Background: an optimization exercise with open tools, aiming at small area, a short achievable clock period and few clock cycles. Do not read the settings as production practice.
Function was checked by simulation only, so behaviour that the tests miss may differ from the original.
Some runs may be left out. An edit can pass the tests and still lose a function that they never use.

[flow/run.sh]
#!/bin/bash
# The standard layout, with ORFS's repair_timing asked to keep a larger
# setup margin than the 22 ns clock needs, so that it works on the period the
# design achieves. The constraints and the clock period are the standard flow's own.
set -euo pipefail
bash standard.sh SETUP_SLACK_MARGIN=16.2 finish > standard_flow.log 2>&1
[standard.sh]
#!/bin/bash
# synth_recipe.tcl (not shown) runs the flow's synth.tcl, then flattens the netlist and writes it again
# the make line also repeats each setting of config.mk as NAME=value (left out here)
make -C /OpenROAD-flow-scripts/flow DESIGN_CONFIG=/design/flow/config.mk WORK_HOME=/design/flow/orfs CLKGATE_MAP_FILE= SYNTH_SCRIPT=/design/flow/synth_recipe.tcl "${@:-finish}"
[config.mk]
export PLATFORM = sky130hd
export DESIGN_NAME = mips_core
export DESIGN_NICKNAME = mips_core
export VERILOG_FILES = /design/flow/design.v
export SDC_FILE = /design/flow/constraint.sdc
export NUM_CORES = 4
export LEC_CHECK = 0
export ABC_AREA = 1
export ABC_CLOCK_PERIOD_IN_PS = 2500
export CAP_MARGIN = 20
export CORE_MARGIN = 2
export CORE_UTILIZATION = 55
export PLACE_DENSITY = 0.7
export SLEW_MARGIN = 20
[constraint.sdc]
create_clock -name core_clock -period 22.0 [get_ports {clk}]
set_input_delay 4.4000 -clock core_clock [delete_from_list [all_inputs] [get_ports {clk}]]
set_output_delay 4.4000 -clock core_clock [all_outputs]
set_load 0.01 [all_outputs]
[design.v]
module mul_csa (
    input  wire [31:0] a,
    input  wire [31:0] b,
    output wire [31:0] s,
    output wire [31:0] c
);
wire t1, t2, t3, t4, t5, t6, t7, t8, t9, t10, t11, t12, t13, t14, t15, t16;
wire t17, t18, t19, t20, t21, t22, t23, t24, t25, t26, t27, t28, t29, t30, t31, t32;
wire t33, t34, t35, t36, t37, t38, t39, t40, t41, t42, t43, t44, t45, t46, t47, t48;
wire t49, t50, t51, t52, t53, t54, t55, t56, t57, t58, t59, t60, t61, t62, t63, t64;
wire t65, t66, t67, t68, t69, t70, t71, t72, t73, t74, t75, t76, t77, t78, t79, t80;
wire t81, t82, t83, t84, t85, t86, t87, t88, t89, t90, t91, t92, t93, t94, t95, t96;
wire t97, t98, t99, t100, t101, t102, t103, t104, t105, t106, t107, t108, t109, t110, t111, t112;
wire t113, t114, t115, t116, t117, t118, t119, t120, t121, t122, t123, t124, t125, t126, t127, t128;
wire t129, t130, t131, t132, t133, t134, t135, t136, t137, t138, t139, t140, t141, t142, t143, t144;
wire t145, t146, t147, t148, t149, t150, t151, t152, t153, t154, t155, t156, t157, t158, t159, t160;
wire t161, t162, t163, t164, t165, t166, t167, t168, t169, t170, t171, t172, t173, t174, t175, t176;
wire t177, t178, t179, t180, t181, t182, t183, t184, t185, t186, t187, t188, t189, t190, t191, t192;
wire t193, t194, t195, t196, t197, t198, t199, t200, t201, t202, t203, t204, t205, t206, t207, t208;
wire t209, t210, t211, t212, t213, t214, t215, t216, t217, t218, t219, t220, t221, t222, t223, t224;
wire t225, t226, t227, t228, t229, t230, t231, t232, t233, t234, t235, t236, t237, t238, t239, t240;
wire t241, t242, t243, t244, t245, t246, t247, t248, t249, t250, t251, t252, t253, t254, t255, t256;
wire t257, t258, t259, t260, t261, t262, t263, t264, t265, t266, t267, t268, t269, t270, t271, t272;
wire t273, t274, t275, t276, t277, t278, t279, t280, t281, t282, t283, t284, t285, t286, t287, t288;
wire t289, t290, t291, t292, t293, t294, t295, t296, t297, t298, t299, t300, t301, t302, t303, t304;
wire t305, t306, t307, t308, t309, t310, t311, t312, t313, t314, t315, t316, t317, t318, t319, t320;
wire t321, t322, t323, t324, t325, t326, t327, t328, t329, t330, t331, t332, t333, t334, t335, t336;
wire t337, t338, t339, t340, t341, t342, t343, t344, t345, t346, t347, t348, t349, t350, t351, t352;
wire t353, t354, t355, t356, t357, t358, t359, t360, t361, t362, t363, t364, t365, t366, t367, t368;
wire t369, t370, t371, t372, t373, t374, t375, t376, t377, t378, t379, t380, t381, t382, t383, t384;
wire t385, t386, t387, t388, t389, t390, t391, t392, t393, t394, t395, t396, t397, t398, t399, t400;
wire t401, t402, t403, t404, t405, t406, t407, t408, t409, t410, t411, t412, t413, t414, t415, t416;
wire t417, t418, t419, t420, t421, t422, t423, t424, t425, t426, t427, t428, t429, t430, t431, t432;
wire t433, t434, t435, t436, t437, t438, t439, t440, t441, t442, t443, t444, t445, t446, t447, t448;
wire t449, t450, t451, t452, t453, t454, t455, t456, t457, t458, t459, t460, t461, t462, t463, t464;
wire t465, t466, t467, t468, t469, t470, t471, t472, t473, t474, t475, t476, t477, t478, t479, t480;
wire t481, t482, t483, t484, t485, t486, t487, t488, t489, t490, t491, t492, t493, t494, t495, t496;
wire t497, t498, t499, t500, t501, t502, t503, t504, t505, t506, t507, t508, t509, t510, t511, t512;
wire t513, t514, t515, t516, t517, t518, t519, t520, t521, t522, t523, t524, t525, t526, t527, t528;
wire t529, t530, t531, t532, t533, t534, t535, t536, t537, t538, t539, t540, t541, t542, t543, t544;
wire t545, t546, t547, t548, t549, t550, t551, t552, t553, t554, t555, t556, t557, t558, t559, t560;
wire t561, t562, t563, t564, t565, t566, t567, t568, t569, t570, t571, t572, t573, t574, t575, t576;
wire t577, t578, t579, t580, t581, t582, t583, t584, t585, t586, t587, t588, t589, t590, t591, t592;
wire t593, t594, t595, t596, t597, t598, t599, t600, t601, t602, t603, t604, t605, t606, t607, t608;
wire t609, t610, t611, t612, t613, t614, t615, t616, t617, t618, t619, t620, t621, t622, t623, t624;
wire t625, t626, t627, t628, t629, t630, t631, t632, t633, t634, t635, t636, t637, t638, t639, t640;
wire t641, t642, t643, t644, t645, t646, t647, t648, t649, t650, t651, t652, t653, t654, t655, t656;
wire t657, t658, t659, t660, t661, t662, t663, t664, t665, t666, t667, t668, t669, t670, t671, t672;
wire t673, t674, t675, t676, t677, t678, t679, t680, t681, t682, t683, t684, t685, t686, t687, t688;
wire t689, t690, t691, t692, t693, t694, t695, t696, t697, t698, t699, t700, t701, t702, t703, t704;
wire t705, t706, t707, t708, t709, t710, t711, t712, t713, t714, t715, t716, t717, t718, t719, t720;
wire t721, t722, t723, t724, t725, t726, t727, t728, t729, t730, t731, t732, t733, t734, t735, t736;
wire t737, t738, t739, t740, t741, t742, t743, t744, t745, t746, t747, t748, t749, t750, t751, t752;
wire one0 = b[0] ^ 1'b0;
wire two0 = (b[1] & ~b[0] & ~1'b0) | (~b[1] & b[0] & 1'b0);
wire neg0 = b[1];
assign t1 = ((one0 & a[0]) | (two0 & 1'b0)) ^ neg0;
assign t2 = ((one0 & a[1]) | (two0 & a[0])) ^ neg0;
assign t3 = ((one0 & a[2]) | (two0 & a[1])) ^ neg0;
assign t4 = ((one0 & a[3]) | (two0 & a[2])) ^ neg0;
assign t5 = ((one0 & a[4]) | (two0 & a[3])) ^ neg0;
assign t6 = ((one0 & a[5]) | (two0 & a[4])) ^ neg0;
assign t7 = ((one0 & a[6]) | (two0 & a[5])) ^ neg0;
assign t8 = ((one0 & a[7]) | (two0 & a[6])) ^ neg0;
assign t9 = ((one0 & a[8]) | (two0 & a[7])) ^ neg0;
assign t10 = ((one0 & a[9]) | (two0 & a[8])) ^ neg0;
assign t11 = ((one0 & a[10]) | (two0 & a[9])) ^ neg0;
assign t12 = ((one0 & a[11]) | (two0 & a[10])) ^ neg0;
assign t13 = ((one0 & a[12]) | (two0 & a[11])) ^ neg0;
assign t14 = ((one0 & a[13]) | (two0 & a[12])) ^ neg0;
assign t15 = ((one0 & a[14]) | (two0 & a[13])) ^ neg0;
assign t16 = ((one0 & a[15]) | (two0 & a[14])) ^ neg0;
assign t17 = ((one0 & a[16]) | (two0 & a[15])) ^ neg0;
assign t18 = ((one0 & a[17]) | (two0 & a[16])) ^ neg0;
assign t19 = ((one0 & a[18]) | (two0 & a[17])) ^ neg0;
assign t20 = ((one0 & a[19]) | (two0 & a[18])) ^ neg0;
assign t21 = ((one0 & a[20]) | (two0 & a[19])) ^ neg0;
assign t22 = ((one0 & a[21]) | (two0 & a[20])) ^ neg0;
assign t23 = ((one0 & a[22]) | (two0 & a[21])) ^ neg0;
assign t24 = ((one0 & a[23]) | (two0 & a[22])) ^ neg0;
assign t25 = ((one0 & a[24]) | (two0 & a[23])) ^ neg0;
assign t26 = ((one0 & a[25]) | (two0 & a[24])) ^ neg0;
assign t27 = ((one0 & a[26]) | (two0 & a[25])) ^ neg0;
assign t28 = ((one0 & a[27]) | (two0 & a[26])) ^ neg0;
assign t29 = ((one0 & a[28]) | (two0 & a[27])) ^ neg0;
assign t30 = ((one0 & a[29]) | (two0 & a[28])) ^ neg0;
assign t31 = ((one0 & a[30]) | (two0 & a[29])) ^ neg0;
assign t32 = ((one0 & a[31]) | (two0 & a[30])) ^ neg0;
wire one1 = b[2] ^ b[1];
wire two1 = (b[3] & ~b[2] & ~b[1]) | (~b[3] & b[2] & b[1]);
wire neg1 = b[3];
assign t33 = ((one1 & a[0]) | (two1 & 1'b0)) ^ neg1;
assign t34 = ((one1 & a[1]) | (two1 & a[0])) ^ neg1;
assign t35 = ((one1 & a[2]) | (two1 & a[1])) ^ neg1;
assign t36 = ((one1 & a[3]) | (two1 & a[2])) ^ neg1;
assign t37 = ((one1 & a[4]) | (two1 & a[3])) ^ neg1;
assign t38 = ((one1 & a[5]) | (two1 & a[4])) ^ neg1;
assign t39 = ((one1 & a[6]) | (two1 & a[5])) ^ neg1;
assign t40 = ((one1 & a[7]) | (two1 & a[6])) ^ neg1;
assign t41 = ((one1 & a[8]) | (two1 & a[7])) ^ neg1;
assign t42 = ((one1 & a[9]) | (two1 & a[8])) ^ neg1;
assign t43 = ((one1 & a[10]) | (two1 & a[9])) ^ neg1;
assign t44 = ((one1 & a[11]) | (two1 & a[10])) ^ neg1;
assign t45 = ((one1 & a[12]) | (two1 & a[11])) ^ neg1;
assign t46 = ((one1 & a[13]) | (two1 & a[12])) ^ neg1;
assign t47 = ((one1 & a[14]) | (two1 & a[13])) ^ neg1;
assign t48 = ((one1 & a[15]) | (two1 & a[14])) ^ neg1;
assign t49 = ((one1 & a[16]) | (two1 & a[15])) ^ neg1;
assign t50 = ((one1 & a[17]) | (two1 & a[16])) ^ neg1;
assign t51 = ((one1 & a[18]) | (two1 & a[17])) ^ neg1;
assign t52 = ((one1 & a[19]) | (two1 & a[18])) ^ neg1;
assign t53 = ((one1 & a[20]) | (two1 & a[19])) ^ neg1;
assign t54 = ((one1 & a[21]) | (two1 & a[20])) ^ neg1;
assign t55 = ((one1 & a[22]) | (two1 & a[21])) ^ neg1;
assign t56 = ((one1 & a[23]) | (two1 & a[22])) ^ neg1;
assign t57 = ((one1 & a[24]) | (two1 & a[23])) ^ neg1;
assign t58 = ((one1 & a[25]) | (two1 & a[24])) ^ neg1;
assign t59 = ((one1 & a[26]) | (two1 & a[25])) ^ neg1;
assign t60 = ((one1 & a[27]) | (two1 & a[26])) ^ neg1;
assign t61 = ((one1 & a[28]) | (two1 & a[27])) ^ neg1;
assign t62 = ((one1 & a[29]) | (two1 & a[28])) ^ neg1;
wire one2 = b[4] ^ b[3];
wire two2 = (b[5] & ~b[4] & ~b[3]) | (~b[5] & b[4] & b[3]);
wire neg2 = b[5];
assign t63 = ((one2 & a[0]) | (two2 & 1'b0)) ^ neg2;
assign t64 = ((one2 & a[1]) | (two2 & a[0])) ^ neg2;
assign t65 = ((one2 & a[2]) | (two2 & a[1])) ^ neg2;
assign t66 = ((one2 & a[3]) | (two2 & a[2])) ^ neg2;
assign t67 = ((one2 & a[4]) | (two2 & a[3])) ^ neg2;
assign t68 = ((one2 & a[5]) | (two2 & a[4])) ^ neg2;
assign t69 = ((one2 & a[6]) | (two2 & a[5])) ^ neg2;
assign t70 = ((one2 & a[7]) | (two2 & a[6])) ^ neg2;
assign t71 = ((one2 & a[8]) | (two2 & a[7])) ^ neg2;
assign t72 = ((one2 & a[9]) | (two2 & a[8])) ^ neg2;
assign t73 = ((one2 & a[10]) | (two2 & a[9])) ^ neg2;
assign t74 = ((one2 & a[11]) | (two2 & a[10])) ^ neg2;
assign t75 = ((one2 & a[12]) | (two2 & a[11])) ^ neg2;
assign t76 = ((one2 & a[13]) | (two2 & a[12])) ^ neg2;
assign t77 = ((one2 & a[14]) | (two2 & a[13])) ^ neg2;
assign t78 = ((one2 & a[15]) | (two2 & a[14])) ^ neg2;
assign t79 = ((one2 & a[16]) | (two2 & a[15])) ^ neg2;
assign t80 = ((one2 & a[17]) | (two2 & a[16])) ^ neg2;
assign t81 = ((one2 & a[18]) | (two2 & a[17])) ^ neg2;
assign t82 = ((one2 & a[19]) | (two2 & a[18])) ^ neg2;
assign t83 = ((one2 & a[20]) | (two2 & a[19])) ^ neg2;
assign t84 = ((one2 & a[21]) | (two2 & a[20])) ^ neg2;
assign t85 = ((one2 & a[22]) | (two2 & a[21])) ^ neg2;
assign t86 = ((one2 & a[23]) | (two2 & a[22])) ^ neg2;
assign t87 = ((one2 & a[24]) | (two2 & a[23])) ^ neg2;
assign t88 = ((one2 & a[25]) | (two2 & a[24])) ^ neg2;
assign t89 = ((one2 & a[26]) | (two2 & a[25])) ^ neg2;
assign t90 = ((one2 & a[27]) | (two2 & a[26])) ^ neg2;
wire one3 = b[6] ^ b[5];
wire two3 = (b[7] & ~b[6] & ~b[5]) | (~b[7] & b[6] & b[5]);
wire neg3 = b[7];
assign t91 = ((one3 & a[0]) | (two3 & 1'b0)) ^ neg3;
assign t92 = ((one3 & a[1]) | (two3 & a[0])) ^ neg3;
assign t93 = ((one3 & a[2]) | (two3 & a[1])) ^ neg3;
assign t94 = ((one3 & a[3]) | (two3 & a[2])) ^ neg3;
assign t95 = ((one3 & a[4]) | (two3 & a[3])) ^ neg3;
assign t96 = ((one3 & a[5]) | (two3 & a[4])) ^ neg3;
assign t97 = ((one3 & a[6]) | (two3 & a[5])) ^ neg3;
assign t98 = ((one3 & a[7]) | (two3 & a[6])) ^ neg3;
assign t99 = ((one3 & a[8]) | (two3 & a[7])) ^ neg3;
assign t100 = ((one3 & a[9]) | (two3 & a[8])) ^ neg3;
assign t101 = ((one3 & a[10]) | (two3 & a[9])) ^ neg3;
assign t102 = ((one3 & a[11]) | (two3 & a[10])) ^ neg3;
assign t103 = ((one3 & a[12]) | (two3 & a[11])) ^ neg3;
assign t104 = ((one3 & a[13]) | (two3 & a[12])) ^ neg3;
assign t105 = ((one3 & a[14]) | (two3 & a[13])) ^ neg3;
assign t106 = ((one3 & a[15]) | (two3 & a[14])) ^ neg3;
assign t107 = ((one3 & a[16]) | (two3 & a[15])) ^ neg3;
assign t108 = ((one3 & a[17]) | (two3 & a[16])) ^ neg3;
assign t109 = ((one3 & a[18]) | (two3 & a[17])) ^ neg3;
assign t110 = ((one3 & a[19]) | (two3 & a[18])) ^ neg3;
assign t111 = ((one3 & a[20]) | (two3 & a[19])) ^ neg3;
assign t112 = ((one3 & a[21]) | (two3 & a[20])) ^ neg3;
assign t113 = ((one3 & a[22]) | (two3 & a[21])) ^ neg3;
assign t114 = ((one3 & a[23]) | (two3 & a[22])) ^ neg3;
assign t115 = ((one3 & a[24]) | (two3 & a[23])) ^ neg3;
assign t116 = ((one3 & a[25]) | (two3 & a[24])) ^ neg3;
wire one4 = b[8] ^ b[7];
wire two4 = (b[9] & ~b[8] & ~b[7]) | (~b[9] & b[8] & b[7]);
wire neg4 = b[9];
assign t117 = ((one4 & a[0]) | (two4 & 1'b0)) ^ neg4;
assign t118 = ((one4 & a[1]) | (two4 & a[0])) ^ neg4;
assign t119 = ((one4 & a[2]) | (two4 & a[1])) ^ neg4;
assign t120 = ((one4 & a[3]) | (two4 & a[2])) ^ neg4;
assign t121 = ((one4 & a[4]) | (two4 & a[3])) ^ neg4;
assign t122 = ((one4 & a[5]) | (two4 & a[4])) ^ neg4;
assign t123 = ((one4 & a[6]) | (two4 & a[5])) ^ neg4;
assign t124 = ((one4 & a[7]) | (two4 & a[6])) ^ neg4;
assign t125 = ((one4 & a[8]) | (two4 & a[7])) ^ neg4;
assign t126 = ((one4 & a[9]) | (two4 & a[8])) ^ neg4;
assign t127 = ((one4 & a[10]) | (two4 & a[9])) ^ neg4;
assign t128 = ((one4 & a[11]) | (two4 & a[10])) ^ neg4;
assign t129 = ((one4 & a[12]) | (two4 & a[11])) ^ neg4;
assign t130 = ((one4 & a[13]) | (two4 & a[12])) ^ neg4;
assign t131 = ((one4 & a[14]) | (two4 & a[13])) ^ neg4;
assign t132 = ((one4 & a[15]) | (two4 & a[14])) ^ neg4;
assign t133 = ((one4 & a[16]) | (two4 & a[15])) ^ neg4;
assign t134 = ((one4 & a[17]) | (two4 & a[16])) ^ neg4;
assign t135 = ((one4 & a[18]) | (two4 & a[17])) ^ neg4;
assign t136 = ((one4 & a[19]) | (two4 & a[18])) ^ neg4;
assign t137 = ((one4 & a[20]) | (two4 & a[19])) ^ neg4;
assign t138 = ((one4 & a[21]) | (two4 & a[20])) ^ neg4;
assign t139 = ((one4 & a[22]) | (two4 & a[21])) ^ neg4;
assign t140 = ((one4 & a[23]) | (two4 & a[22])) ^ neg4;
wire one5 = b[10] ^ b[9];
wire two5 = (b[11] & ~b[10] & ~b[9]) | (~b[11] & b[10] & b[9]);
wire neg5 = b[11];
assign t141 = ((one5 & a[0]) | (two5 & 1'b0)) ^ neg5;
assign t142 = ((one5 & a[1]) | (two5 & a[0])) ^ neg5;
assign t143 = ((one5 & a[2]) | (two5 & a[1])) ^ neg5;
assign t144 = ((one5 & a[3]) | (two5 & a[2])) ^ neg5;
assign t145 = ((one5 & a[4]) | (two5 & a[3])) ^ neg5;
assign t146 = ((one5 & a[5]) | (two5 & a[4])) ^ neg5;
assign t147 = ((one5 & a[6]) | (two5 & a[5])) ^ neg5;
assign t148 = ((one5 & a[7]) | (two5 & a[6])) ^ neg5;
assign t149 = ((one5 & a[8]) | (two5 & a[7])) ^ neg5;
assign t150 = ((one5 & a[9]) | (two5 & a[8])) ^ neg5;
assign t151 = ((one5 & a[10]) | (two5 & a[9])) ^ neg5;
assign t152 = ((one5 & a[11]) | (two5 & a[10])) ^ neg5;
assign t153 = ((one5 & a[12]) | (two5 & a[11])) ^ neg5;
assign t154 = ((one5 & a[13]) | (two5 & a[12])) ^ neg5;
assign t155 = ((one5 & a[14]) | (two5 & a[13])) ^ neg5;
assign t156 = ((one5 & a[15]) | (two5 & a[14])) ^ neg5;
assign t157 = ((one5 & a[16]) | (two5 & a[15])) ^ neg5;
assign t158 = ((one5 & a[17]) | (two5 & a[16])) ^ neg5;
assign t159 = ((one5 & a[18]) | (two5 & a[17])) ^ neg5;
assign t160 = ((one5 & a[19]) | (two5 & a[18])) ^ neg5;
assign t161 = ((one5 & a[20]) | (two5 & a[19])) ^ neg5;
assign t162 = ((one5 & a[21]) | (two5 & a[20])) ^ neg5;
wire one6 = b[12] ^ b[11];
wire two6 = (b[13] & ~b[12] & ~b[11]) | (~b[13] & b[12] & b[11]);
wire neg6 = b[13];
assign t163 = ((one6 & a[0]) | (two6 & 1'b0)) ^ neg6;
assign t164 = ((one6 & a[1]) | (two6 & a[0])) ^ neg6;
assign t165 = ((one6 & a[2]) | (two6 & a[1])) ^ neg6;
assign t166 = ((one6 & a[3]) | (two6 & a[2])) ^ neg6;
assign t167 = ((one6 & a[4]) | (two6 & a[3])) ^ neg6;
assign t168 = ((one6 & a[5]) | (two6 & a[4])) ^ neg6;
assign t169 = ((one6 & a[6]) | (two6 & a[5])) ^ neg6;
assign t170 = ((one6 & a[7]) | (two6 & a[6])) ^ neg6;
assign t171 = ((one6 & a[8]) | (two6 & a[7])) ^ neg6;
assign t172 = ((one6 & a[9]) | (two6 & a[8])) ^ neg6;
assign t173 = ((one6 & a[10]) | (two6 & a[9])) ^ neg6;
assign t174 = ((one6 & a[11]) | (two6 & a[10])) ^ neg6;
assign t175 = ((one6 & a[12]) | (two6 & a[11])) ^ neg6;
assign t176 = ((one6 & a[13]) | (two6 & a[12])) ^ neg6;
assign t177 = ((one6 & a[14]) | (two6 & a[13])) ^ neg6;
assign t178 = ((one6 & a[15]) | (two6 & a[14])) ^ neg6;
assign t179 = ((one6 & a[16]) | (two6 & a[15])) ^ neg6;
assign t180 = ((one6 & a[17]) | (two6 & a[16])) ^ neg6;
assign t181 = ((one6 & a[18]) | (two6 & a[17])) ^ neg6;
assign t182 = ((one6 & a[19]) | (two6 & a[18])) ^ neg6;
wire one7 = b[14] ^ b[13];
wire two7 = (b[15] & ~b[14] & ~b[13]) | (~b[15] & b[14] & b[13]);
wire neg7 = b[15];
assign t183 = ((one7 & a[0]) | (two7 & 1'b0)) ^ neg7;
assign t184 = ((one7 & a[1]) | (two7 & a[0])) ^ neg7;
assign t185 = ((one7 & a[2]) | (two7 & a[1])) ^ neg7;
assign t186 = ((one7 & a[3]) | (two7 & a[2])) ^ neg7;
assign t187 = ((one7 & a[4]) | (two7 & a[3])) ^ neg7;
assign t188 = ((one7 & a[5]) | (two7 & a[4])) ^ neg7;
assign t189 = ((one7 & a[6]) | (two7 & a[5])) ^ neg7;
assign t190 = ((one7 & a[7]) | (two7 & a[6])) ^ neg7;
assign t191 = ((one7 & a[8]) | (two7 & a[7])) ^ neg7;
assign t192 = ((one7 & a[9]) | (two7 & a[8])) ^ neg7;
assign t193 = ((one7 & a[10]) | (two7 & a[9])) ^ neg7;
assign t194 = ((one7 & a[11]) | (two7 & a[10])) ^ neg7;
assign t195 = ((one7 & a[12]) | (two7 & a[11])) ^ neg7;
assign t196 = ((one7 & a[13]) | (two7 & a[12])) ^ neg7;
assign t197 = ((one7 & a[14]) | (two7 & a[13])) ^ neg7;
assign t198 = ((one7 & a[15]) | (two7 & a[14])) ^ neg7;
assign t199 = ((one7 & a[16]) | (two7 & a[15])) ^ neg7;
assign t200 = ((one7 & a[17]) | (two7 & a[16])) ^ neg7;
wire one8 = b[16] ^ b[15];
wire two8 = (b[17] & ~b[16] & ~b[15]) | (~b[17] & b[16] & b[15]);
wire neg8 = b[17];
assign t201 = ((one8 & a[0]) | (two8 & 1'b0)) ^ neg8;
assign t202 = ((one8 & a[1]) | (two8 & a[0])) ^ neg8;
assign t203 = ((one8 & a[2]) | (two8 & a[1])) ^ neg8;
assign t204 = ((one8 & a[3]) | (two8 & a[2])) ^ neg8;
assign t205 = ((one8 & a[4]) | (two8 & a[3])) ^ neg8;
assign t206 = ((one8 & a[5]) | (two8 & a[4])) ^ neg8;
assign t207 = ((one8 & a[6]) | (two8 & a[5])) ^ neg8;
assign t208 = ((one8 & a[7]) | (two8 & a[6])) ^ neg8;
assign t209 = ((one8 & a[8]) | (two8 & a[7])) ^ neg8;
assign t210 = ((one8 & a[9]) | (two8 & a[8])) ^ neg8;
assign t211 = ((one8 & a[10]) | (two8 & a[9])) ^ neg8;
assign t212 = ((one8 & a[11]) | (two8 & a[10])) ^ neg8;
assign t213 = ((one8 & a[12]) | (two8 & a[11])) ^ neg8;
assign t214 = ((one8 & a[13]) | (two8 & a[12])) ^ neg8;
assign t215 = ((one8 & a[14]) | (two8 & a[13])) ^ neg8;
assign t216 = ((one8 & a[15]) | (two8 & a[14])) ^ neg8;
wire one9 = b[18] ^ b[17];
wire two9 = (b[19] & ~b[18] & ~b[17]) | (~b[19] & b[18] & b[17]);
wire neg9 = b[19];
assign t217 = ((one9 & a[0]) | (two9 & 1'b0)) ^ neg9;
assign t218 = ((one9 & a[1]) | (two9 & a[0])) ^ neg9;
assign t219 = ((one9 & a[2]) | (two9 & a[1])) ^ neg9;
assign t220 = ((one9 & a[3]) | (two9 & a[2])) ^ neg9;
assign t221 = ((one9 & a[4]) | (two9 & a[3])) ^ neg9;
assign t222 = ((one9 & a[5]) | (two9 & a[4])) ^ neg9;
assign t223 = ((one9 & a[6]) | (two9 & a[5])) ^ neg9;
assign t224 = ((one9 & a[7]) | (two9 & a[6])) ^ neg9;
assign t225 = ((one9 & a[8]) | (two9 & a[7])) ^ neg9;
assign t226 = ((one9 & a[9]) | (two9 & a[8])) ^ neg9;
assign t227 = ((one9 & a[10]) | (two9 & a[9])) ^ neg9;
assign t228 = ((one9 & a[11]) | (two9 & a[10])) ^ neg9;
assign t229 = ((one9 & a[12]) | (two9 & a[11])) ^ neg9;
assign t230 = ((one9 & a[13]) | (two9 & a[12])) ^ neg9;
wire one10 = b[20] ^ b[19];
wire two10 = (b[21] & ~b[20] & ~b[19]) | (~b[21] & b[20] & b[19]);
wire neg10 = b[21];
assign t231 = ((one10 & a[0]) | (two10 & 1'b0)) ^ neg10;
assign t232 = ((one10 & a[1]) | (two10 & a[0])) ^ neg10;
assign t233 = ((one10 & a[2]) | (two10 & a[1])) ^ neg10;
assign t234 = ((one10 & a[3]) | (two10 & a[2])) ^ neg10;
assign t235 = ((one10 & a[4]) | (two10 & a[3])) ^ neg10;
assign t236 = ((one10 & a[5]) | (two10 & a[4])) ^ neg10;
assign t237 = ((one10 & a[6]) | (two10 & a[5])) ^ neg10;
assign t238 = ((one10 & a[7]) | (two10 & a[6])) ^ neg10;
assign t239 = ((one10 & a[8]) | (two10 & a[7])) ^ neg10;
assign t240 = ((one10 & a[9]) | (two10 & a[8])) ^ neg10;
assign t241 = ((one10 & a[10]) | (two10 & a[9])) ^ neg10;
assign t242 = ((one10 & a[11]) | (two10 & a[10])) ^ neg10;
wire one11 = b[22] ^ b[21];
wire two11 = (b[23] & ~b[22] & ~b[21]) | (~b[23] & b[22] & b[21]);
wire neg11 = b[23];
assign t243 = ((one11 & a[0]) | (two11 & 1'b0)) ^ neg11;
assign t244 = ((one11 & a[1]) | (two11 & a[0])) ^ neg11;
assign t245 = ((one11 & a[2]) | (two11 & a[1])) ^ neg11;
assign t246 = ((one11 & a[3]) | (two11 & a[2])) ^ neg11;
assign t247 = ((one11 & a[4]) | (two11 & a[3])) ^ neg11;
assign t248 = ((one11 & a[5]) | (two11 & a[4])) ^ neg11;
assign t249 = ((one11 & a[6]) | (two11 & a[5])) ^ neg11;
assign t250 = ((one11 & a[7]) | (two11 & a[6])) ^ neg11;
assign t251 = ((one11 & a[8]) | (two11 & a[7])) ^ neg11;
assign t252 = ((one11 & a[9]) | (two11 & a[8])) ^ neg11;
wire one12 = b[24] ^ b[23];
wire two12 = (b[25] & ~b[24] & ~b[23]) | (~b[25] & b[24] & b[23]);
wire neg12 = b[25];
assign t253 = ((one12 & a[0]) | (two12 & 1'b0)) ^ neg12;
assign t254 = ((one12 & a[1]) | (two12 & a[0])) ^ neg12;
assign t255 = ((one12 & a[2]) | (two12 & a[1])) ^ neg12;
assign t256 = ((one12 & a[3]) | (two12 & a[2])) ^ neg12;
assign t257 = ((one12 & a[4]) | (two12 & a[3])) ^ neg12;
assign t258 = ((one12 & a[5]) | (two12 & a[4])) ^ neg12;
assign t259 = ((one12 & a[6]) | (two12 & a[5])) ^ neg12;
assign t260 = ((one12 & a[7]) | (two12 & a[6])) ^ neg12;
wire one13 = b[26] ^ b[25];
wire two13 = (b[27] & ~b[26] & ~b[25]) | (~b[27] & b[26] & b[25]);
wire neg13 = b[27];
assign t261 = ((one13 & a[0]) | (two13 & 1'b0)) ^ neg13;
assign t262 = ((one13 & a[1]) | (two13 & a[0])) ^ neg13;
assign t263 = ((one13 & a[2]) | (two13 & a[1])) ^ neg13;
assign t264 = ((one13 & a[3]) | (two13 & a[2])) ^ neg13;
assign t265 = ((one13 & a[4]) | (two13 & a[3])) ^ neg13;
assign t266 = ((one13 & a[5]) | (two13 & a[4])) ^ neg13;
wire one14 = b[28] ^ b[27];
wire two14 = (b[29] & ~b[28] & ~b[27]) | (~b[29] & b[28] & b[27]);
wire neg14 = b[29];
assign t267 = ((one14 & a[0]) | (two14 & 1'b0)) ^ neg14;
assign t268 = ((one14 & a[1]) | (two14 & a[0])) ^ neg14;
assign t269 = ((one14 & a[2]) | (two14 & a[1])) ^ neg14;
assign t270 = ((one14 & a[3]) | (two14 & a[2])) ^ neg14;
wire one15 = b[30] ^ b[29];
wire two15 = (b[31] & ~b[30] & ~b[29]) | (~b[31] & b[30] & b[29]);
wire neg15 = b[31];
assign t271 = ((one15 & a[0]) | (two15 & 1'b0)) ^ neg15;
assign t272 = ((one15 & a[1]) | (two15 & a[0])) ^ neg15;
assign t273 = neg1^t3;
assign t274 = neg1&t3;
assign t275 = t4^t34;
assign t276 = t4&t34;
assign t277 = neg2^t5^t35;
assign t278 = (neg2&t5)|(neg2&t35)|(t5&t35);
assign t279 = t63^t276;
assign t280 = t63&t276;
assign t281 = t6^t36^t64;
assign t282 = (t6&t36)|(t6&t64)|(t36&t64);
assign t283 = t278^t281;
assign t284 = t278&t281;
assign t285 = neg3^t7^t37;
assign t286 = (neg3&t7)|(neg3&t37)|(t7&t37);
assign t287 = t65^t91^t282;
assign t288 = (t65&t91)|(t65&t282)|(t91&t282);
assign t289 = t285^t284;
assign t290 = t285&t284;
assign t291 = t8^t38^t66;
assign t292 = (t8&t38)|(t8&t66)|(t38&t66);
assign t293 = t92^t286^t291;
assign t294 = (t92&t286)|(t92&t291)|(t286&t291);
assign t295 = t288^t293;
assign t296 = t288&t293;
assign t297 = neg4^t9^t39;
assign t298 = (neg4&t9)|(neg4&t39)|(t9&t39);
assign t299 = t67^t93^t117;
assign t300 = (t67&t93)|(t67&t117)|(t93&t117);
assign t301 = t292^t297^t299;
assign t302 = (t292&t297)|(t292&t299)|(t297&t299);
assign t303 = t294^t301;
assign t304 = t294&t301;
assign t305 = t10^t40^t68;
assign t306 = (t10&t40)|(t10&t68)|(t40&t68);
assign t307 = t94^t118^t298;
assign t308 = (t94&t118)|(t94&t298)|(t118&t298);
assign t309 = t300^t305^t302;
assign t310 = (t300&t305)|(t300&t302)|(t305&t302);
assign t311 = t307^t304;
assign t312 = t307&t304;
assign t313 = neg5^t11^t41;
assign t314 = (neg5&t11)|(neg5&t41)|(t11&t41);
assign t315 = t69^t95^t119;
assign t316 = (t69&t95)|(t69&t119)|(t95&t119);
assign t317 = t141^t306^t313;
assign t318 = (t141&t306)|(t141&t313)|(t306&t313);
assign t319 = t315^t308^t317;
assign t320 = (t315&t308)|(t315&t317)|(t308&t317);
assign t321 = t310^t319;
assign t322 = t310&t319;
assign t323 = t12^t42^t70;
assign t324 = (t12&t42)|(t12&t70)|(t42&t70);
assign t325 = t96^t120^t142;
assign t326 = (t96&t120)|(t96&t142)|(t120&t142);
assign t327 = t314^t316^t323;
assign t328 = (t314&t316)|(t314&t323)|(t316&t323);
assign t329 = t325^t318^t327;
assign t330 = (t325&t318)|(t325&t327)|(t318&t327);
assign t331 = t320^t329;
assign t332 = t320&t329;
assign t333 = neg6^t13^t43;
assign t334 = (neg6&t13)|(neg6&t43)|(t13&t43);
assign t335 = t71^t97^t121;
assign t336 = (t71&t97)|(t71&t121)|(t97&t121);
assign t337 = t143^t163^t324;
assign t338 = (t143&t163)|(t143&t324)|(t163&t324);
assign t339 = t326^t333^t335;
assign t340 = (t326&t333)|(t326&t335)|(t333&t335);
assign t341 = t328^t337^t339;
assign t342 = (t328&t337)|(t328&t339)|(t337&t339);
assign t343 = t330^t341;
assign t344 = t330&t341;
assign t345 = t14^t44^t72;
assign t346 = (t14&t44)|(t14&t72)|(t44&t72);
assign t347 = t98^t122^t144;
assign t348 = (t98&t122)|(t98&t144)|(t122&t144);
assign t349 = t164^t334^t336;
assign t350 = (t164&t334)|(t164&t336)|(t334&t336);
assign t351 = t345^t347^t338;
assign t352 = (t345&t347)|(t345&t338)|(t347&t338);
assign t353 = t340^t349^t342;
assign t354 = (t340&t349)|(t340&t342)|(t349&t342);
assign t355 = t351^t344;
assign t356 = t351&t344;
assign t357 = neg7^t15^t45;
assign t358 = (neg7&t15)|(neg7&t45)|(t15&t45);
assign t359 = t73^t99^t123;
assign t360 = (t73&t99)|(t73&t123)|(t99&t123);
assign t361 = t145^t165^t183;
assign t362 = (t145&t165)|(t145&t183)|(t165&t183);
assign t363 = t346^t348^t357;
assign t364 = (t346&t348)|(t346&t357)|(t348&t357);
assign t365 = t359^t361^t350;
assign t366 = (t359&t361)|(t359&t350)|(t361&t350);
assign t367 = t363^t352^t365;
assign t368 = (t363&t352)|(t363&t365)|(t352&t365);
assign t369 = t354^t367;
assign t370 = t354&t367;
assign t371 = t16^t46^t74;
assign t372 = (t16&t46)|(t16&t74)|(t46&t74);
assign t373 = t100^t124^t146;
assign t374 = (t100&t124)|(t100&t146)|(t124&t146);
assign t375 = t166^t184^t358;
assign t376 = (t166&t184)|(t166&t358)|(t184&t358);
assign t377 = t360^t362^t371;
assign t378 = (t360&t362)|(t360&t371)|(t362&t371);
assign t379 = t373^t364^t375;
assign t380 = (t373&t364)|(t373&t375)|(t364&t375);
assign t381 = t377^t366^t379;
assign t382 = (t377&t366)|(t377&t379)|(t366&t379);
assign t383 = t368^t381;
assign t384 = t368&t381;
assign t385 = neg8^t17^t47;
assign t386 = (neg8&t17)|(neg8&t47)|(t17&t47);
assign t387 = t75^t101^t125;
assign t388 = (t75&t101)|(t75&t125)|(t101&t125);
assign t389 = t147^t167^t185;
assign t390 = (t147&t167)|(t147&t185)|(t167&t185);
assign t391 = t201^t372^t374;
assign t392 = (t201&t372)|(t201&t374)|(t372&t374);
assign t393 = t385^t387^t389;
assign t394 = (t385&t387)|(t385&t389)|(t387&t389);
assign t395 = t376^t378^t391;
assign t396 = (t376&t378)|(t376&t391)|(t378&t391);
assign t397 = t393^t380^t395;
assign t398 = (t393&t380)|(t393&t395)|(t380&t395);
assign t399 = t382^t397;
assign t400 = t382&t397;
assign t401 = t18^t48^t76;
assign t402 = (t18&t48)|(t18&t76)|(t48&t76);
assign t403 = t102^t126^t148;
assign t404 = (t102&t126)|(t102&t148)|(t126&t148);
assign t405 = t168^t186^t202;
assign t406 = (t168&t186)|(t168&t202)|(t186&t202);
assign t407 = t386^t388^t390;
assign t408 = (t386&t388)|(t386&t390)|(t388&t390);
assign t409 = t401^t403^t405;
assign t410 = (t401&t403)|(t401&t405)|(t403&t405);
assign t411 = t392^t394^t407;
assign t412 = (t392&t394)|(t392&t407)|(t394&t407);
assign t413 = t409^t396^t411;
assign t414 = (t409&t396)|(t409&t411)|(t396&t411);
assign t415 = t398^t413;
assign t416 = t398&t413;
assign t417 = neg9^t19^t49;
assign t418 = (neg9&t19)|(neg9&t49)|(t19&t49);
assign t419 = t77^t103^t127;
assign t420 = (t77&t103)|(t77&t127)|(t103&t127);
assign t421 = t149^t169^t187;
assign t422 = (t149&t169)|(t149&t187)|(t169&t187);
assign t423 = t203^t217^t402;
assign t424 = (t203&t217)|(t203&t402)|(t217&t402);
assign t425 = t404^t406^t417;
assign t426 = (t404&t406)|(t404&t417)|(t406&t417);
assign t427 = t419^t421^t408;
assign t428 = (t419&t421)|(t419&t408)|(t421&t408);
assign t429 = t410^t423^t425;
assign t430 = (t410&t423)|(t410&t425)|(t423&t425);
assign t431 = t412^t427^t429;
assign t432 = (t412&t427)|(t412&t429)|(t427&t429);
assign t433 = t414^t431;
assign t434 = t414&t431;
assign t435 = t20^t50^t78;
assign t436 = (t20&t50)|(t20&t78)|(t50&t78);
assign t437 = t104^t128^t150;
assign t438 = (t104&t128)|(t104&t150)|(t128&t150);
assign t439 = t170^t188^t204;
assign t440 = (t170&t188)|(t170&t204)|(t188&t204);
assign t441 = t218^t418^t420;
assign t442 = (t218&t418)|(t218&t420)|(t418&t420);
assign t443 = t422^t435^t437;
assign t444 = (t422&t435)|(t422&t437)|(t435&t437);
assign t445 = t439^t424^t426;
assign t446 = (t439&t424)|(t439&t426)|(t424&t426);
assign t447 = t441^t443^t428;
assign t448 = (t441&t443)|(t441&t428)|(t443&t428);
assign t449 = t430^t445^t432;
assign t450 = (t430&t445)|(t430&t432)|(t445&t432);
assign t451 = t447^t434;
assign t452 = t447&t434;
assign t453 = neg10^t21^t51;
assign t454 = (neg10&t21)|(neg10&t51)|(t21&t51);
assign t455 = t79^t105^t129;
assign t456 = (t79&t105)|(t79&t129)|(t105&t129);
assign t457 = t151^t171^t189;
assign t458 = (t151&t171)|(t151&t189)|(t171&t189);
assign t459 = t205^t219^t231;
assign t460 = (t205&t219)|(t205&t231)|(t219&t231);
assign t461 = t436^t438^t440;
assign t462 = (t436&t438)|(t436&t440)|(t438&t440);
assign t463 = t453^t455^t457;
assign t464 = (t453&t455)|(t453&t457)|(t455&t457);
assign t465 = t459^t442^t444;
assign t466 = (t459&t442)|(t459&t444)|(t442&t444);
assign t467 = t461^t463^t446;
assign t468 = (t461&t463)|(t461&t446)|(t463&t446);
assign t469 = t465^t448^t467;
assign t470 = (t465&t448)|(t465&t467)|(t448&t467);
assign t471 = t450^t469;
assign t472 = t450&t469;
assign t473 = t22^t52^t80;
assign t474 = (t22&t52)|(t22&t80)|(t52&t80);
assign t475 = t106^t130^t152;
assign t476 = (t106&t130)|(t106&t152)|(t130&t152);
assign t477 = t172^t190^t206;
assign t478 = (t172&t190)|(t172&t206)|(t190&t206);
assign t479 = t220^t232^t454;
assign t480 = (t220&t232)|(t220&t454)|(t232&t454);
assign t481 = t456^t458^t460;
assign t482 = (t456&t458)|(t456&t460)|(t458&t460);
assign t483 = t473^t475^t477;
assign t484 = (t473&t475)|(t473&t477)|(t475&t477);
assign t485 = t462^t464^t479;
assign t486 = (t462&t464)|(t462&t479)|(t464&t479);
assign t487 = t481^t483^t466;
assign t488 = (t481&t483)|(t481&t466)|(t483&t466);
assign t489 = t485^t468^t487;
assign t490 = (t485&t468)|(t485&t487)|(t468&t487);
assign t491 = t470^t489;
assign t492 = t470&t489;
assign t493 = neg11^t23^t53;
assign t494 = (neg11&t23)|(neg11&t53)|(t23&t53);
assign t495 = t81^t107^t131;
assign t496 = (t81&t107)|(t81&t131)|(t107&t131);
assign t497 = t153^t173^t191;
assign t498 = (t153&t173)|(t153&t191)|(t173&t191);
assign t499 = t207^t221^t233;
assign t500 = (t207&t221)|(t207&t233)|(t221&t233);
assign t501 = t243^t474^t476;
assign t502 = (t243&t474)|(t243&t476)|(t474&t476);
assign t503 = t478^t493^t495;
assign t504 = (t478&t493)|(t478&t495)|(t493&t495);
assign t505 = t497^t499^t480;
assign t506 = (t497&t499)|(t497&t480)|(t499&t480);
assign t507 = t482^t484^t501;
assign t508 = (t482&t484)|(t482&t501)|(t484&t501);
assign t509 = t503^t486^t505;
assign t510 = (t503&t486)|(t503&t505)|(t486&t505);
assign t511 = t507^t488^t509;
assign t512 = (t507&t488)|(t507&t509)|(t488&t509);
assign t513 = t490^t511;
assign t514 = t490&t511;
assign t515 = t24^t54^t82;
assign t516 = (t24&t54)|(t24&t82)|(t54&t82);
assign t517 = t108^t132^t154;
assign t518 = (t108&t132)|(t108&t154)|(t132&t154);
assign t519 = t174^t192^t208;
assign t520 = (t174&t192)|(t174&t208)|(t192&t208);
assign t521 = t222^t234^t244;
assign t522 = (t222&t234)|(t222&t244)|(t234&t244);
assign t523 = t494^t496^t498;
assign t524 = (t494&t496)|(t494&t498)|(t496&t498);
assign t525 = t500^t515^t517;
assign t526 = (t500&t515)|(t500&t517)|(t515&t517);
assign t527 = t519^t521^t502;
assign t528 = (t519&t521)|(t519&t502)|(t521&t502);
assign t529 = t504^t523^t525;
assign t530 = (t504&t523)|(t504&t525)|(t523&t525);
assign t531 = t506^t508^t527;
assign t532 = (t506&t508)|(t506&t527)|(t508&t527);
assign t533 = t529^t510^t531;
assign t534 = (t529&t510)|(t529&t531)|(t510&t531);
assign t535 = t512^t533;
assign t536 = t512&t533;
assign t537 = neg12^t25^t55;
assign t538 = (neg12&t25)|(neg12&t55)|(t25&t55);
assign t539 = t83^t109^t133;
assign t540 = (t83&t109)|(t83&t133)|(t109&t133);
assign t541 = t155^t175^t193;
assign t542 = (t155&t175)|(t155&t193)|(t175&t193);
assign t543 = t209^t223^t235;
assign t544 = (t209&t223)|(t209&t235)|(t223&t235);
assign t545 = t245^t253^t516;
assign t546 = (t245&t253)|(t245&t516)|(t253&t516);
assign t547 = t518^t520^t522;
assign t548 = (t518&t520)|(t518&t522)|(t520&t522);
assign t549 = t537^t539^t541;
assign t550 = (t537&t539)|(t537&t541)|(t539&t541);
assign t551 = t543^t524^t526;
assign t552 = (t543&t524)|(t543&t526)|(t524&t526);
assign t553 = t545^t547^t549;
assign t554 = (t545&t547)|(t545&t549)|(t547&t549);
assign t555 = t528^t530^t551;
assign t556 = (t528&t530)|(t528&t551)|(t530&t551);
assign t557 = t553^t532^t555;
assign t558 = (t553&t532)|(t553&t555)|(t532&t555);
assign t559 = t534^t557;
assign t560 = t534&t557;
assign t561 = t26^t56^t84;
assign t562 = (t26&t56)|(t26&t84)|(t56&t84);
assign t563 = t110^t134^t156;
assign t564 = (t110&t134)|(t110&t156)|(t134&t156);
assign t565 = t176^t194^t210;
assign t566 = (t176&t194)|(t176&t210)|(t194&t210);
assign t567 = t224^t236^t246;
assign t568 = (t224&t236)|(t224&t246)|(t236&t246);
assign t569 = t254^t538^t540;
assign t570 = (t254&t538)|(t254&t540)|(t538&t540);
assign t571 = t542^t544^t561;
assign t572 = (t542&t544)|(t542&t561)|(t544&t561);
assign t573 = t563^t565^t567;
assign t574 = (t563&t565)|(t563&t567)|(t565&t567);
assign t575 = t546^t548^t550;
assign t576 = (t546&t548)|(t546&t550)|(t548&t550);
assign t577 = t569^t571^t573;
assign t578 = (t569&t571)|(t569&t573)|(t571&t573);
assign t579 = t552^t554^t575;
assign t580 = (t552&t554)|(t552&t575)|(t554&t575);
assign t581 = t577^t556^t579;
assign t582 = (t577&t556)|(t577&t579)|(t556&t579);
assign t583 = t558^t581;
assign t584 = t558&t581;
assign t585 = neg13^t27^t57;
assign t586 = (neg13&t27)|(neg13&t57)|(t27&t57);
assign t587 = t85^t111^t135;
assign t588 = (t85&t111)|(t85&t135)|(t111&t135);
assign t589 = t157^t177^t195;
assign t590 = (t157&t177)|(t157&t195)|(t177&t195);
assign t591 = t211^t225^t237;
assign t592 = (t211&t225)|(t211&t237)|(t225&t237);
assign t593 = t247^t255^t261;
assign t594 = (t247&t255)|(t247&t261)|(t255&t261);
assign t595 = t562^t564^t566;
assign t596 = (t562&t564)|(t562&t566)|(t564&t566);
assign t597 = t568^t585^t587;
assign t598 = (t568&t585)|(t568&t587)|(t585&t587);
assign t599 = t589^t591^t593;
assign t600 = (t589&t591)|(t589&t593)|(t591&t593);
assign t601 = t570^t572^t574;
assign t602 = (t570&t572)|(t570&t574)|(t572&t574);
assign t603 = t595^t597^t599;
assign t604 = (t595&t597)|(t595&t599)|(t597&t599);
assign t605 = t576^t578^t601;
assign t606 = (t576&t578)|(t576&t601)|(t578&t601);
assign t607 = t603^t580^t605;
assign t608 = (t603&t580)|(t603&t605)|(t580&t605);
assign t609 = t582^t607;
assign t610 = t582&t607;
assign t611 = t28^t58^t86;
assign t612 = (t28&t58)|(t28&t86)|(t58&t86);
assign t613 = t112^t136^t158;
assign t614 = (t112&t136)|(t112&t158)|(t136&t158);
assign t615 = t178^t196^t212;
assign t616 = (t178&t196)|(t178&t212)|(t196&t212);
assign t617 = t226^t238^t248;
assign t618 = (t226&t238)|(t226&t248)|(t238&t248);
assign t619 = t256^t262^t586;
assign t620 = (t256&t262)|(t256&t586)|(t262&t586);
assign t621 = t588^t590^t592;
assign t622 = (t588&t590)|(t588&t592)|(t590&t592);
assign t623 = t594^t611^t613;
assign t624 = (t594&t611)|(t594&t613)|(t611&t613);
assign t625 = t615^t617^t596;
assign t626 = (t615&t617)|(t615&t596)|(t617&t596);
assign t627 = t598^t600^t619;
assign t628 = (t598&t600)|(t598&t619)|(t600&t619);
assign t629 = t621^t623^t602;
assign t630 = (t621&t623)|(t621&t602)|(t623&t602);
assign t631 = t604^t625^t627;
assign t632 = (t604&t625)|(t604&t627)|(t625&t627);
assign t633 = t606^t629^t631;
assign t634 = (t606&t629)|(t606&t631)|(t629&t631);
assign t635 = t608^t633;
assign t636 = t608&t633;
assign t637 = neg14^t29^t59;
assign t638 = (neg14&t29)|(neg14&t59)|(t29&t59);
assign t639 = t87^t113^t137;
assign t640 = (t87&t113)|(t87&t137)|(t113&t137);
assign t641 = t159^t179^t197;
assign t642 = (t159&t179)|(t159&t197)|(t179&t197);
assign t643 = t213^t227^t239;
assign t644 = (t213&t227)|(t213&t239)|(t227&t239);
assign t645 = t249^t257^t263;
assign t646 = (t249&t257)|(t249&t263)|(t257&t263);
assign t647 = t267^t612^t614;
assign t648 = (t267&t612)|(t267&t614)|(t612&t614);
assign t649 = t616^t618^t637;
assign t650 = (t616&t618)|(t616&t637)|(t618&t637);
assign t651 = t639^t641^t643;
assign t652 = (t639&t641)|(t639&t643)|(t641&t643);
assign t653 = t645^t620^t622;
assign t654 = (t645&t620)|(t645&t622)|(t620&t622);
assign t655 = t624^t647^t649;
assign t656 = (t624&t647)|(t624&t649)|(t647&t649);
assign t657 = t651^t626^t628;
assign t658 = (t651&t626)|(t651&t628)|(t626&t628);
assign t659 = t653^t655^t630;
assign t660 = (t653&t655)|(t653&t630)|(t655&t630);
assign t661 = t632^t657^t634;
assign t662 = (t632&t657)|(t632&t634)|(t657&t634);
assign t663 = t659^t636;
assign t664 = t659&t636;
assign t665 = t30^t60^t88;
assign t666 = (t30&t60)|(t30&t88)|(t60&t88);
assign t667 = t114^t138^t160;
assign t668 = (t114&t138)|(t114&t160)|(t138&t160);
assign t669 = t180^t198^t214;
assign t670 = (t180&t198)|(t180&t214)|(t198&t214);
assign t671 = t228^t240^t250;
assign t672 = (t228&t240)|(t228&t250)|(t240&t250);
assign t673 = t258^t264^t268;
assign t674 = (t258&t264)|(t258&t268)|(t264&t268);
assign t675 = t638^t640^t642;
assign t676 = (t638&t640)|(t638&t642)|(t640&t642);
assign t677 = t644^t646^t665;
assign t678 = (t644&t646)|(t644&t665)|(t646&t665);
assign t679 = t667^t669^t671;
assign t680 = (t667&t669)|(t667&t671)|(t669&t671);
assign t681 = t673^t648^t650;
assign t682 = (t673&t648)|(t673&t650)|(t648&t650);
assign t683 = t652^t675^t677;
assign t684 = (t652&t675)|(t652&t677)|(t675&t677);
assign t685 = t679^t654^t656;
assign t686 = (t679&t654)|(t679&t656)|(t654&t656);
assign t687 = t681^t683^t658;
assign t688 = (t681&t683)|(t681&t658)|(t683&t658);
assign t689 = t685^t660^t687;
assign t690 = (t685&t660)|(t685&t687)|(t660&t687);
assign t691 = t662^t689;
assign t692 = t662&t689;
assign t693 = neg15^t31^t61;
assign t694 = (neg15&t31)|(neg15&t61)|(t31&t61);
assign t695 = t89^t115^t139;
assign t696 = (t89&t115)|(t89&t139)|(t115&t139);
assign t697 = t161^t181^t199;
assign t698 = (t161&t181)|(t161&t199)|(t181&t199);
assign t699 = t215^t229^t241;
assign t700 = (t215&t229)|(t215&t241)|(t229&t241);
assign t701 = t251^t259^t265;
assign t702 = (t251&t259)|(t251&t265)|(t259&t265);
assign t703 = t269^t271^t666;
assign t704 = (t269&t271)|(t269&t666)|(t271&t666);
assign t705 = t668^t670^t672;
assign t706 = (t668&t670)|(t668&t672)|(t670&t672);
assign t707 = t674^t693^t695;
assign t708 = (t674&t693)|(t674&t695)|(t693&t695);
assign t709 = t697^t699^t701;
assign t710 = (t697&t699)|(t697&t701)|(t699&t701);
assign t711 = t676^t678^t680;
assign t712 = (t676&t678)|(t676&t680)|(t678&t680);
assign t713 = t703^t705^t707;
assign t714 = (t703&t705)|(t703&t707)|(t705&t707);
assign t715 = t709^t682^t684;
assign t716 = (t709&t682)|(t709&t684)|(t682&t684);
assign t717 = t711^t713^t686;
assign t718 = (t711&t713)|(t711&t686)|(t713&t686);
assign t719 = t715^t688^t717;
assign t720 = (t715&t688)|(t715&t717)|(t688&t717);
assign t721 = t690^t719;
assign t722 = t690&t719;
assign t723 = t32^t62^t90;
assign t724 = (t32&t62)|(t32&t90)|(t62&t90);
assign t725 = t116^t140^t162;
assign t726 = (t116&t140)|(t116&t162)|(t140&t162);
assign t727 = t182^t200^t216;
assign t728 = (t182&t200)|(t182&t216)|(t200&t216);
assign t729 = t230^t242^t252;
assign t730 = (t230&t242)|(t230&t252)|(t242&t252);
assign t731 = t260^t266^t270;
assign t732 = (t260&t266)|(t260&t270)|(t266&t270);
assign t733 = t272^t694^t696;
assign t734 = (t272&t694)|(t272&t696)|(t694&t696);
assign t735 = t698^t700^t702;
assign t736 = (t698&t700)|(t698&t702)|(t700&t702);
assign t737 = t723^t725^t727;
assign t738 = (t723&t725)|(t723&t727)|(t725&t727);
assign t739 = t729^t731^t704;
assign t740 = (t729&t731)|(t729&t704)|(t731&t704);
assign t741 = t706^t708^t710;
assign t742 = (t706&t708)|(t706&t710)|(t708&t710);
assign t743 = t733^t735^t737;
assign t744 = (t733&t735)|(t733&t737)|(t735&t737);
assign t745 = t712^t714^t739;
assign t746 = (t712&t714)|(t712&t739)|(t714&t739);
assign t747 = t741^t743^t716;
assign t748 = (t741&t743)|(t741&t716)|(t743&t716);
assign t749 = t745^t718^t747;
assign t750 = (t745&t718)|(t745&t747)|(t718&t747);
assign t751 = t720^t749;
assign t752 = t720&t749;
assign s[0] = t1;
assign c[0] = neg0;
assign s[1] = t2;
assign c[1] = 1'b0;
assign s[2] = t33;
assign c[2] = t273;
assign s[3] = t274;
assign c[3] = t275;
assign s[4] = t277;
assign c[4] = t279;
assign s[5] = t280;
assign c[5] = t283;
assign s[6] = t287;
assign c[6] = t289;
assign s[7] = t290;
assign c[7] = t295;
assign s[8] = t296;
assign c[8] = t303;
assign s[9] = t309;
assign c[9] = t311;
assign s[10] = t312;
assign c[10] = t321;
assign s[11] = t322;
assign c[11] = t331;
assign s[12] = t332;
assign c[12] = t343;
assign s[13] = t353;
assign c[13] = t355;
assign s[14] = t356;
assign c[14] = t369;
assign s[15] = t370;
assign c[15] = t383;
assign s[16] = t384;
assign c[16] = t399;
assign s[17] = t400;
assign c[17] = t415;
assign s[18] = t416;
assign c[18] = t433;
assign s[19] = t449;
assign c[19] = t451;
assign s[20] = t452;
assign c[20] = t471;
assign s[21] = t472;
assign c[21] = t491;
assign s[22] = t492;
assign c[22] = t513;
assign s[23] = t514;
assign c[23] = t535;
assign s[24] = t536;
assign c[24] = t559;
assign s[25] = t560;
assign c[25] = t583;
assign s[26] = t584;
assign c[26] = t609;
assign s[27] = t610;
assign c[27] = t635;
assign s[28] = t661;
assign c[28] = t663;
assign s[29] = t664;
assign c[29] = t691;
assign s[30] = t692;
assign c[30] = t721;
assign s[31] = t722;
assign c[31] = t751;
endmodule
module register_file (
    input  wire        clk,
    input  wire        rst_n,
    input  wire [31:0] sel1,
    input  wire [31:0] sel2,
    output reg  [31:0] rd1,
    output reg  [31:0] rd2,
    input  wire        we,
    input  wire [4:0]  wa,
    input  wire [31:0] wd
);
    reg [31:0] bank [0:31];
    reg [31:0] valid;
    integer i;
    always @(posedge clk) begin
        for (i = 0; i < 32; i = i + 1)
            if (we && wa == i) bank[i] <= wd;
    end
    always @(posedge clk or negedge rst_n) begin
        if (!rst_n)
            valid <= 32'b0;
        else if (we)
            valid[wa] <= 1'b1;
    end
    wire [31:0] s1 = sel1 & valid;
    wire [31:0] s2 = sel2 & valid;
    always @(*) begin
        rd1 = 32'b0;
        rd2 = 32'b0;
        for (i = 0; i < 32; i = i + 1) begin
            rd1 = rd1 | (bank[i] & {32{s1[i]}});
            rd2 = rd2 | (bank[i] & {32{s2[i]}});
        end
    end
endmodule
module ks_add #(parameter W = 32) (
    input  wire [W-1:0] a,
    input  wire [W-1:0] b,
    input  wire         ci,
    output wire [W-1:0] s,
    output wire         co
);
    localparam L = $clog2(W + 1);
    wire [W-1:0] p0 = a ^ b;
    wire [W-1:0] g0 = (a & b) | {{(W-1){1'b0}}, p0[0] & ci};
    wire [W-1:0] g [0:L];
    wire [W-1:0] p [0:L];
    assign g[0] = g0;
    assign p[0] = p0;
    genvar l, i;
    generate
        for (l = 0; l < L; l = l + 1) begin : lv
            for (i = 0; i < W; i = i + 1) begin : bt
                if (i >= (1 << l)) begin : cmb
                    assign g[l+1][i] = g[l][i] | (p[l][i] & g[l][i - (1 << l)]);
                    assign p[l+1][i] = p[l][i] & p[l][i - (1 << l)];
                end else begin : pas
                    assign g[l+1][i] = g[l][i];
                    assign p[l+1][i] = p[l][i];
                end
            end
        end
    endgenerate
    wire [W:0] c = {g[L], ci};
    assign s  = p0 ^ c[W-1:0];
    assign co = c[W];
endmodule
module ALU (
    input  wire [31:0] a,
    input  wire [31:0] b,
    input  wire        sub,       
    input  wire [1:0]  sel,       
    output reg  [31:0] y
);
    wire [31:0] s;
    wire        co;
    ks_add #(32) add (.a(a), .b(sub ? ~b : b), .ci(sub), .s(s), .co(co));
    always @(*) begin
        case (sel)
            2'd0: y = s;
            2'd1: y = a & b;
            2'd2: y = a | b;
            default: y = {31'b0, ~co};
        endcase
    end
endmodule
module mips_core
( input  wire        clk,
  input  wire        rst_n,
  output wire [31:0] imem_addr,
  input  wire [31:0] imem_rdata,
  output wire [31:0] dmem_addr,
  output wire [31:0] dmem_wdata,
  output wire        dmem_we,
  input  wire [31:0] dmem_rdata
);
reg  [31:2] pc;
reg  [31:0] ir;
reg         ir_v;
reg  [31:0] sel_a, sel_b;    
assign imem_addr = {pc, 2'b00};
wire [5:0] f_op = imem_rdata[31:26];
wire [5:0] f_fn = imem_rdata[5:0];
wire f_rtype = (f_op == 6'b000000);
wire f_addi  = (f_op == 6'b001000);
wire f_lw    = (f_op == 6'b100011);
wire f_sw    = (f_op == 6'b101011);
wire f_beq   = (f_op == 6'b000100);
wire f_jump  = (f_op == 6'b000010);
wire [31:0] f_sel_a = 32'b1 << imem_rdata[25:21];
wire [31:0] f_sel_b = 32'b1 << imem_rdata[20:16];
reg e_rtype, e_lw, e_sw, e_beq, e_wr, e_mul, e_sub, use_rs, use_rt;
reg [1:0] e_sel;             
wire [4:0] rs = ir[25:21];
wire [4:0] rt = ir[20:16];
wire [4:0] rd = ir[15:11];
wire [4:0] e_wa = e_rtype ? rd : rt;
reg         m_wr;       
reg         m_st;       
reg         m_ld;
reg         m_mul1;     
reg         m_mul2;     
reg  [4:0]  m_wa;
reg  [31:0] m_res;      
reg  [31:0] m_x;        
reg  [31:0] o_addr;     
reg  [31:0] o_wdata;    
wire [31:0] rf_a, rf_b;
wire        m_late = m_ld | m_mul2;
wire        eq_a   = (m_wa == rs);
wire        eq_b   = (m_wa == rt);
wire        hit_a  = m_wr & eq_a;
wire        hit_b  = m_wr & eq_b;
wire        dep    = (use_rs & eq_a) | (use_rt & eq_b);
wire        stall  = ir_v & ((m_mul1 & (e_wr | dep)) | (m_late & m_wr & dep));
wire [31:0] a = hit_a ? m_res : rf_a;
wire [31:0] b = hit_b ? m_res : rf_b;
wire [31:0] sx = {{16{ir[15]}}, ir[15:0]};
wire [31:0] alu_b = e_rtype ? b : sx;
wire [31:0] alu_y;
ALU alu (.a(a), .b(alu_b), .sub(e_sub), .sel(e_sel), .y(alu_y));
wire go       = ir_v & ~stall;
wire br_taken = go & e_beq & (a == b);
wire [31:2] br_target = pc + sx[29:0];    
wire [31:0] mul_s, mul_c;
mul_csa mulcsa (.a(m_x), .b(m_res), .s(mul_s), .c(mul_c));
wire [31:0] mul_y;
wire        mul_co;
ks_add #(32) muladd (.a(m_res), .b(m_x), .ci(1'b0), .s(mul_y), .co(mul_co));
wire [31:0] wb    = m_ld ? dmem_rdata : m_mul2 ? mul_y : m_res;
register_file rf (
    .clk(clk), .rst_n(rst_n),
    .sel1(sel_a), .sel2(sel_b), .rd1(rf_a), .rd2(rf_b),
    .we(m_wr), .wa(m_wa), .wd(wb)
);
assign dmem_addr  = o_addr;
assign dmem_wdata = o_wdata;
assign dmem_we    = m_st;
wire [31:2] pc_inc;
genvar k;
generate
    for (k = 2; k < 32; k = k + 1) begin : inc
        if (k == 2) begin : b0
            assign pc_inc[k] = ~pc[k];
        end else begin : bn
            assign pc_inc[k] = pc[k] ^ (&pc[k-1:2]);
        end
    end
endgenerate
wire [31:2] pc_seq  = stall ? pc : br_taken ? br_target : pc_inc;
wire        take_j  = f_jump & ~stall & ~br_taken;
wire [31:2] pc_next = take_j ? {pc[31:28], imem_rdata[25:0]} : pc_seq;
always @(posedge clk or negedge rst_n) begin
    if (!rst_n) begin
        pc     <= 30'b0;
        ir_v   <= 1'b0;
        m_wr   <= 1'b0;
        m_st   <= 1'b0;
        m_mul1 <= 1'b0;
        m_mul2 <= 1'b0;
    end else begin
        pc     <= pc_next;
        ir_v   <= stall ? ir_v : ~br_taken;
        m_wr   <= (go & e_wr & ~e_mul) | m_mul1;
        m_st   <= go & e_sw;
        m_mul1 <= go & e_mul;
        m_mul2 <= m_mul1;
    end
end
always @(posedge clk) begin
    if (!stall) begin
        ir      <= imem_rdata;
        sel_a   <= f_sel_a;
        sel_b   <= f_sel_b;
        e_rtype <= f_rtype;
        e_lw    <= f_lw;
        e_sw    <= f_sw;
        e_beq   <= f_beq;
        e_wr    <= f_rtype | f_addi | f_lw;
        e_mul   <= f_rtype & (f_fn == 6'b011100);
        e_sub   <= f_rtype & ((f_fn == 6'b100010) | (f_fn == 6'b101010));
        e_sel   <= ~f_rtype                ? 2'd0 :
                   (f_fn == 6'b100100)     ? 2'd1 :
                   (f_fn == 6'b100101)     ? 2'd2 :
                   (f_fn == 6'b101010)     ? 2'd3 : 2'd0;
        use_rs  <= f_rtype | f_addi | f_lw | f_sw | f_beq;
        use_rt  <= f_rtype | f_sw | f_beq;
    end
    m_ld    <= e_lw & ~m_mul1;
    if (!m_mul1) m_wa <= e_wa;
    m_res   <= m_mul1 ? mul_s : e_mul ? b : alu_y;
    m_x     <= m_mul1 ? mul_c : a;
    o_addr  <= alu_y;
    o_wdata <= b;
end
endmodule
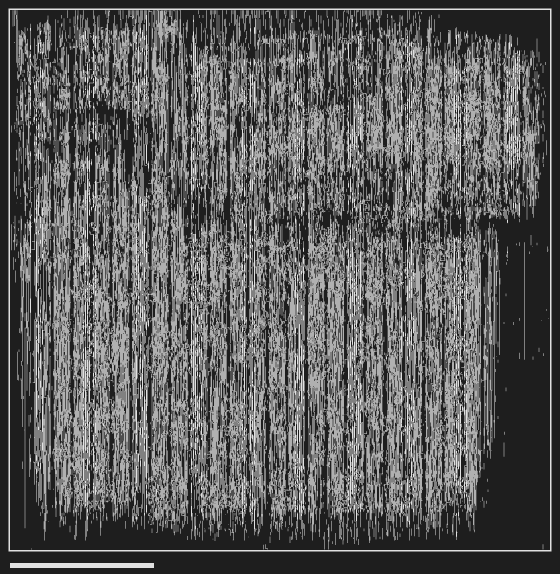
(run_1/m2.png)
Scale bar: 100 um.
The wires run mostly vertical. The layer carries 132 mm of wire. 6987 nets have wire on it. The longest straight run is 139 um. The layer holds 39% of the routed length.
Post-Route WL: 341 mm
met2 Track Usage GR: 63.3%
total number of vias: 70866

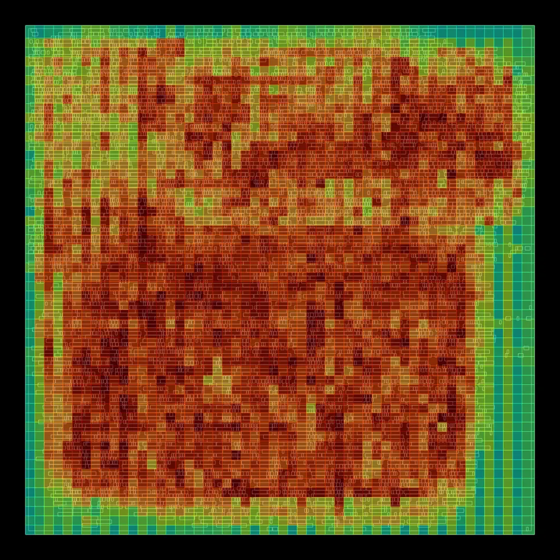
(run_1/congestion_map.png)
utilization after layout: 61.8%
gr usage total: 47.1%
M1 GR Usage: 58.9%
DR WL/cell: 33.4 um
busiest grt layer: met2

==> results.py, run 1 <==
metrics = {
    "floorplan": {
        "core.rowCount": 136,
        "coreArea_um2": 137000,
        "io_pins": 163,
        "die-width_um": 375,
        "start_util_pct": 55.2,
    },
    "detailed_routing": {
        "via_per_inst": 6.93,
        "drc": 0,
        "drt.antenna.violating_nets": 0,
        "drtIter0Drc": 15012,
    },
    "grt": {
        "grt-ovfl-total": 0,
        "grt_pass1_vias": 65528,
        "grt_pass1_wl_mm": 468,
        "antenna_found_initial": 14,
    },
    "sta": {
        "maxSlewHeadroom_pct": 17.8,
        "rsz0062_at_grt": "true",
        "fin_setup_tns_ps": 0,
        "finalCriticalPeriod_ps": 5810,
        "hold_viol": 0,
        "finalSetupViolCount": 0,
        "max_freq_ghz": 0.172,
        "worstMarginPinSlew_ps": 1230,
        "period_share_pct": 26.4,
        "slew_viol_final": 0,
        "skew_ps": 49.7,
        "whs_ps": 440,
    },
    "place": {
        "globalplace.congestion": 1.04,
        "hpwl_mm": 193,
        "port_buffers": 160,
    },
    "cells_and_area": {
        "drive_gt1_share_pct": 8.16,
        "fillers": 11461,
        "multiInputGateArea_um2": 30800,
        "nets": 8692,
        "ff_latch_area_um2": 38300,
    },
    "synth": {
        "synthDistinctLibCells": 60,
        "ys_seq_elements": 1326,
        "synth_top_cell_area_share_pct": 44.8,
        "syn-cell-area_um2": 75700,
        "ys_seq_area_share_pct": 50.5,
        "yosys.area.top_type": "edfxtp_1",
        "synth_cells": 8216,
        "yosysMostFrequentCell": "inv_1",
        "avgSynthCellArea_um2": 9.21,
        "synth-async-reset-ratio_pct": 5.05,
        "ys.flop_type": "edfxtp_1",
        "synth-edff-count": 1130,
        "synthTopCellsByCount": "inv_1 (1467), o22ai_1 (1246), nand2_1 (1143)",
        "synth_warnings": 5,
        "synth_area_leaders": "edfxtp_1 (45%), o22ai_1 (10%), inv_1 (7.3%)",
    },
    "clock_network": {
        "numCtsBuffers": 141,
        "path_clk_slew_ps": 60,
        "clockBufferDepth": 3,
        "cts_root_buffer": "clkbuf_16",
        "htree_levels": 4,
        "hold_buffers": 0,
        "cts_sinks": 1326,
        "insertion_delay_ps": 850,
    },
    "setup_path": {
        "cp-start-kind": "register",
        "critPathTopFamily": "flip-flops",
        "crit_path_end_kind": "primary output",
        "path_buf_inv": 1,
        "critical_path.max_stage_delay_ps": 450,
        "path_cells": "buf_6",
        "cp_slowest_cell": "dfrtp_2",
        "required_ps": 17600,
        "worstPathMaxFanout": 2,
        "arrival_ps": 1410,
    },
    "hold_path": {
        "hold_path.class": "reg -> reg",
    },
    "run_status": {
        "outcome": "finished clean",
    },
}
Testbench counts for the RTL of run 1, summed over its fixed seeds: cycles 16,365.
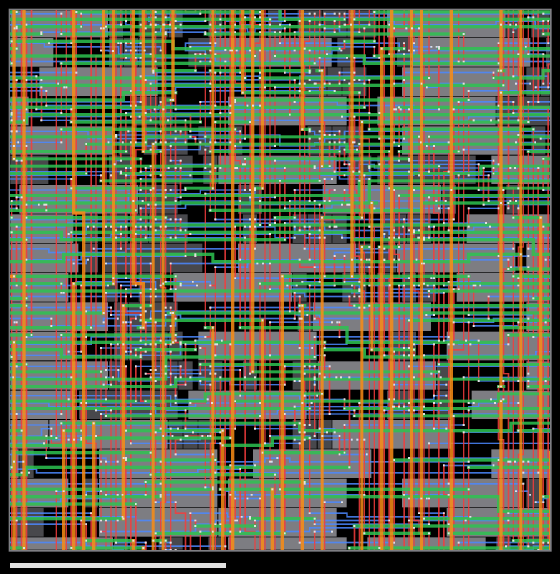
(run_1/closeup.png)
Scale bar: 20 um. Window x 162 to 212, y 162 to 212 um. Cells in gray, sequential cells in the stronger gray; small squares are vias.
M2: drawn in red. M4: drawn in orange. M1: drawn in blue. M3: drawn in green.
134 logic cells have their middle in the window. Netlist names of flops here include `rf.bank` (40). Most frequent: edfxtp_1 (40), inv_1 (31), o22ai_1 (28). Sequential cells in the window: 40.

[run 1: layout by cell type, fill, tap and decap left out, types with 40 or more instances in the layout]
| cell type | count |
|---|---|
| xor2_1 | 358 |
| ha_1 | 132 |
| o21ai_0 | 243 |
| clkdlybuf4s50_1 | 64 |
| nand4_1 | 92 |
| clkinv_1 | 44 |
| inv_1 | 1460 |
| a21oi_1 | 185 |
| nand3_1 | 217 |
| fa_1 | 199 |
| nor2_1 | 814 |
| inv_2 | 41 |
| dfrtp_1 | 42 |
| nand2_4 | 41 |
| clkbuf_16 | 145 |
| edfxtp_1 | 1130 |
| nand3b_1 | 46 |
| xnor2_1 | 40 |
| dfxtp_1 | 112 |
| nand2_1 | 1076 |
| buf_4 | 168 |
| o22ai_1 | 1246 |
[run 1: timing repair]
action	4_1_cts	5_1_grt
resized for setup	336	51
setup endpoints to repair	122	80
pin swaps	0	1
gates cloned	0	1
buffers inserted	29	15
[run 1: metrics by stage]
stage          cells  setup WS, ps  instance area (um^2)
2_1_floorplan   8217         16240                 75700
3_3_place_gp    9900         15470                 79400
3_5_place_dp    9901         15420                 79500
4_1_cts        10187         16170                 84300
5_1_grt        10208         16150                 84600
6_report       10224         16190                 84600
[run 1: flip-flops by register name, summed over array words and instances (netlist names), 30 cells and up]
| name | count |
|---|---|
| sel_b | 32 |
| pc | 30 |
| m_res | 32 |
| rf.valid | 32 |
| m_x | 32 |
| sel_a | 32 |
| o_addr | 32 |
| rf.bank | 1024 |
| o_wdata | 32 |
[run 1: worst paths after layout]
| check | from | end | slack (ps) | depth (start not counted) |
|---|---|---|---|---|
| max | pc[26] | imem_addr[26] | 16190 | 1 |
| min | e_lw | m_ld | 440 | 2 |
| max reg2reg | sel_b[8] | m_res[29] | 16210 | 24 |
| min reg2reg | e_lw | m_ld | 440 | 2 |
| max in group asynchronous | rst_n | pc[23] | 17510 | 1 |
| min in group asynchronous | rst_n | pc[28] | 3720 | 1 |
[run 1: per-layer routing]
layer	GRT usage, %	share of wire [%]	vias up
met3	20.5	18	2280
li1	-	-	28136
met2	63.3	39	7804
met5	0.892	0.048	-
met1	58.9	32	32634
met4	37.0	10	12
[run 1: final cells by class]
type | count | share of cell area [%]
multi-input combinational | 4958 | 36.4
clock buffer | 180 | 4.49
clock inverter | 77 | 1.03
sequential | 1326 | 45.2
inverter | 1529 | 6.83
antenna | 21 | 0.0621
tap | 1794 | 2.65
timing repair buffer | 339 | 3.36
[run 1: tightest hold or removal path, cell delays in order (launching register included)]
cell and delay (ps):
edfxtp_1 320, inv_1 30, nor2_1 60
[run 1: cells by family after synthesis]
logic type      count (synthesis)  synth area share, %
simple gates                 2414                 13.1
buf+inv                      1934                 9.92
compound gates               1811                 14.4
flops                        1326                 50.5
xor+xnor                      399                 4.62
fa+ha+maj                     331                 7.45
other cells                     1              0.00496
## Run 2: what changed since run 1
--- a/config.mk
+++ b/config.mk
@@ -10,5 +10,7 @@
 export CAP_MARGIN = 20
 export CORE_MARGIN = 2
 export CORE_UTILIZATION = 55
+export CTS_CLUSTER_DIAMETER = 80
+export CTS_CLUSTER_SIZE = 20
 export PLACE_DENSITY = 0.7
 export SLEW_MARGIN = 20
==> run 2 against run 1 <==
Setup slack worse by 180 ps. Non-clock buffer count decreased by 1. Maximum frequency fell by 3.0%. Critical endpoint is now m_res[25]. Largest cell class unchanged.
==> results.py, run 2 <==
metrics = {
    "run_status": {
        "outcome": "finished clean",
    },
    "synth": {
        "synth_top_cell_area_share_pct": 44.8,
        "synthTopCellsByCount": "inv_1 (1467), o22ai_1 (1246), nand2_1 (1143)",
        "synth-async-reset-ratio_pct": 5.05,
        "synth_cells": 8216,
        "synth_warnings": 5,
        "avgSynthCellArea_um2": 9.21,
        "synth_area_leaders": "edfxtp_1 (45%), o22ai_1 (10%), inv_1 (7.3%)",
        "synth-edff-count": 1130,
        "yosys.area.top_type": "edfxtp_1",
        "syn-cell-area_um2": 75700,
        "ys_seq_elements": 1326,
        "ys.flop_type": "edfxtp_1",
        "yosysMostFrequentCell": "inv_1",
        "synthDistinctLibCells": 60,
        "ys_seq_area_share_pct": 50.5,
    },
    "setup_path": {
        "cp_common_cell": "nand2_1",
        "arrival_ps": 6610,
        "critPathTopFamily": "simple AND/OR/NAND/NOR gates",
        "reg2reg_slack_ps": 16010,
        "crit_cells": 23,
        "worstSetupEndpoint": "m_res[25]",
        "required_ps": 22620,
        "path_buf_inv": 2,
        "r2r-start": "rf.valid[15]",
        "crit_type": "reg -> reg",
        "r2r-end": "m_res[25]",
        "cp-start-kind": "register",
        "critical_path.max_stage_delay_ps": 580,
        "cp-startpoint": "rf.valid[15]",
        "crit_path_end_kind": "register",
        "worstPathMaxFanout": 19,
        "cp_slowest_cell": "nand3b_1",
        "ff2ff_path_depth": 23,
        "path_cells": "nand2_4 -> buf_4 -> o22ai_1 -> nor2_1 -> nand4_1 -> nand3b_1 -> nand2_1 -> o21ai_0 -> xor2_1 -> ha_1 -> a21oi_1 -> o21ai_0 -> nand2_1 -> nand2_1 -> inv_1 -> o21ai_0 -> a21oi_1 -> nand2_1 -> nand2_1 -> nand3_1 -> nand2_1 -> o21ai_0 -> nand2_1",
    },
    "cells_and_area": {
        "layout_common_cells": "inv_1 (1460), o22ai_1 (1246), edfxtp_1 (1130)",
        "regMostFlops": "rf.bank",
        "drive_gt1_share_pct": 6.66,
        "final_common_cell": "inv_1",
        "nets": 8632,
        "synthToLayoutAreaGrowth_pct": 8.76,
        "largest_reg_flops": 1024,
        "fin_cells": 10080,
    },
    "floorplan": {
        "die_area_um2": 141000,
        "start_util_pct": 55.2,
        "coreArea_um2": 137000,
        "io_pins": 163,
        "core.rowCount": 136,
    },
    "run": {
        "max_cap_violations": 0,
    },
    "detailed_routing": {
        "drt-pass1-iter-count": 14,
        "drt.antenna.violating_nets": 0,
        "via_per_inst": 6.93,
        "drc": 0,
        "drtIter0Drc": 14489,
    },
    "grt": {
        "grt-ovfl-total": 0,
        "antenna_found_initial": 21,
        "grt_start_max_net_pins": 84,
        "busiest_layer": "met2",
        "grt_pass1_wl_mm": 465,
        "grt_pass1_vias": 64624,
        "use_met1_pct": 58.7,
    },
    "sta": {
        "period_share_pct": 27.2,
        "rsz0062_at_grt": "true",
        "max_freq_ghz": 0.167,
        "hold_viol": 0,
        "worstMarginPinSlew_ps": 1230,
        "finalSetupViolCount": 0,
        "maxSlewHeadroom_pct": 17.9,
        "slew_viol_final": 0,
        "finalCriticalPeriod_ps": 5990,
        "skew_ps": 68.9,
        "fin_setup_tns_ps": 0,
        "whs_ps": 456,
    },
    "place": {
        "hpwl_mm": 193,
        "globalplace.congestion": 1.04,
        "dp.cells": 9901,
    },
    "clock_network": {
        "insertion_delay_ps": 800,
        "cts_tree": "built",
        "htree_levels": 3,
        "cts_sinks": 1326,
        "numCtsBuffers": 81,
        "clockBufferDepth": 3,
        "cts_root_buffer": "clkbuf_16",
        "path_clk_slew_ps": 90,
    },
    "hold_path": {
        "hold_path.class": "reg -> reg",
    },
}
## run 2: cell count changes in the layout (fill, tap and decap cells not counted), moves of 13 or more
cell and delta:
clkinv_1 -26, clkdlybuf4s15_2 -13, dlygate4sd2_1 +44, clkbuf_16 -61, clkinv_2 -13, clkbuf_1 -18
## run 2: worst min path at each step
stage / startpoint / end / slack, ps / cells after the start
floorplan: m_mul1 / m_mul2 / 410 / 0
global placement: e_lw / m_ld / 440 / 2
detailed placement: e_lw / m_ld / 440 / 2
CTS: e_lw / m_ld / 460 / 2
global route: e_lw / m_ld / 480 / 2
finish: e_lw / m_ld / 460 / 2
## run 2: what timing repair did
item / in CTS / in global routing
endpoints found under the setup margin: 124 / 85
hold buffers: 0 / 0
gates resized for setup: 220 / 54
cloned: 0 / 2
setup buffers: 29 / 13
pin swaps: 0 / 1
## run 2: cells by family (layout without fill, tap and decap cells)
group	count (synthesis)	count (layout)	share of synthesized area (%)
fa+ha+maj	331	331	7.45
simple gates	2414	2415	13.1
xor+xnor	399	399	4.62
compound gates	1811	1811	14.4
buf+inv	1934	1985	9.92
other cells	1	19	0.00496
flops	1326	1326	50.5
## run 2: layout make-up
cell class | instances | area (um^2)
fillers | 11674 | 54700
flip-flops and latches | 1326 | 38200
multi-input cells | 4958 | 30800
inverters | 1529 | 5780
repair buffers | 338 | 2800
well taps | 1794 | 2240
clock buffers | 97 | 2150
clock inverters | 20 | 243
diodes | 17 | 42.5
repair inverters | 1 | 6.26
## run 2: tightest hold or removal path, stage by stage (launching register included)
cell and delay, ps:
edfxtp_1 330, inv_1 40, nor2_1 60
## run 2: metrics by stage
step / setup slack (ps) / cell area, um^2
after floorplan: 16240 / 75700
final: 16010 / 82300
after global placement: 15470 / 79400
after CTS: 16200 / 82000
after global routing: 16110 / 82300
after detailed placement: 15420 / 79500
## run 2: layer usage
layer | wire (um) | vias to the layer above
met5 | 267 | -
met1 | 110000 | 32164
li1 | - | 27922
met3 | 63200 | 2176
met4 | 34600 | 22
met2 | 131000 | 7552
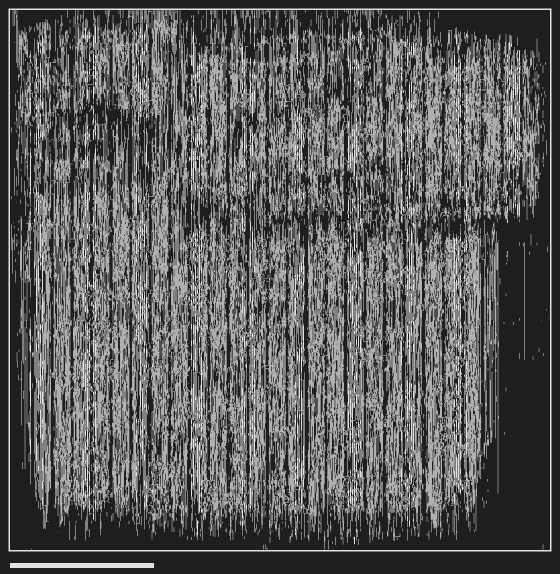
(run_2/m2.png)
Scale bar: 100 um.
The layer carries 131 mm of wire. The layer holds 39% of the routed length. 6905 nets have wire on it. The wires run mostly vertical.
Post-Route WL: 339 mm
total number of vias: 69836
met2 Track Usage GR: 63.1%

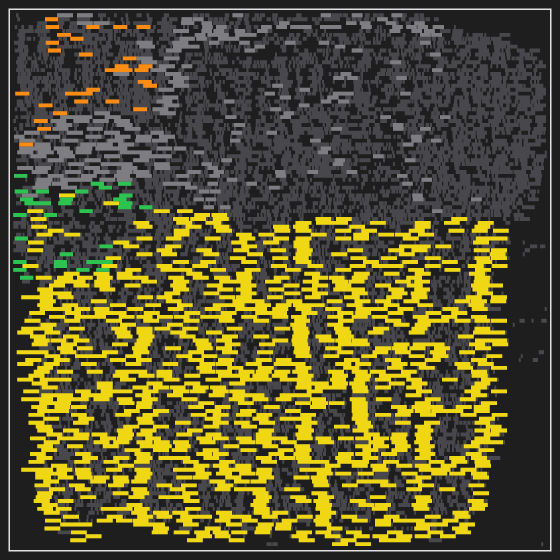
(run_2/ff_map.png)
Other sequential cells in the stronger gray, the rest of the logic in the fainter gray.
`rf.bank`: drawn in yellow, flops 1024. `rf.valid`: drawn in green, flops 32. `pc`: drawn in orange, flops 30, where top left.
Another 240 sequential cells are not colored.
Sequential Area: 38200 um^2
register share of the cell area: 46.5%

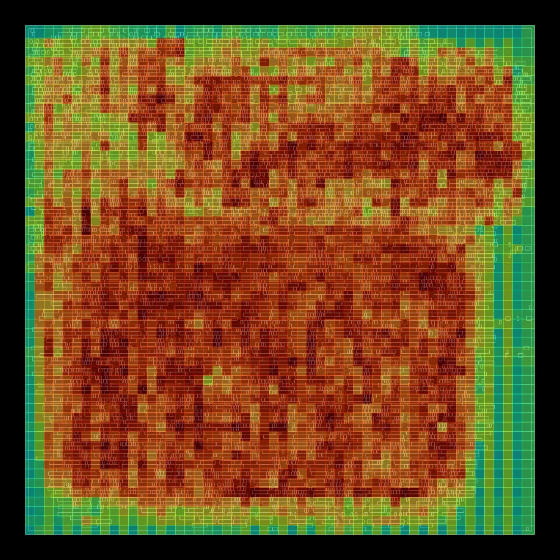
(run_2/congestion_map.png)
GR Util met3: 20.1%
utilization after layout: 60.1%
gr usage total: 46.7%
DR WL/cell: 33.6 um

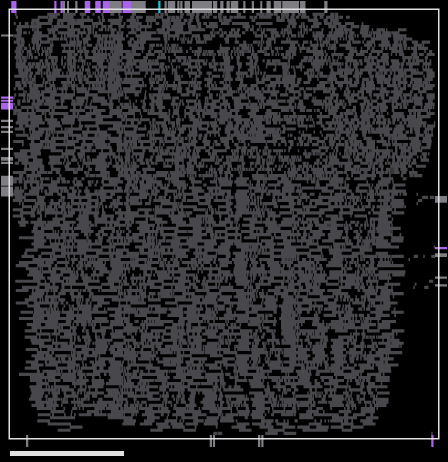
(run_2/pinout.png)
Scale bar: 100 um. Pins as bars across the die edge, other pins in gray.
`imem_addr`: drawn in purple, pins 32, direction output, edge 24 top, 6 left, 1 right, 1 bottom. `dmem_we`: drawn in cyan, pins 1, direction output, edge top.
DIE HEIGHT: 375 um
IO buf count: 160
Die X: 375 um

## Run 3: what changed since run 2
==> flow/run.sh (replaced) <==
#!/bin/bash
# The standard layout, with ORFS's repair_timing asked to keep a larger
# setup margin than the 22 ns clock needs, so that it works on the period the
# design achieves. The constraints and the clock period are the standard flow's own.
set -euo pipefail
bash standard.sh SETUP_SLACK_MARGIN=16.35 finish > standard_flow.log 2>&1
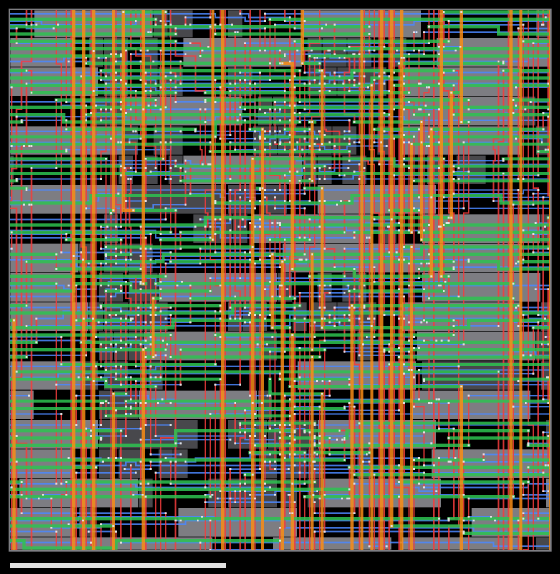
(run_3/closeup.png)
Scale bar: 20 um. Window x 162 to 212, y 162 to 212 um. Cells in gray, sequential cells in the stronger gray; small squares are vias.
M3: drawn in green. M1: drawn in blue. M2: drawn in red. M4: drawn in orange.
Sequential cells in the window: 39. 141 logic cells have their middle in the window. Netlist names of flops here include `rf.bank` (39). Most frequent: edfxtp_1 (39), inv_1 (36), o22ai_1 (32).

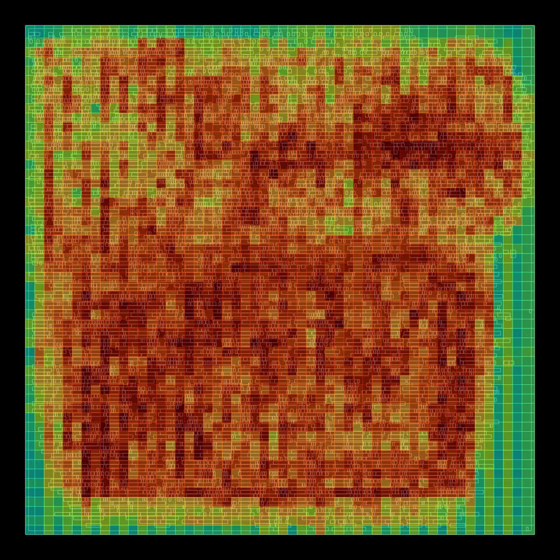
(run_3/congestion_map.png)
DR WL/cell: 33.8 um
met2 Track Usage GR: 64.5%
GR Util met3: 21.3%

==> run 3 against run 2 <==
Final cell count rose by 0.29%. First-iteration DRC count rose by 4.2%. Final area grew 0.45%. Clock skew shrank 6.4 ps. Highest routed layer unchanged. Clock-buffer cell count rose by 3. Die area did not move. Largest cell class unchanged. Non-clock buffer count rose by 22. Sequential cell count did not move. Maximum frequency rose by 4.1%.
==> results.py, run 3 <==
metrics = {
    "synth": {
        "ys.flop_type": "edfxtp_1",
        "avgSynthCellArea_um2": 9.21,
        "syn-cell-area_um2": 75700,
        "synth_top_cell_area_share_pct": 44.8,
        "yosys.area.top_type": "edfxtp_1",
        "synth-async-reset-ratio_pct": 5.05,
        "synthTopCellsByCount": "inv_1 (1467), o22ai_1 (1246), nand2_1 (1143)",
        "yosysMostFrequentCell": "inv_1",
        "synthDistinctLibCells": 60,
        "ys_seq_area_share_pct": 50.5,
        "synth_area_leaders": "edfxtp_1 (45%), o22ai_1 (10%), inv_1 (7.3%)",
        "ys_seq_elements": 1326,
        "synth-edff-count": 1130,
        "synth_warnings": 5,
        "synth_cells": 8216,
    },
    "setup_path": {
        "path_cells": "buf_6",
        "critical_path.max_stage_delay_ps": 460,
        "cp_slowest_cell": "dfrtp_2",
        "cp-start-kind": "register",
        "crit_type": "reg -> out",
        "critPathTopFamily": "flip-flops",
        "worstPathMaxFanout": 2,
        "required_ps": 17600,
        "crit_path_end_kind": "primary output",
        "path_buf_inv": 1,
        "arrival_ps": 1350,
    },
    "grt": {
        "grt_pass1_vias": 65034,
        "grt_start_max_net_pins": 69,
        "antenna_found_initial": 18,
        "grt-ovfl-total": 0,
        "grt_usage_pct": 47.3,
        "grt_pass1_wl_mm": 469,
    },
    "floorplan": {
        "die-width_um": 375,
        "io_pins": 163,
        "coreArea_um2": 137000,
        "die_h_um": 375,
        "start_util_pct": 55.2,
        "die_area_um2": 141000,
        "core.rowCount": 136,
    },
    "run_status": {
        "outcome": "finished clean",
    },
    "sta": {
        "worstMarginPinSlew_ps": 1290,
        "finalSetupViolCount": 0,
        "skew_ps": 62.4,
        "maxSlewHeadroom_pct": 14.0,
        "fin_setup_tns_ps": 0,
        "whs_ps": 485,
        "max_freq_ghz": 0.174,
        "hold_viol": 0,
        "period_share_pct": 26.1,
        "rsz0062_at_grt": "true",
        "slew_viol_final": 0,
    },
    "place": {
        "port_buffers": 160,
        "hpwl_mm": 195,
        "globalplace.congestion": 1.02,
        "dp.cells": 9909,
    },
    "run": {
        "max_cap_violations": 0,
    },
    "detailed_routing": {
        "drt-pass1-iter-count": 10,
        "drt.antenna.violating_nets": 0,
        "drtIter0Drc": 15097,
        "drc": 0,
        "via_per_inst": 6.92,
    },
    "hold_path": {
        "hold_path.class": "reg -> reg",
    },
    "clock_network": {
        "hold_buffers": 0,
        "cts_root_buffer": "clkbuf_16",
        "insertion_delay_ps": 790,
        "htree_levels": 3,
        "numCtsBuffers": 82,
        "cts_tree": "built",
        "cts_sinks": 1326,
        "path_clk_slew_ps": 90,
        "clockBufferDepth": 3,
    },
    "cells_and_area": {
        "synthToLayoutAreaGrowth_pct": 9.26,
        "largest_reg_flops": 1024,
        "drive_gt1_share_pct": 7.96,
        "fillers": 11565,
        "final_common_cell": "inv_1",
        "nets": 8655,
        "layout_common_cells": "inv_1 (1459), o22ai_1 (1246), edfxtp_1 (1130)",
        "regMostFlops": "rf.bank",
    },
}
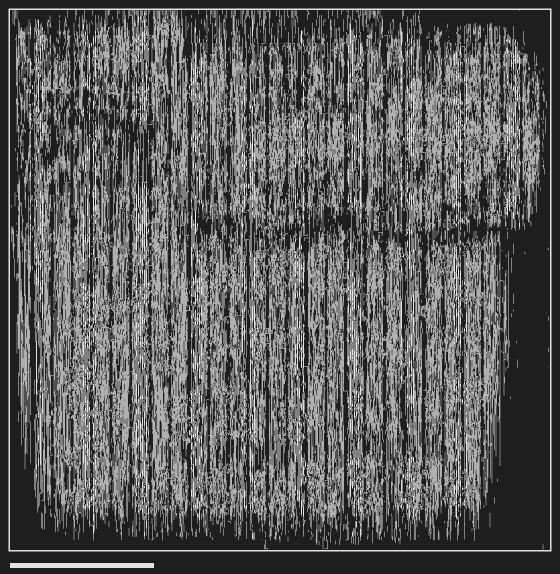
(run_3/m2.png)
Scale bar: 100 um.
6989 nets have wire on it. The layer carries 133 mm of wire.
total number of vias: 69965
Post-Route WL: 342 mm

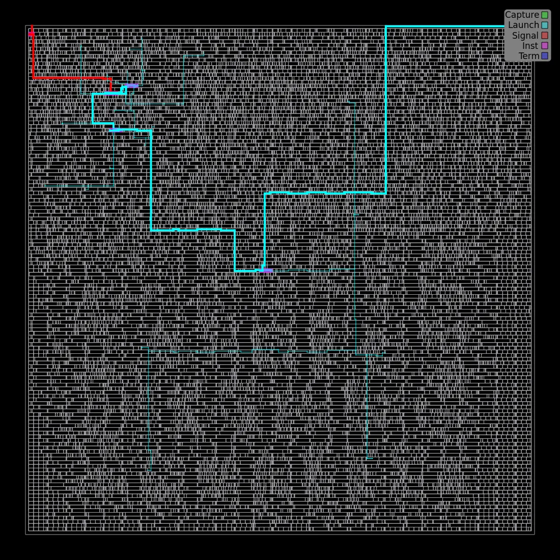
(run_3/critical_path.png)
utilization after layout: 60.4%
non-filler cells, final: 10109
min Tclk post-route: 5750 ps
final worst slack: 16250 ps

## run 3: cell type report
| cell class | count | area [um^2] | share of cell area, % |
|---|---|---|---|
| diodes | 19 | 47.5 | 0.0575 |
| multi-input cells | 4957 | 30800 | 37.2 |
| clock inverters | 22 | 273 | 0.330 |
| well taps | 1794 | 2240 | 2.71 |
| repair inverters | 2 | 13.8 | 0.0166 |
| flip-flops and latches | 1326 | 38300 | 46.3 |
| inverters | 1529 | 5780 | 6.99 |
| repair buffers | 360 | 3120 | 3.77 |
| clock buffers | 100 | 2180 | 2.64 |
## run 3: cells by family (layout without fill, tap and decap cells)
| group | after synthesis | in the layout | synth area share, % |
|---|---|---|---|
| adders and majority gates | 331 | 331 | 7.45 |
| and+or+nand+nor | 2414 | 2414 | 13.1 |
| xor gates and xnor gates | 399 | 399 | 4.62 |
| DFF | 1326 | 1326 | 50.5 |
| buffers and inverters | 1934 | 2013 | 9.92 |
| AOI/OAI and AO/OA | 1811 | 1811 | 14.4 |
| other | 1 | 21 | 0.00496 |
## run 3: metal layers
| metal | track usage, % | up-vias | wire length [um] |
|---|---|---|---|
| met5 | 0.137 | - | 115 |
| met4 | 33.6 | 20 | 33500 |
| met3 | 21.3 | 2109 | 62300 |
| met2 | 64.5 | 7366 | 133000 |
| met1 | 59.4 | 32493 | 113000 |
| li1 | - | 27977 | - |
## run 3: path summary, 6_finish.rpt
kind	start	endpoint	slack (ps)	depth (start not counted)
setup reg to reg	sel_b[27]	m_res[28]	16260	23
setup / recovery	pc[26]	imem_addr[26]	16250	1
max in group asynchronous	rst_n	m_mul1	17740	1
hold / removal	e_sw	m_st	480	2
min in group asynchronous	rst_n	m_mul2	3680	1
hold reg to reg	e_sw	m_st	480	2
## run 3: metrics by stage
stage	worst slack [ps]	area (um^2)	utilization, %
after floorplan	16350	75700	-
after global placement	14660	79400	58.0
after detailed placement	14580	79400	58.0
after CTS	16220	82000	59.9
after global routing	16230	82600	60.3
final	16250	82700	60.4
## run 3: what timing repair did
item	4_1_cts	5_1_grt
gates resized for setup	469	99
gates cloned	2	1
setup endpoints to repair	158	128
pin swaps	0	7
buffers inserted	36	18
## Run 4: what changed since run 3
--- a/design.v
+++ b/design.v
@@ -918,7 +918,6 @@
 endmodule
 module register_file (
     input  wire        clk,
-    input  wire        rst_n,
     input  wire [31:0] sel1,
     input  wire [31:0] sel2,
     output reg  [31:0] rd1,
@@ -928,26 +927,17 @@
     input  wire [31:0] wd
 );
     reg [31:0] bank [0:31];
-    reg [31:0] valid;
     integer i;
     always @(posedge clk) begin
         for (i = 0; i < 32; i = i + 1)
             if (we && wa == i) bank[i] <= wd;
     end
-    always @(posedge clk or negedge rst_n) begin
-        if (!rst_n)
-            valid <= 32'b0;
-        else if (we)
-            valid[wa] <= 1'b1;
-    end
-    wire [31:0] s1 = sel1 & valid;
-    wire [31:0] s2 = sel2 & valid;
     always @(*) begin
         rd1 = 32'b0;
         rd2 = 32'b0;
         for (i = 0; i < 32; i = i + 1) begin
-            rd1 = rd1 | (bank[i] & {32{s1[i]}});
-            rd2 = rd2 | (bank[i] & {32{s2[i]}});
+            rd1 = rd1 | (bank[i] & {32{sel1[i]}});
+            rd2 = rd2 | (bank[i] & {32{sel2[i]}});
         end
     end
 endmodule
@@ -1016,6 +1006,7 @@
 reg  [31:0] ir;
 reg         ir_v;
 reg  [31:0] sel_a, sel_b;    
+reg  [31:0] valid;           
 assign imem_addr = {pc, 2'b00};
 wire [5:0] f_op = imem_rdata[31:26];
 wire [5:0] f_fn = imem_rdata[5:0];
@@ -1067,10 +1058,11 @@
 ks_add #(32) muladd (.a(m_res), .b(m_x), .ci(1'b0), .s(mul_y), .co(mul_co));
 wire [31:0] wb    = m_ld ? dmem_rdata : m_mul2 ? mul_y : m_res;
 register_file rf (
-    .clk(clk), .rst_n(rst_n),
+    .clk(clk),
     .sel1(sel_a), .sel2(sel_b), .rd1(rf_a), .rd2(rf_b),
     .we(m_wr), .wa(m_wa), .wd(wb)
 );
+wire [31:0] valid_nx = valid | ({31'b0, m_wr} << m_wa);
 assign dmem_addr  = o_addr;
 assign dmem_wdata = o_wdata;
 assign dmem_we    = m_st;
@@ -1096,6 +1088,7 @@
         m_st   <= 1'b0;
         m_mul1 <= 1'b0;
         m_mul2 <= 1'b0;
+        valid  <= 32'b0;
     end else begin
         pc     <= pc_next;
         ir_v   <= stall ? ir_v : ~br_taken;
@@ -1103,13 +1096,14 @@
         m_st   <= go & e_sw;
         m_mul1 <= go & e_mul;
         m_mul2 <= m_mul1;
+        valid  <= valid_nx;
     end
 end
 always @(posedge clk) begin
+    sel_a <= (stall ? (32'b1 << rs) : f_sel_a) & valid_nx;
+    sel_b <= (stall ? (32'b1 << rt) : f_sel_b) & valid_nx;
     if (!stall) begin
         ir      <= imem_rdata;
-        sel_a   <= f_sel_a;
-        sel_b   <= f_sel_b;
         e_rtype <= f_rtype;
         e_lw    <= f_lw;
         e_sw    <= f_sw;
==> flow/run.sh (replaced) <==
#!/bin/bash
# The standard layout, with ORFS's repair_timing asked to keep a larger
# setup margin than the 22 ns clock needs, so that it works on the period the
# design achieves. The constraints and the clock period are the standard flow's own.
set -euo pipefail
bash standard.sh SETUP_SLACK_MARGIN=16.3 finish > standard_flow.log 2>&1
==> run 4 against run 3 <==
Wire length rose by 0.90%. Final cell count rose by 0.30%. Critical endpoint is now imem_addr[21]. Largest cell class unchanged.
==> results.py, run 4 <==
metrics = {
    "run_status": {
        "outcome": "finished clean",
    },
    "clock_network": {
        "cts_sinks": 1326,
        "hold_buffers": 0,
        "numCtsBuffers": 83,
        "clockBufferDepth": 3,
        "cts_tree": "built",
        "htree_levels": 3,
        "cts_root_buffer": "clkbuf_16",
        "insertion_delay_ps": 800,
        "path_clk_slew_ps": 90,
    },
    "sta": {
        "skew_ps": 75.3,
        "max_freq_ghz": 0.174,
        "slew_viol_final": 0,
        "hold_viol": 0,
        "worstMarginPinSlew_ps": 1260,
        "maxSlewHeadroom_pct": 15.3,
        "rsz0062_at_grt": "true",
        "period_share_pct": 26.1,
        "fin_setup_tns_ps": 0,
        "finalCriticalPeriod_ps": 5740,
        "finalSetupViolCount": 0,
    },
    "cells_and_area": {
        "synthToLayoutAreaGrowth_pct": 10.0,
        "layout_common_cells": "nand2_1 (2959), edfxtp_1 (1066), inv_1 (599)",
        "drive_gt1_share_pct": 9.22,
        "final_common_cell": "nand2_1",
        "multiInputGateArea_um2": 32700,
        "largest_reg_flops": 1024,
        "final_cell_area_um2": 81300,
        "fillers": 11377,
        "nets": 8706,
        "regMostFlops": "rf.bank",
    },
    "floorplan": {
        "io_pins": 163,
        "coreArea_um2": 133000,
        "start_util_pct": 55.4,
        "die_area_um2": 137000,
        "core.rowCount": 134,
    },
    "setup_path": {
        "cp_slowest_cell": "dfrtp_2",
        "path_buf_inv": 1,
        "crit_type": "reg -> out",
        "critical_path.max_stage_delay_ps": 450,
        "cp-start-kind": "register",
        "critPathTopFamily": "flip-flops",
        "path_cells": "buf_6",
        "arrival_ps": 1340,
        "crit_path_end_kind": "primary output",
        "worstPathMaxFanout": 2,
        "required_ps": 17600,
    },
    "grt": {
        "grt_pass1_wl_mm": 468,
        "grt_usage_pct": 49.0,
        "antenna_found_initial": 12,
        "grt-ovfl-total": 0,
        "grt_start_max_net_pins": 104,
        "grt_pass1_vias": 63057,
    },
    "synth": {
        "avgSynthCellArea_um2": 8.99,
        "syn-cell-area_um2": 73900,
        "ys_seq_area_share_pct": 50.8,
        "ys_seq_elements": 1326,
        "synth_cells": 8219,
        "synthDistinctLibCells": 70,
        "synthTopCellsByCount": "nand2_1 (2974), edfxtp_1 (1066), inv_1 (608)",
        "yosys.area.top_type": "edfxtp_1",
        "synth_area_leaders": "edfxtp_1 (43%), nand2_1 (15%), fa_1 (5.4%)",
        "yosysMostFrequentCell": "nand2_1",
        "synth_warnings": 5,
        "synth-edff-count": 1066,
        "synth-async-reset-ratio_pct": 5.05,
        "ys.flop_type": "edfxtp_1",
        "synth_top_cell_area_share_pct": 43.3,
    },
    "place": {
        "hpwl_mm": 209,
        "globalplace.congestion": 1.03,
        "port_buffers": 160,
        "place_area_um2": 77800,
    },
    "detailed_routing": {
        "drtIter0Drc": 14124,
        "drt-pass1-iter-count": 13,
        "wl_per_cell_um": 34.0,
        "routed-via-count": 68911,
        "via_per_inst": 6.80,
        "drc": 0,
        "drt.antenna.violating_nets": 0,
        "drt-total-wl_mm": 345,
    },
    "hold_path": {
        "hold_path.class": "reg -> reg",
    },
    "run": {
        "max_cap_violations": 0,
    },
}
Testbench counts for the RTL of run 4, summed over its fixed seeds: cycles 16,365.
-- run 4: changes by cell type in the layout (fill, tap and decap cells not counted), sizes merged, moves of 30 or more --
cell,before,now
a21oi,186,224
inv,1515,657
dfxtp,129,193
nand2,1148,2988
o22ai,1246,258
nand4,94,215
nor3,22,158
edfxtp,1130,1066
nand3b,46,5
o21ai,268,350
a22o,0,34
o21bai,38,8
nor2,853,374
a221oi,2,127
-- run 4: kinds of logic (layout without fill, tap and decap cells) --
| logic type | count (synthesis) | count (layout) | synth area share (%) |
|---|---|---|---|
| DFF | 1326 | 1326 | 50.8 |
| adders and majority gates | 324 | 324 | 7.51 |
| xor gates and xnor gates | 403 | 403 | 4.78 |
| buffers and inverters | 1059 | 1198 | 5.52 |
| other | 1 | 14 | 0.00508 |
| and+or+nand+nor | 4004 | 4004 | 22.2 |
| AOI/OAI and AO/OA | 1102 | 1102 | 9.18 |
-- run 4: worst paths after layout --
check / from / end / slack, ps / depth (start not counted)
worst max-delay path: pc[21] / imem_addr[21] / 16260 / 1
worst min-delay path: e_lw / m_ld / 470 / 2
worst max register to register: sel_a[4] / m_res[28] / 16320 / 21
worst min register to register: e_lw / m_ld / 470 / 2
max in group asynchronous: rst_n / m_mul1 / 17430 / 1
min in group asynchronous: rst_n / pc[17] / 3810 / 1
-- run 4: layout make-up --
class	count	area share, %
clock buffers	104	2.70
clock inverters	24	0.513
multi-input cells	5835	40.3
repair buffers	402	4.11
well taps	1768	2.72
diodes	12	0.0369
inverters	668	3.17
flip-flops and latches	1326	46.5
-- run 4: per-stage QoR --
step | setup slack, ps | instances | util (%) | hold slack [ps]
floorplan | 16310 | 8220 | - | 372
global placement | 15140 | 9930 | 58.3 | 440
detailed placement | 15090 | 9931 | 58.3 | 445
CTS | 16080 | 10095 | 60.5 | 467
global route | 16180 | 10127 | 60.9 | 490
finish | 16260 | 10139 | 60.9 | 466
-- run 4: repair_timing --
item / in CTS / in global routing
setup buffers: 36 / 30
cloned: 0 / 2
pin swaps: 1 / 3
resized for setup: 421 / 162
endpoints found under the setup margin: 154 / 131
-- run 4: routing by layer --
layer | share of wire, % | track usage, %
met1 | 34 | 63.1
met3 | 19 | 22.8
met4 | 9.0 | 32.9
met5 | 0.10 | 0.245
met2 | 38 | 65.3
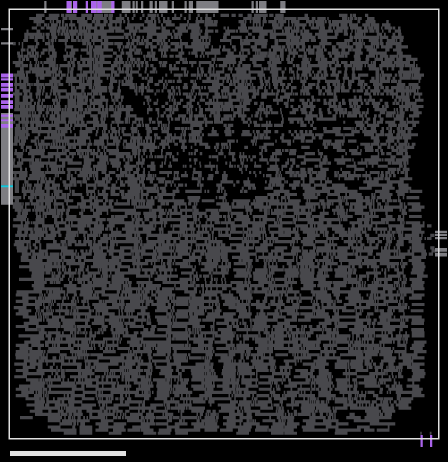
(run_4/pinout.png)
Scale bar: 100 um. Pins as bars across the die edge, other pins in gray.
`dmem_we`: drawn in cyan, pins 1, direction output, edge left. `imem_addr`: drawn in purple, pins 32, direction output, edge 17 left, 13 top, 2 bottom.
All pins by edge: 81 top, 73 left, 7 right, 2 bottom.
Die X: 371 um
DIE HEIGHT: 371 um

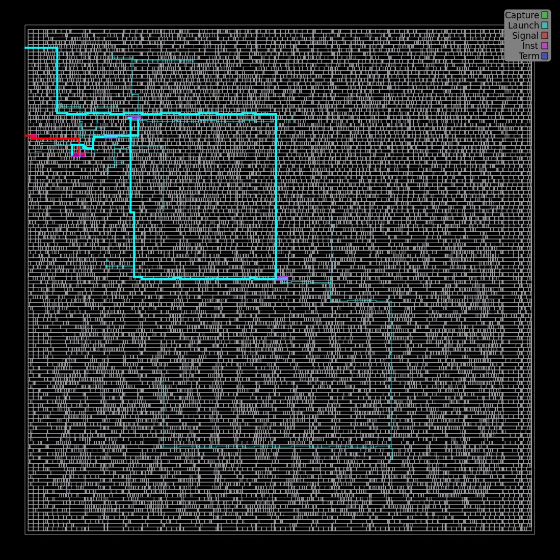
(run_4/critical_path.png)
utilization after layout: 60.9%
non-filler cells, final: 10139

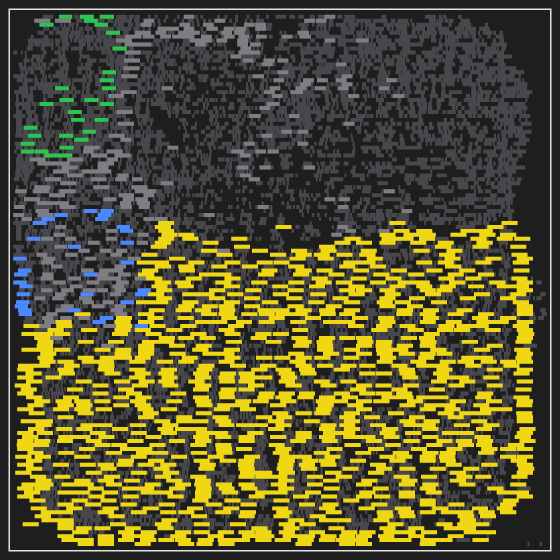
(run_4/ff_map.png)
Other sequential cells in the stronger gray, the rest of the logic in the fainter gray.
`pc`: drawn in green, flops 30, where top left. `valid`: drawn in blue, flops 32, where left middle. `rf.bank`: drawn in yellow, flops 1024.
Another 240 sequential cells are not colored.
Sequential Area: 37800 um^2
register share of the cell area: 46.5%

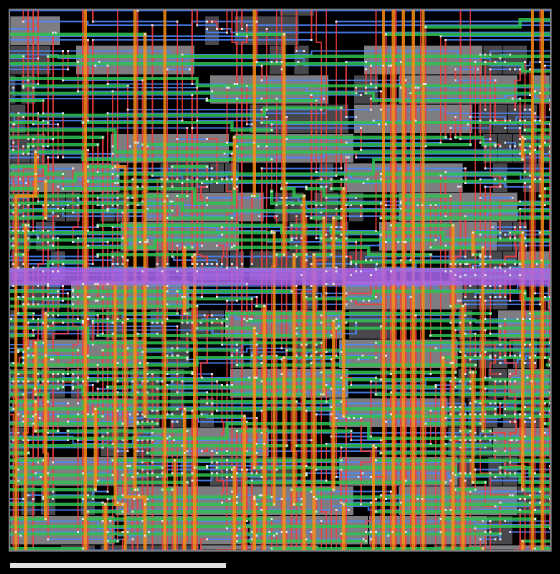
(run_4/closeup.png)
Scale bar: 20 um. Window x 160 to 210, y 160 to 210 um. Cells in gray, sequential cells in the stronger gray; small squares are vias.
M3: drawn in green. M5: drawn in purple. M1: drawn in blue. M2: drawn in red. M4: drawn in orange.
146 logic cells have their middle in the window. Netlist names of flops here include `rf.bank` (31). Sequential cells in the window: 31. Most frequent: nand2_1 (73), edfxtp_1 (31), nand4_1 (12).

## Run 5: what changed since run 4
==> flow/run.sh (replaced) <==
#!/bin/bash
# The standard layout, with ORFS's repair_timing asked to keep a larger
# setup margin than the 22 ns clock needs, so that it works on the period the
# design achieves. The constraints and the clock period are the standard flow's own.
set -euo pipefail
bash standard.sh SETUP_SLACK_MARGIN=16.45 finish > standard_flow.log 2>&1
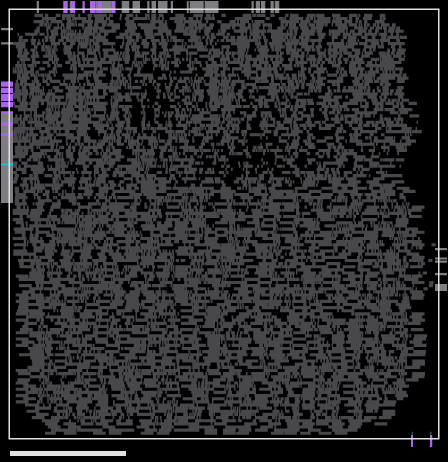
(run_5/pinout.png)
Scale bar: 100 um. Pins as bars across the die edge, other pins in gray.
`dmem_we`: drawn in cyan, pins 1, direction output, edge left. `imem_addr`: drawn in purple, pins 32, direction output, edge 17 left, 13 top, 2 bottom.

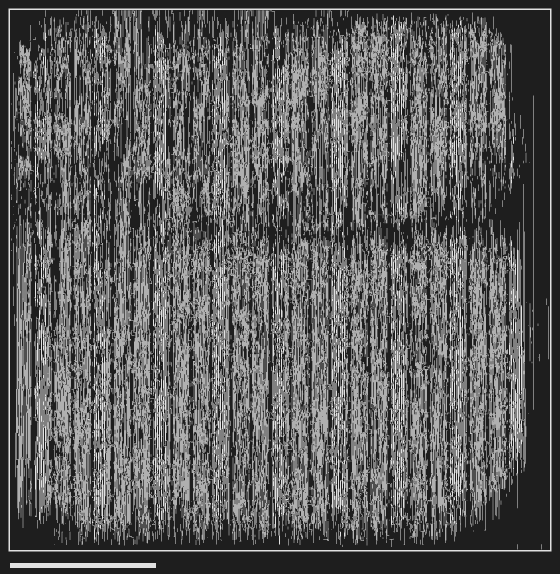
(run_5/m2.png)
Scale bar: 100 um.
The layer holds 39% of the routed length. The longest straight run is 216 um. The layer carries 133 mm of wire. The wires run mostly vertical. 6984 nets have wire on it.
Post-Route WL: 343 mm
met2 Track Usage GR: 65.3%
total number of vias: 69457

==> run 5 against run 4 <==
Die area is the same. Clock skew is 6.8 ps higher. Wire length is 0.44% lower. Core utilization up 0.61 points. Critical path depth did not move. Global-route usage fell by 0.15 points. Largest cell class unchanged. Critical path type unchanged. Still clean.
==> results.py, run 5 <==
metrics = {
    "clock_network": {
        "htree_levels": 3,
        "path_clk_slew_ps": 90,
        "hold_buffers": 0,
        "cts_tree": "built",
        "insertion_delay_ps": 770,
        "cts_sinks": 1326,
        "clockBufferDepth": 3,
        "numCtsBuffers": 82,
        "cts_root_buffer": "clkbuf_16",
    },
    "synth": {
        "yosysMostFrequentCell": "nand2_1",
        "avgSynthCellArea_um2": 8.99,
        "syn-cell-area_um2": 73900,
        "synth-edff-count": 1066,
        "synth_top_cell_area_share_pct": 43.3,
        "ys_seq_elements": 1326,
        "ys.flop_type": "edfxtp_1",
        "synth_cells": 8219,
        "synthTopCellsByCount": "nand2_1 (2974), edfxtp_1 (1066), inv_1 (608)",
        "synth_area_leaders": "edfxtp_1 (43%), nand2_1 (15%), fa_1 (5.4%)",
        "synth_warnings": 5,
        "yosys.area.top_type": "edfxtp_1",
        "ys_seq_area_share_pct": 50.8,
        "synth-async-reset-ratio_pct": 5.05,
        "synthDistinctLibCells": 70,
    },
    "sta": {
        "period_share_pct": 26.0,
        "worstMarginPinSlew_ps": 1200,
        "finalSetupViolCount": 0,
        "fin_setup_tns_ps": 0,
        "hold_viol": 0,
        "maxSlewHeadroom_pct": 20.3,
        "rsz0062_at_grt": "true",
        "skew_ps": 82.1,
        "slew_viol_final": 0,
        "fin_ws_ps": 16280,
        "max_freq_ghz": 0.175,
        "finalCriticalPeriod_ps": 5720,
        "whs_ps": 469,
    },
    "detailed_routing": {
        "drt.antenna.violating_nets": 0,
        "drt-pass1-iter-count": 9,
        "drtIter0Drc": 14119,
        "drc": 0,
        "via_per_inst": 6.82,
    },
    "cells_and_area": {
        "final_common_cell": "nand2_1",
        "drive_gt1_share_pct": 10.5,
        "regMostFlops": "rf.bank",
        "largest_reg_flops": 1024,
        "layout_common_cells": "nand2_1 (2950), edfxtp_1 (1066), inv_1 (595)",
        "synthToLayoutAreaGrowth_pct": 11.1,
        "nets": 8740,
    },
    "hold_path": {
        "hold_end": "valid[0]",
        "whs_path_depth": 2,
        "hold_path.class": "reg -> reg",
        "worstHoldStart": "valid[0]",
    },
    "run": {
        "max_cap_violations": 0,
    },
    "grt": {
        "grt_pass1_vias": 63920,
        "grt_pass1_wl_mm": 470,
        "grt_usage_pct": 48.9,
        "grt_start_max_net_pins": 87,
        "antenna_found_initial": 27,
        "grt-ovfl-total": 0,
    },
    "setup_path": {
        "worstPathMaxFanout": 2,
        "r2r-start": "sel_b[24]",
        "required_ps": 17600,
        "critical_path.max_stage_delay_ps": 450,
        "ff2ff_path_depth": 22,
        "arrival_ps": 1320,
        "path_cells": "buf_6",
        "path_buf_inv": 1,
        "reg2reg_slack_ps": 16440,
        "r2r-end": "m_res[15]",
        "cp_slowest_cell": "dfrtp_2",
        "crit_path_end_kind": "primary output",
        "cp-start-kind": "register",
        "crit_type": "reg -> out",
        "critPathTopFamily": "flip-flops",
    },
    "place": {
        "globalplace.congestion": 1.04,
        "port_buffers": 160,
        "hpwl_mm": 211,
        "pre_cts_ws_ps": 15010,
    },
    "run_status": {
        "outcome": "finished clean",
    },
    "floorplan": {
        "core.rowCount": 134,
        "start_util_pct": 55.4,
        "die_area_um2": 137000,
        "die-width_um": 371,
        "io_pins": 163,
        "coreArea_um2": 133000,
        "die_h_um": 371,
    },
}
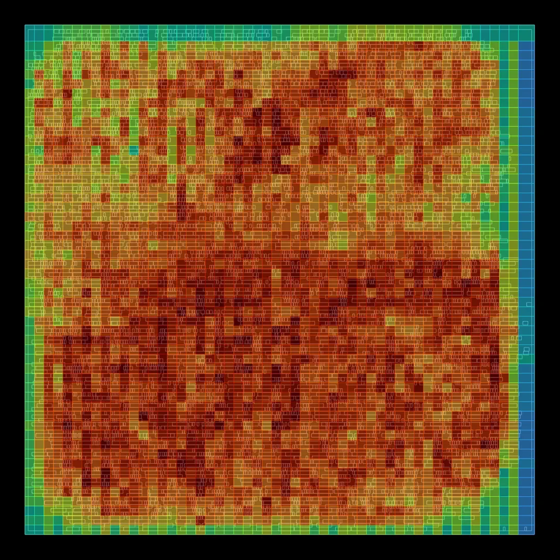
(run_5/congestion_map.png)
DR WL/cell: 33.7 um
utilization after layout: 61.5%

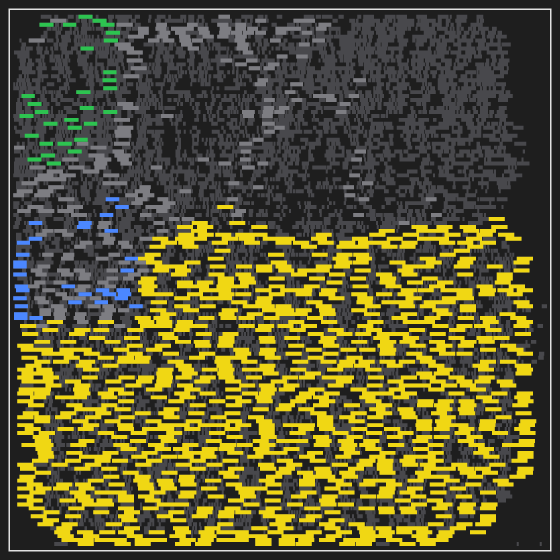
(run_5/ff_map.png)
Other sequential cells in the stronger gray, the rest of the logic in the fainter gray.
`valid`: drawn in blue, flops 32, where left middle. `pc`: drawn in green, flops 30, where top left. `rf.bank`: drawn in yellow, flops 1024.
Another 240 sequential cells are not colored.
Sequential Area: 37800 um^2

-- run 5: worst max path at each step --
stage,startpoint,endpoint,cells past startpoint
floorplan,imem_rdata[29],pc[16],12
global placement,imem_rdata[28],pc[3],11
detailed placement,imem_rdata[29],pc[24],11
CTS,m_res[1],m_x[31],20
global route,pc[19],imem_addr[19],1
finish,pc[20],imem_addr[20],1
-- run 5: kinds of logic after synthesis --
family          after synthesis  synth area share [%]
compound gates             1102                  9.18
other cells                   1               0.00508
simple gates               4004                  22.2
flops                      1326                  50.8
xor+xnor                    403                  4.78
fa+ha+maj                   324                  7.51
buf+inv                    1059                  5.52
-- run 5: per-stage QoR --
step / utilization [%] / std cells / cell area, um^2
final: 61.5 / 10186 / 82100
after global routing: 61.5 / 10159 / 82000
after CTS: 60.6 / 10114 / 80900
after detailed placement: 58.4 / 9944 / 77900
after global placement: 58.4 / 9942 / 77900
after floorplan: - / 8220 / 73900
-- run 5: worst reg2reg max path: stages (launching register included) --
cell,delay [ps]
dfxtp_2,530
buf_4,450
nand2_1,200
nand2_1,60
a21oi_1,130
nand3_1,90
nor3_1,550
nand3_1,400
o21ai_1,220
buf_4,290
o21ai_0,200
xor2_1,190
ha_1,380
nand2_1,160
o21ai_0,190
inv_1,90
o21a_1,170
nand2_1,190
nand2_1,80
nand2_1,60
o21ai_0,140
o21ai_0,530
nand2_1,100
-- run 5: cell type report --
class                      instances  area, um^2
timing repair buffer             437        4000
inverter                         668        2610
fill                           11435       51400
clock buffer                     100        2160
antenna                           27        67.6
clock inverter                    25         350
sequential                      1326       37800
multi-input combinational       5835       32900
tap                             1768        2210
-- run 5: metal layers --
layer / vias up / wire [um] / track usage (%)
li1: 27903 / - / -
met1: 32419 / 114000 / 62.5
met2: 7216 / 133000 / 65.3
met3: 1887 / 65900 / 22.8
met4: 32 / 30700 / 33.2
met5: - / 346 / 0.420
-- run 5: repair_timing --
action,in CTS,in global routing
gates cloned,0,5
endpoints found under the hold margin,0,0
endpoints found under the setup margin,172,365
pin swaps,0,20
setup buffers,45,35
gates resized for setup,570,191
==> run_5/critical_path.png <==
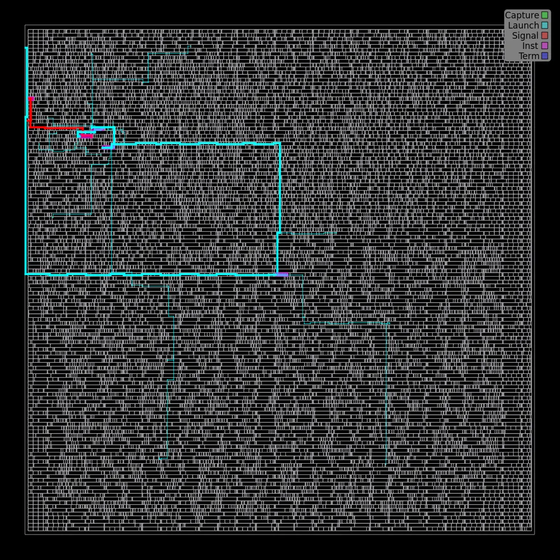

## Run 6: what changed since run 5
==> flow/run.sh (replaced) <==
#!/bin/bash
# The standard layout, with ORFS's repair_timing asked to keep a larger
# setup margin than the 22 ns clock needs, so that it works on the period the
# design achieves. The constraints and the clock period are the standard flow's own.
set -euo pipefail
bash standard.sh SETUP_SLACK_MARGIN=16.6 finish > standard_flow.log 2>&1
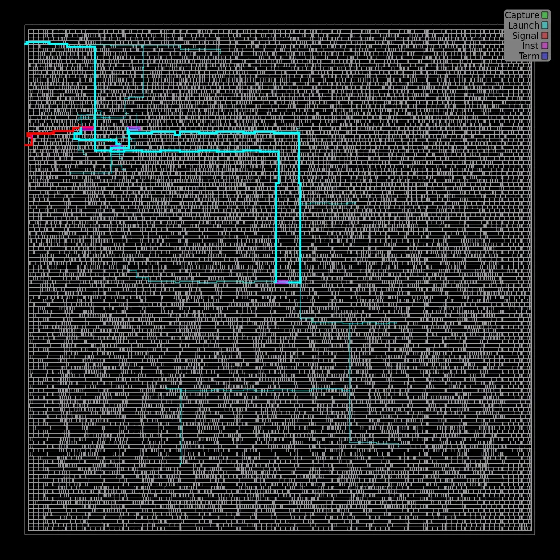
(run_6/critical_path.png)
non-filler cells, final: 10206
utilization after layout: 62.0%
setup TNS: 0 ps
min Tclk post-route: 5740 ps

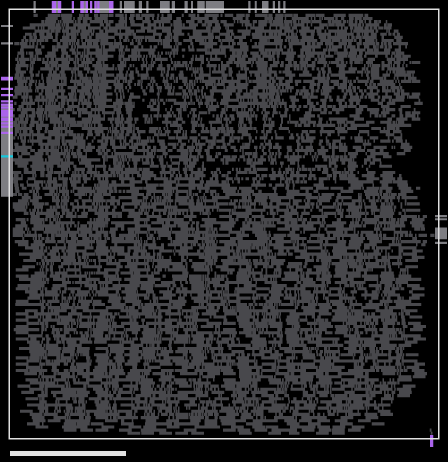
(run_6/pinout.png)
Scale bar: 100 um. Pins as bars across the die edge, other pins in gray.
`imem_addr`: drawn in purple, pins 32, direction output, edge 16 left, 14 top, 2 bottom. `dmem_we`: drawn in cyan, pins 1, direction output, edge left.

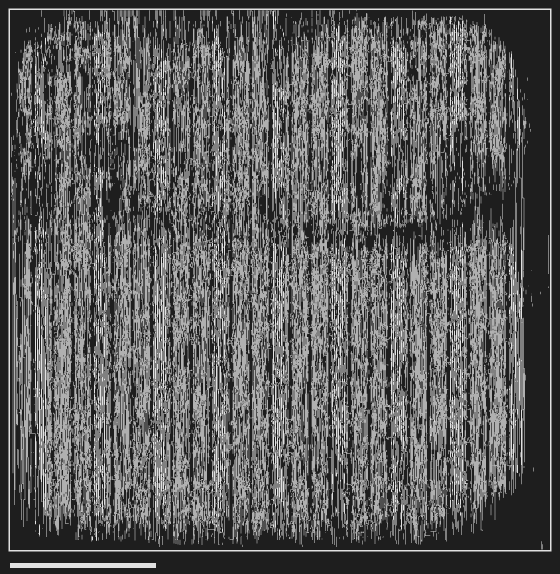
(run_6/m2.png)
Scale bar: 100 um.
The wires run mostly vertical. The layer holds 38% of the routed length. The layer carries 134 mm of wire.
total number of vias: 69938
Post-Route WL: 348 mm

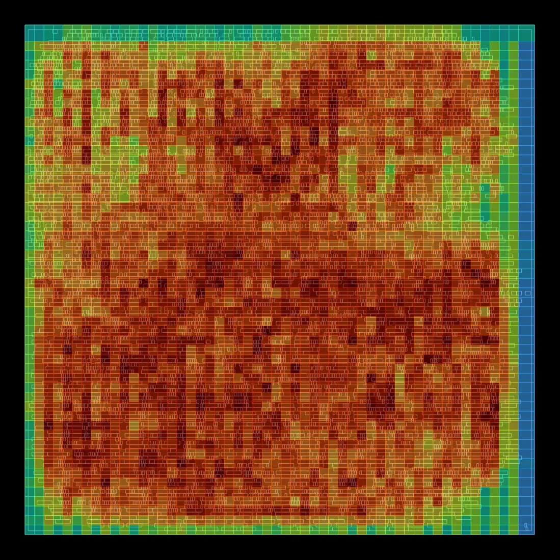
(run_6/congestion_map.png)
GR Util met3: 24.8%
gr usage total: 49.6%
met2 Track Usage GR: 65.7%

==> run 6 against run 5 <==
Still clean on timing, DRC and antenna. Clock skew grew 11 ps. Non-clock buffer count grew 5. Synthesized area is the same. First-iteration DRC count grew 1.2%. Core utilization grew 0.46 points.
==> results.py, run 6 <==
metrics = {
    "run_status": {
        "outcome": "finished clean",
    },
    "cells_and_area": {
        "largest_reg_flops": 1024,
        "fillers": 11245,
        "ff_latch_area_um2": 37800,
        "drive_gt1_share_pct": 11.4,
        "nets": 8750,
    },
    "setup_path": {
        "ff2ff_path_depth": 23,
        "path_cells": "buf_2",
        "required_ps": 17600,
        "crit_path_end_kind": "primary output",
        "critPathTopFamily": "flip-flops",
        "cp-start-kind": "register",
    },
    "clock_network": {
        "insertion_delay_ps": 810,
        "cts_root_buffer": "clkbuf_16",
        "numCtsBuffers": 86,
        "cts_sinks": 1326,
        "cts_tree": "built",
    },
    "synth": {
        "synth_cells": 8219,
        "synth-async-reset-ratio_pct": 5.05,
    },
    "floorplan": {
        "die_area_um2": 137000,
        "start_util_pct": 55.4,
        "coreArea_um2": 133000,
        "core.rowCount": 134,
    },
    "sta": {
        "maxSlewHeadroom_pct": 15.2,
        "hold_viol": 0,
        "finalSetupViolCount": 0,
    },
    "grt": {
        "grt_pass1_vias": 63881,
    },
    "detailed_routing": {
        "wl_per_cell_um": 34.1,
        "via_per_inst": 6.85,
        "drc": 0,
        "drt.antenna.violating_nets": 0,
    },
    "run": {
        "max_cap_violations": 0,
    },
    "place": {
        "dp.cells": 9936,
        "globalplace.congestion": 1.04,
    },
}
## run 6: worst paths after layout
kind	slack (ps)	startpoint	to
max	16260	pc[25]	imem_addr[25]
min	470	e_lw	m_ld
max reg2reg	16400	m_res[3]	m_x[31]
min reg2reg	470	e_lw	m_ld
max in group asynchronous	17420	rst_n	m_mul1
min in group asynchronous	3790	rst_n	pc[17]
## run 6: routing by layer
layer	vias up	GRT usage, %	share of wire (%)
met5	-	0.210	0.10
met4	28	34.4	9.3
met3	1912	24.8	19
met2	7380	65.7	38
li1	27928	-	-
met1	32690	62.7	33
## run 6: kinds of logic after synthesis
| family | after synthesis | synth area share, % |
|---|---|---|
| buffers and inverters | 1059 | 5.52 |
| flip-flops | 1326 | 50.8 |
| other | 1 | 0.00508 |
| XOR/XNOR | 403 | 4.78 |
| AO/OA/AOI/OAI | 1102 | 9.18 |
| AND/OR/NAND/NOR | 4004 | 22.2 |
| adder cells (fa/ha/maj) | 324 | 7.51 |
## run 6: cell type report
cell class	instances	share of cell area (%)
well taps	1768	2.67
repair buffers	442	4.83
multi-input cells	5836	40.2
flip-flops and latches	1326	45.7
clock buffers	108	2.74
diodes	24	0.0726
inverters	668	3.13
clock inverters	34	0.601
## run 6: timing repair
action                                  4_1_cts  5_1_grt
pin swaps                                     6       17
gates cloned                                  1        5
setup buffers                                51       44
gates resized for setup                     642      180
endpoints found under the setup margin      673      284
## run 6: through the flow
stage / hold slack [ps] / utilization (%) / area, um^2 / setup slack, ps
after CTS: 463 / 61.1 / 81500 / 16260
after floorplan: 372 / - / 74000 / 16350
after detailed placement: 444 / 58.4 / 77900 / 14940
final: 473 / 62.0 / 82700 / 16260
after global placement: 435 / 58.3 / 77800 / 14930
after global routing: 470 / 61.9 / 82600 / 16190

==> layout pictures side by side <==
A small window of the routed layout.
shot_01.png
Scale bar: 20 um. Window x 162 to 212, y 162 to 212 um. Cells in gray, sequential cells in the stronger gray; small squares are vias.
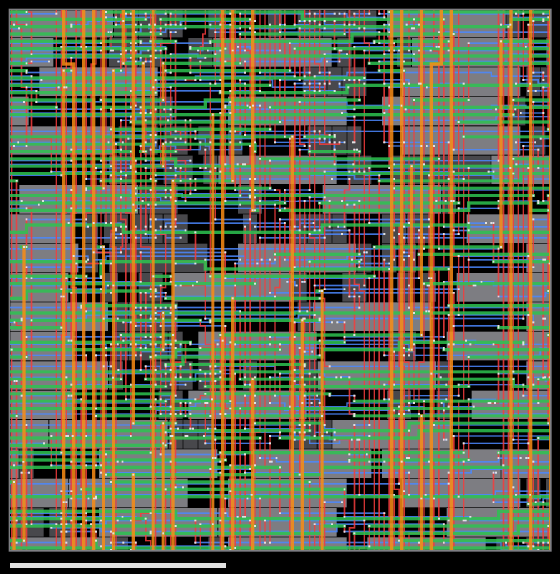
shot_02.png
Scale bar: 20 um. Window x 160 to 210, y 160 to 210 um. Cells in gray, sequential cells in the stronger gray; small squares are vias.
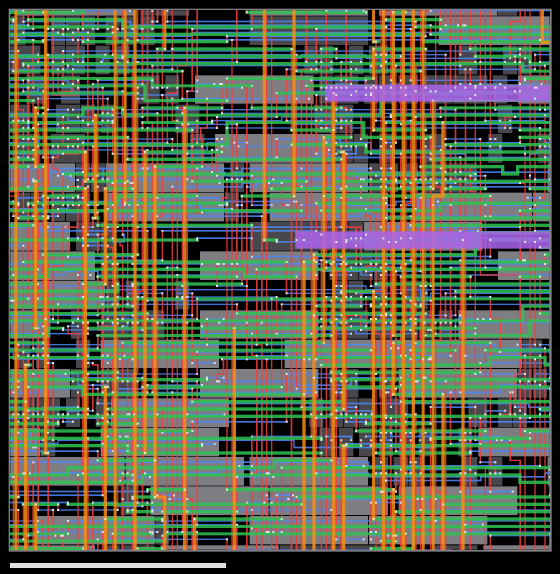
shot_03.png
Scale bar: 20 um. Window x 160 to 210, y 160 to 210 um. Cells in gray, sequential cells in the stronger gray; small squares are vias.
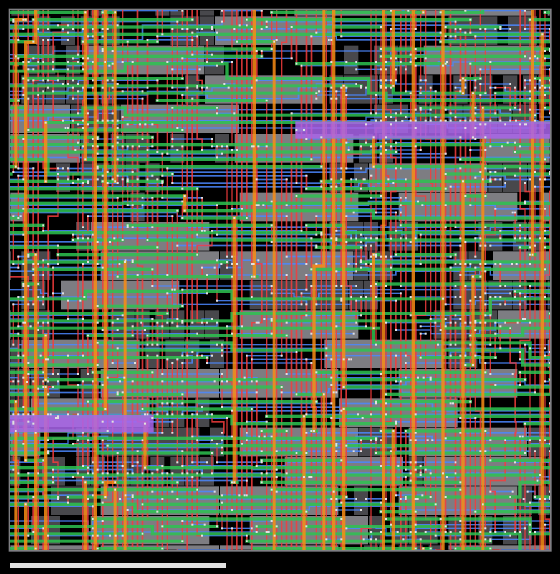
Run 6 is shot_03.png.
Run 2 is shot_01.png.
Run 5 is shot_02.png.

Key to shot_02.png:
M3: drawn in green. M2: drawn in red. M4: drawn in orange. M5: drawn in purple. M1: drawn in blue.
Most frequent: nand2_1 (88), edfxtp_1 (34), nand4_1 (12). Netlist names of flops here include `rf.bank` (34). Sequential cells in the window: 34. 162 logic cells have their middle in the window.

[static timing again, ports no longer ideal]
Ports are ideal in the flow. The routed layouts listed here were re-timed in OpenROAD.
Step 1 sets driving cells, clkbuf_16 on the clock port and buf_2 on the other inputs (assumed; they add their load-dependent delay and slew).
Step 2 adds t to the input delays and takes it off the output delays; t is the mean of the earliest and latest rising clock arrival at the registers after step 1. Input paths then give back, and output paths get back, about the clock's delay inside the block.
Three values: ideal ports, drivers, drivers and shift; two values: the first two.
run	t (ns)	slack for setup (ns)	worst setup path after step 2	worst register clock-pin slew, ns	cell pins on the clock port's net
run 1	0.908	16.193 / 16.104 / 15.442	input to register	0.07 / 0.07	1
run 2	0.846	16.012 / 16.012 / 15.455	input to register	0.10 / 0.10	1
run 3	0.840	16.250 / 16.167 / 15.544	input to register	0.10 / 0.10	1
run 4	0.846	16.265 / 16.177 / 15.497	input to register	0.09 / 0.09	1
run 5	0.811	16.275 / 16.192 / 15.636	input to register	0.09 / 0.09	1
run 6	0.849	16.262 / 16.173 / 15.791	input to register	0.09 / 0.09	1
After both steps every run listed still meets setup and hold. The setup slack of run 4, which loses most, moves by -0.088 ns with the drivers and by -0.768 ns with both steps.
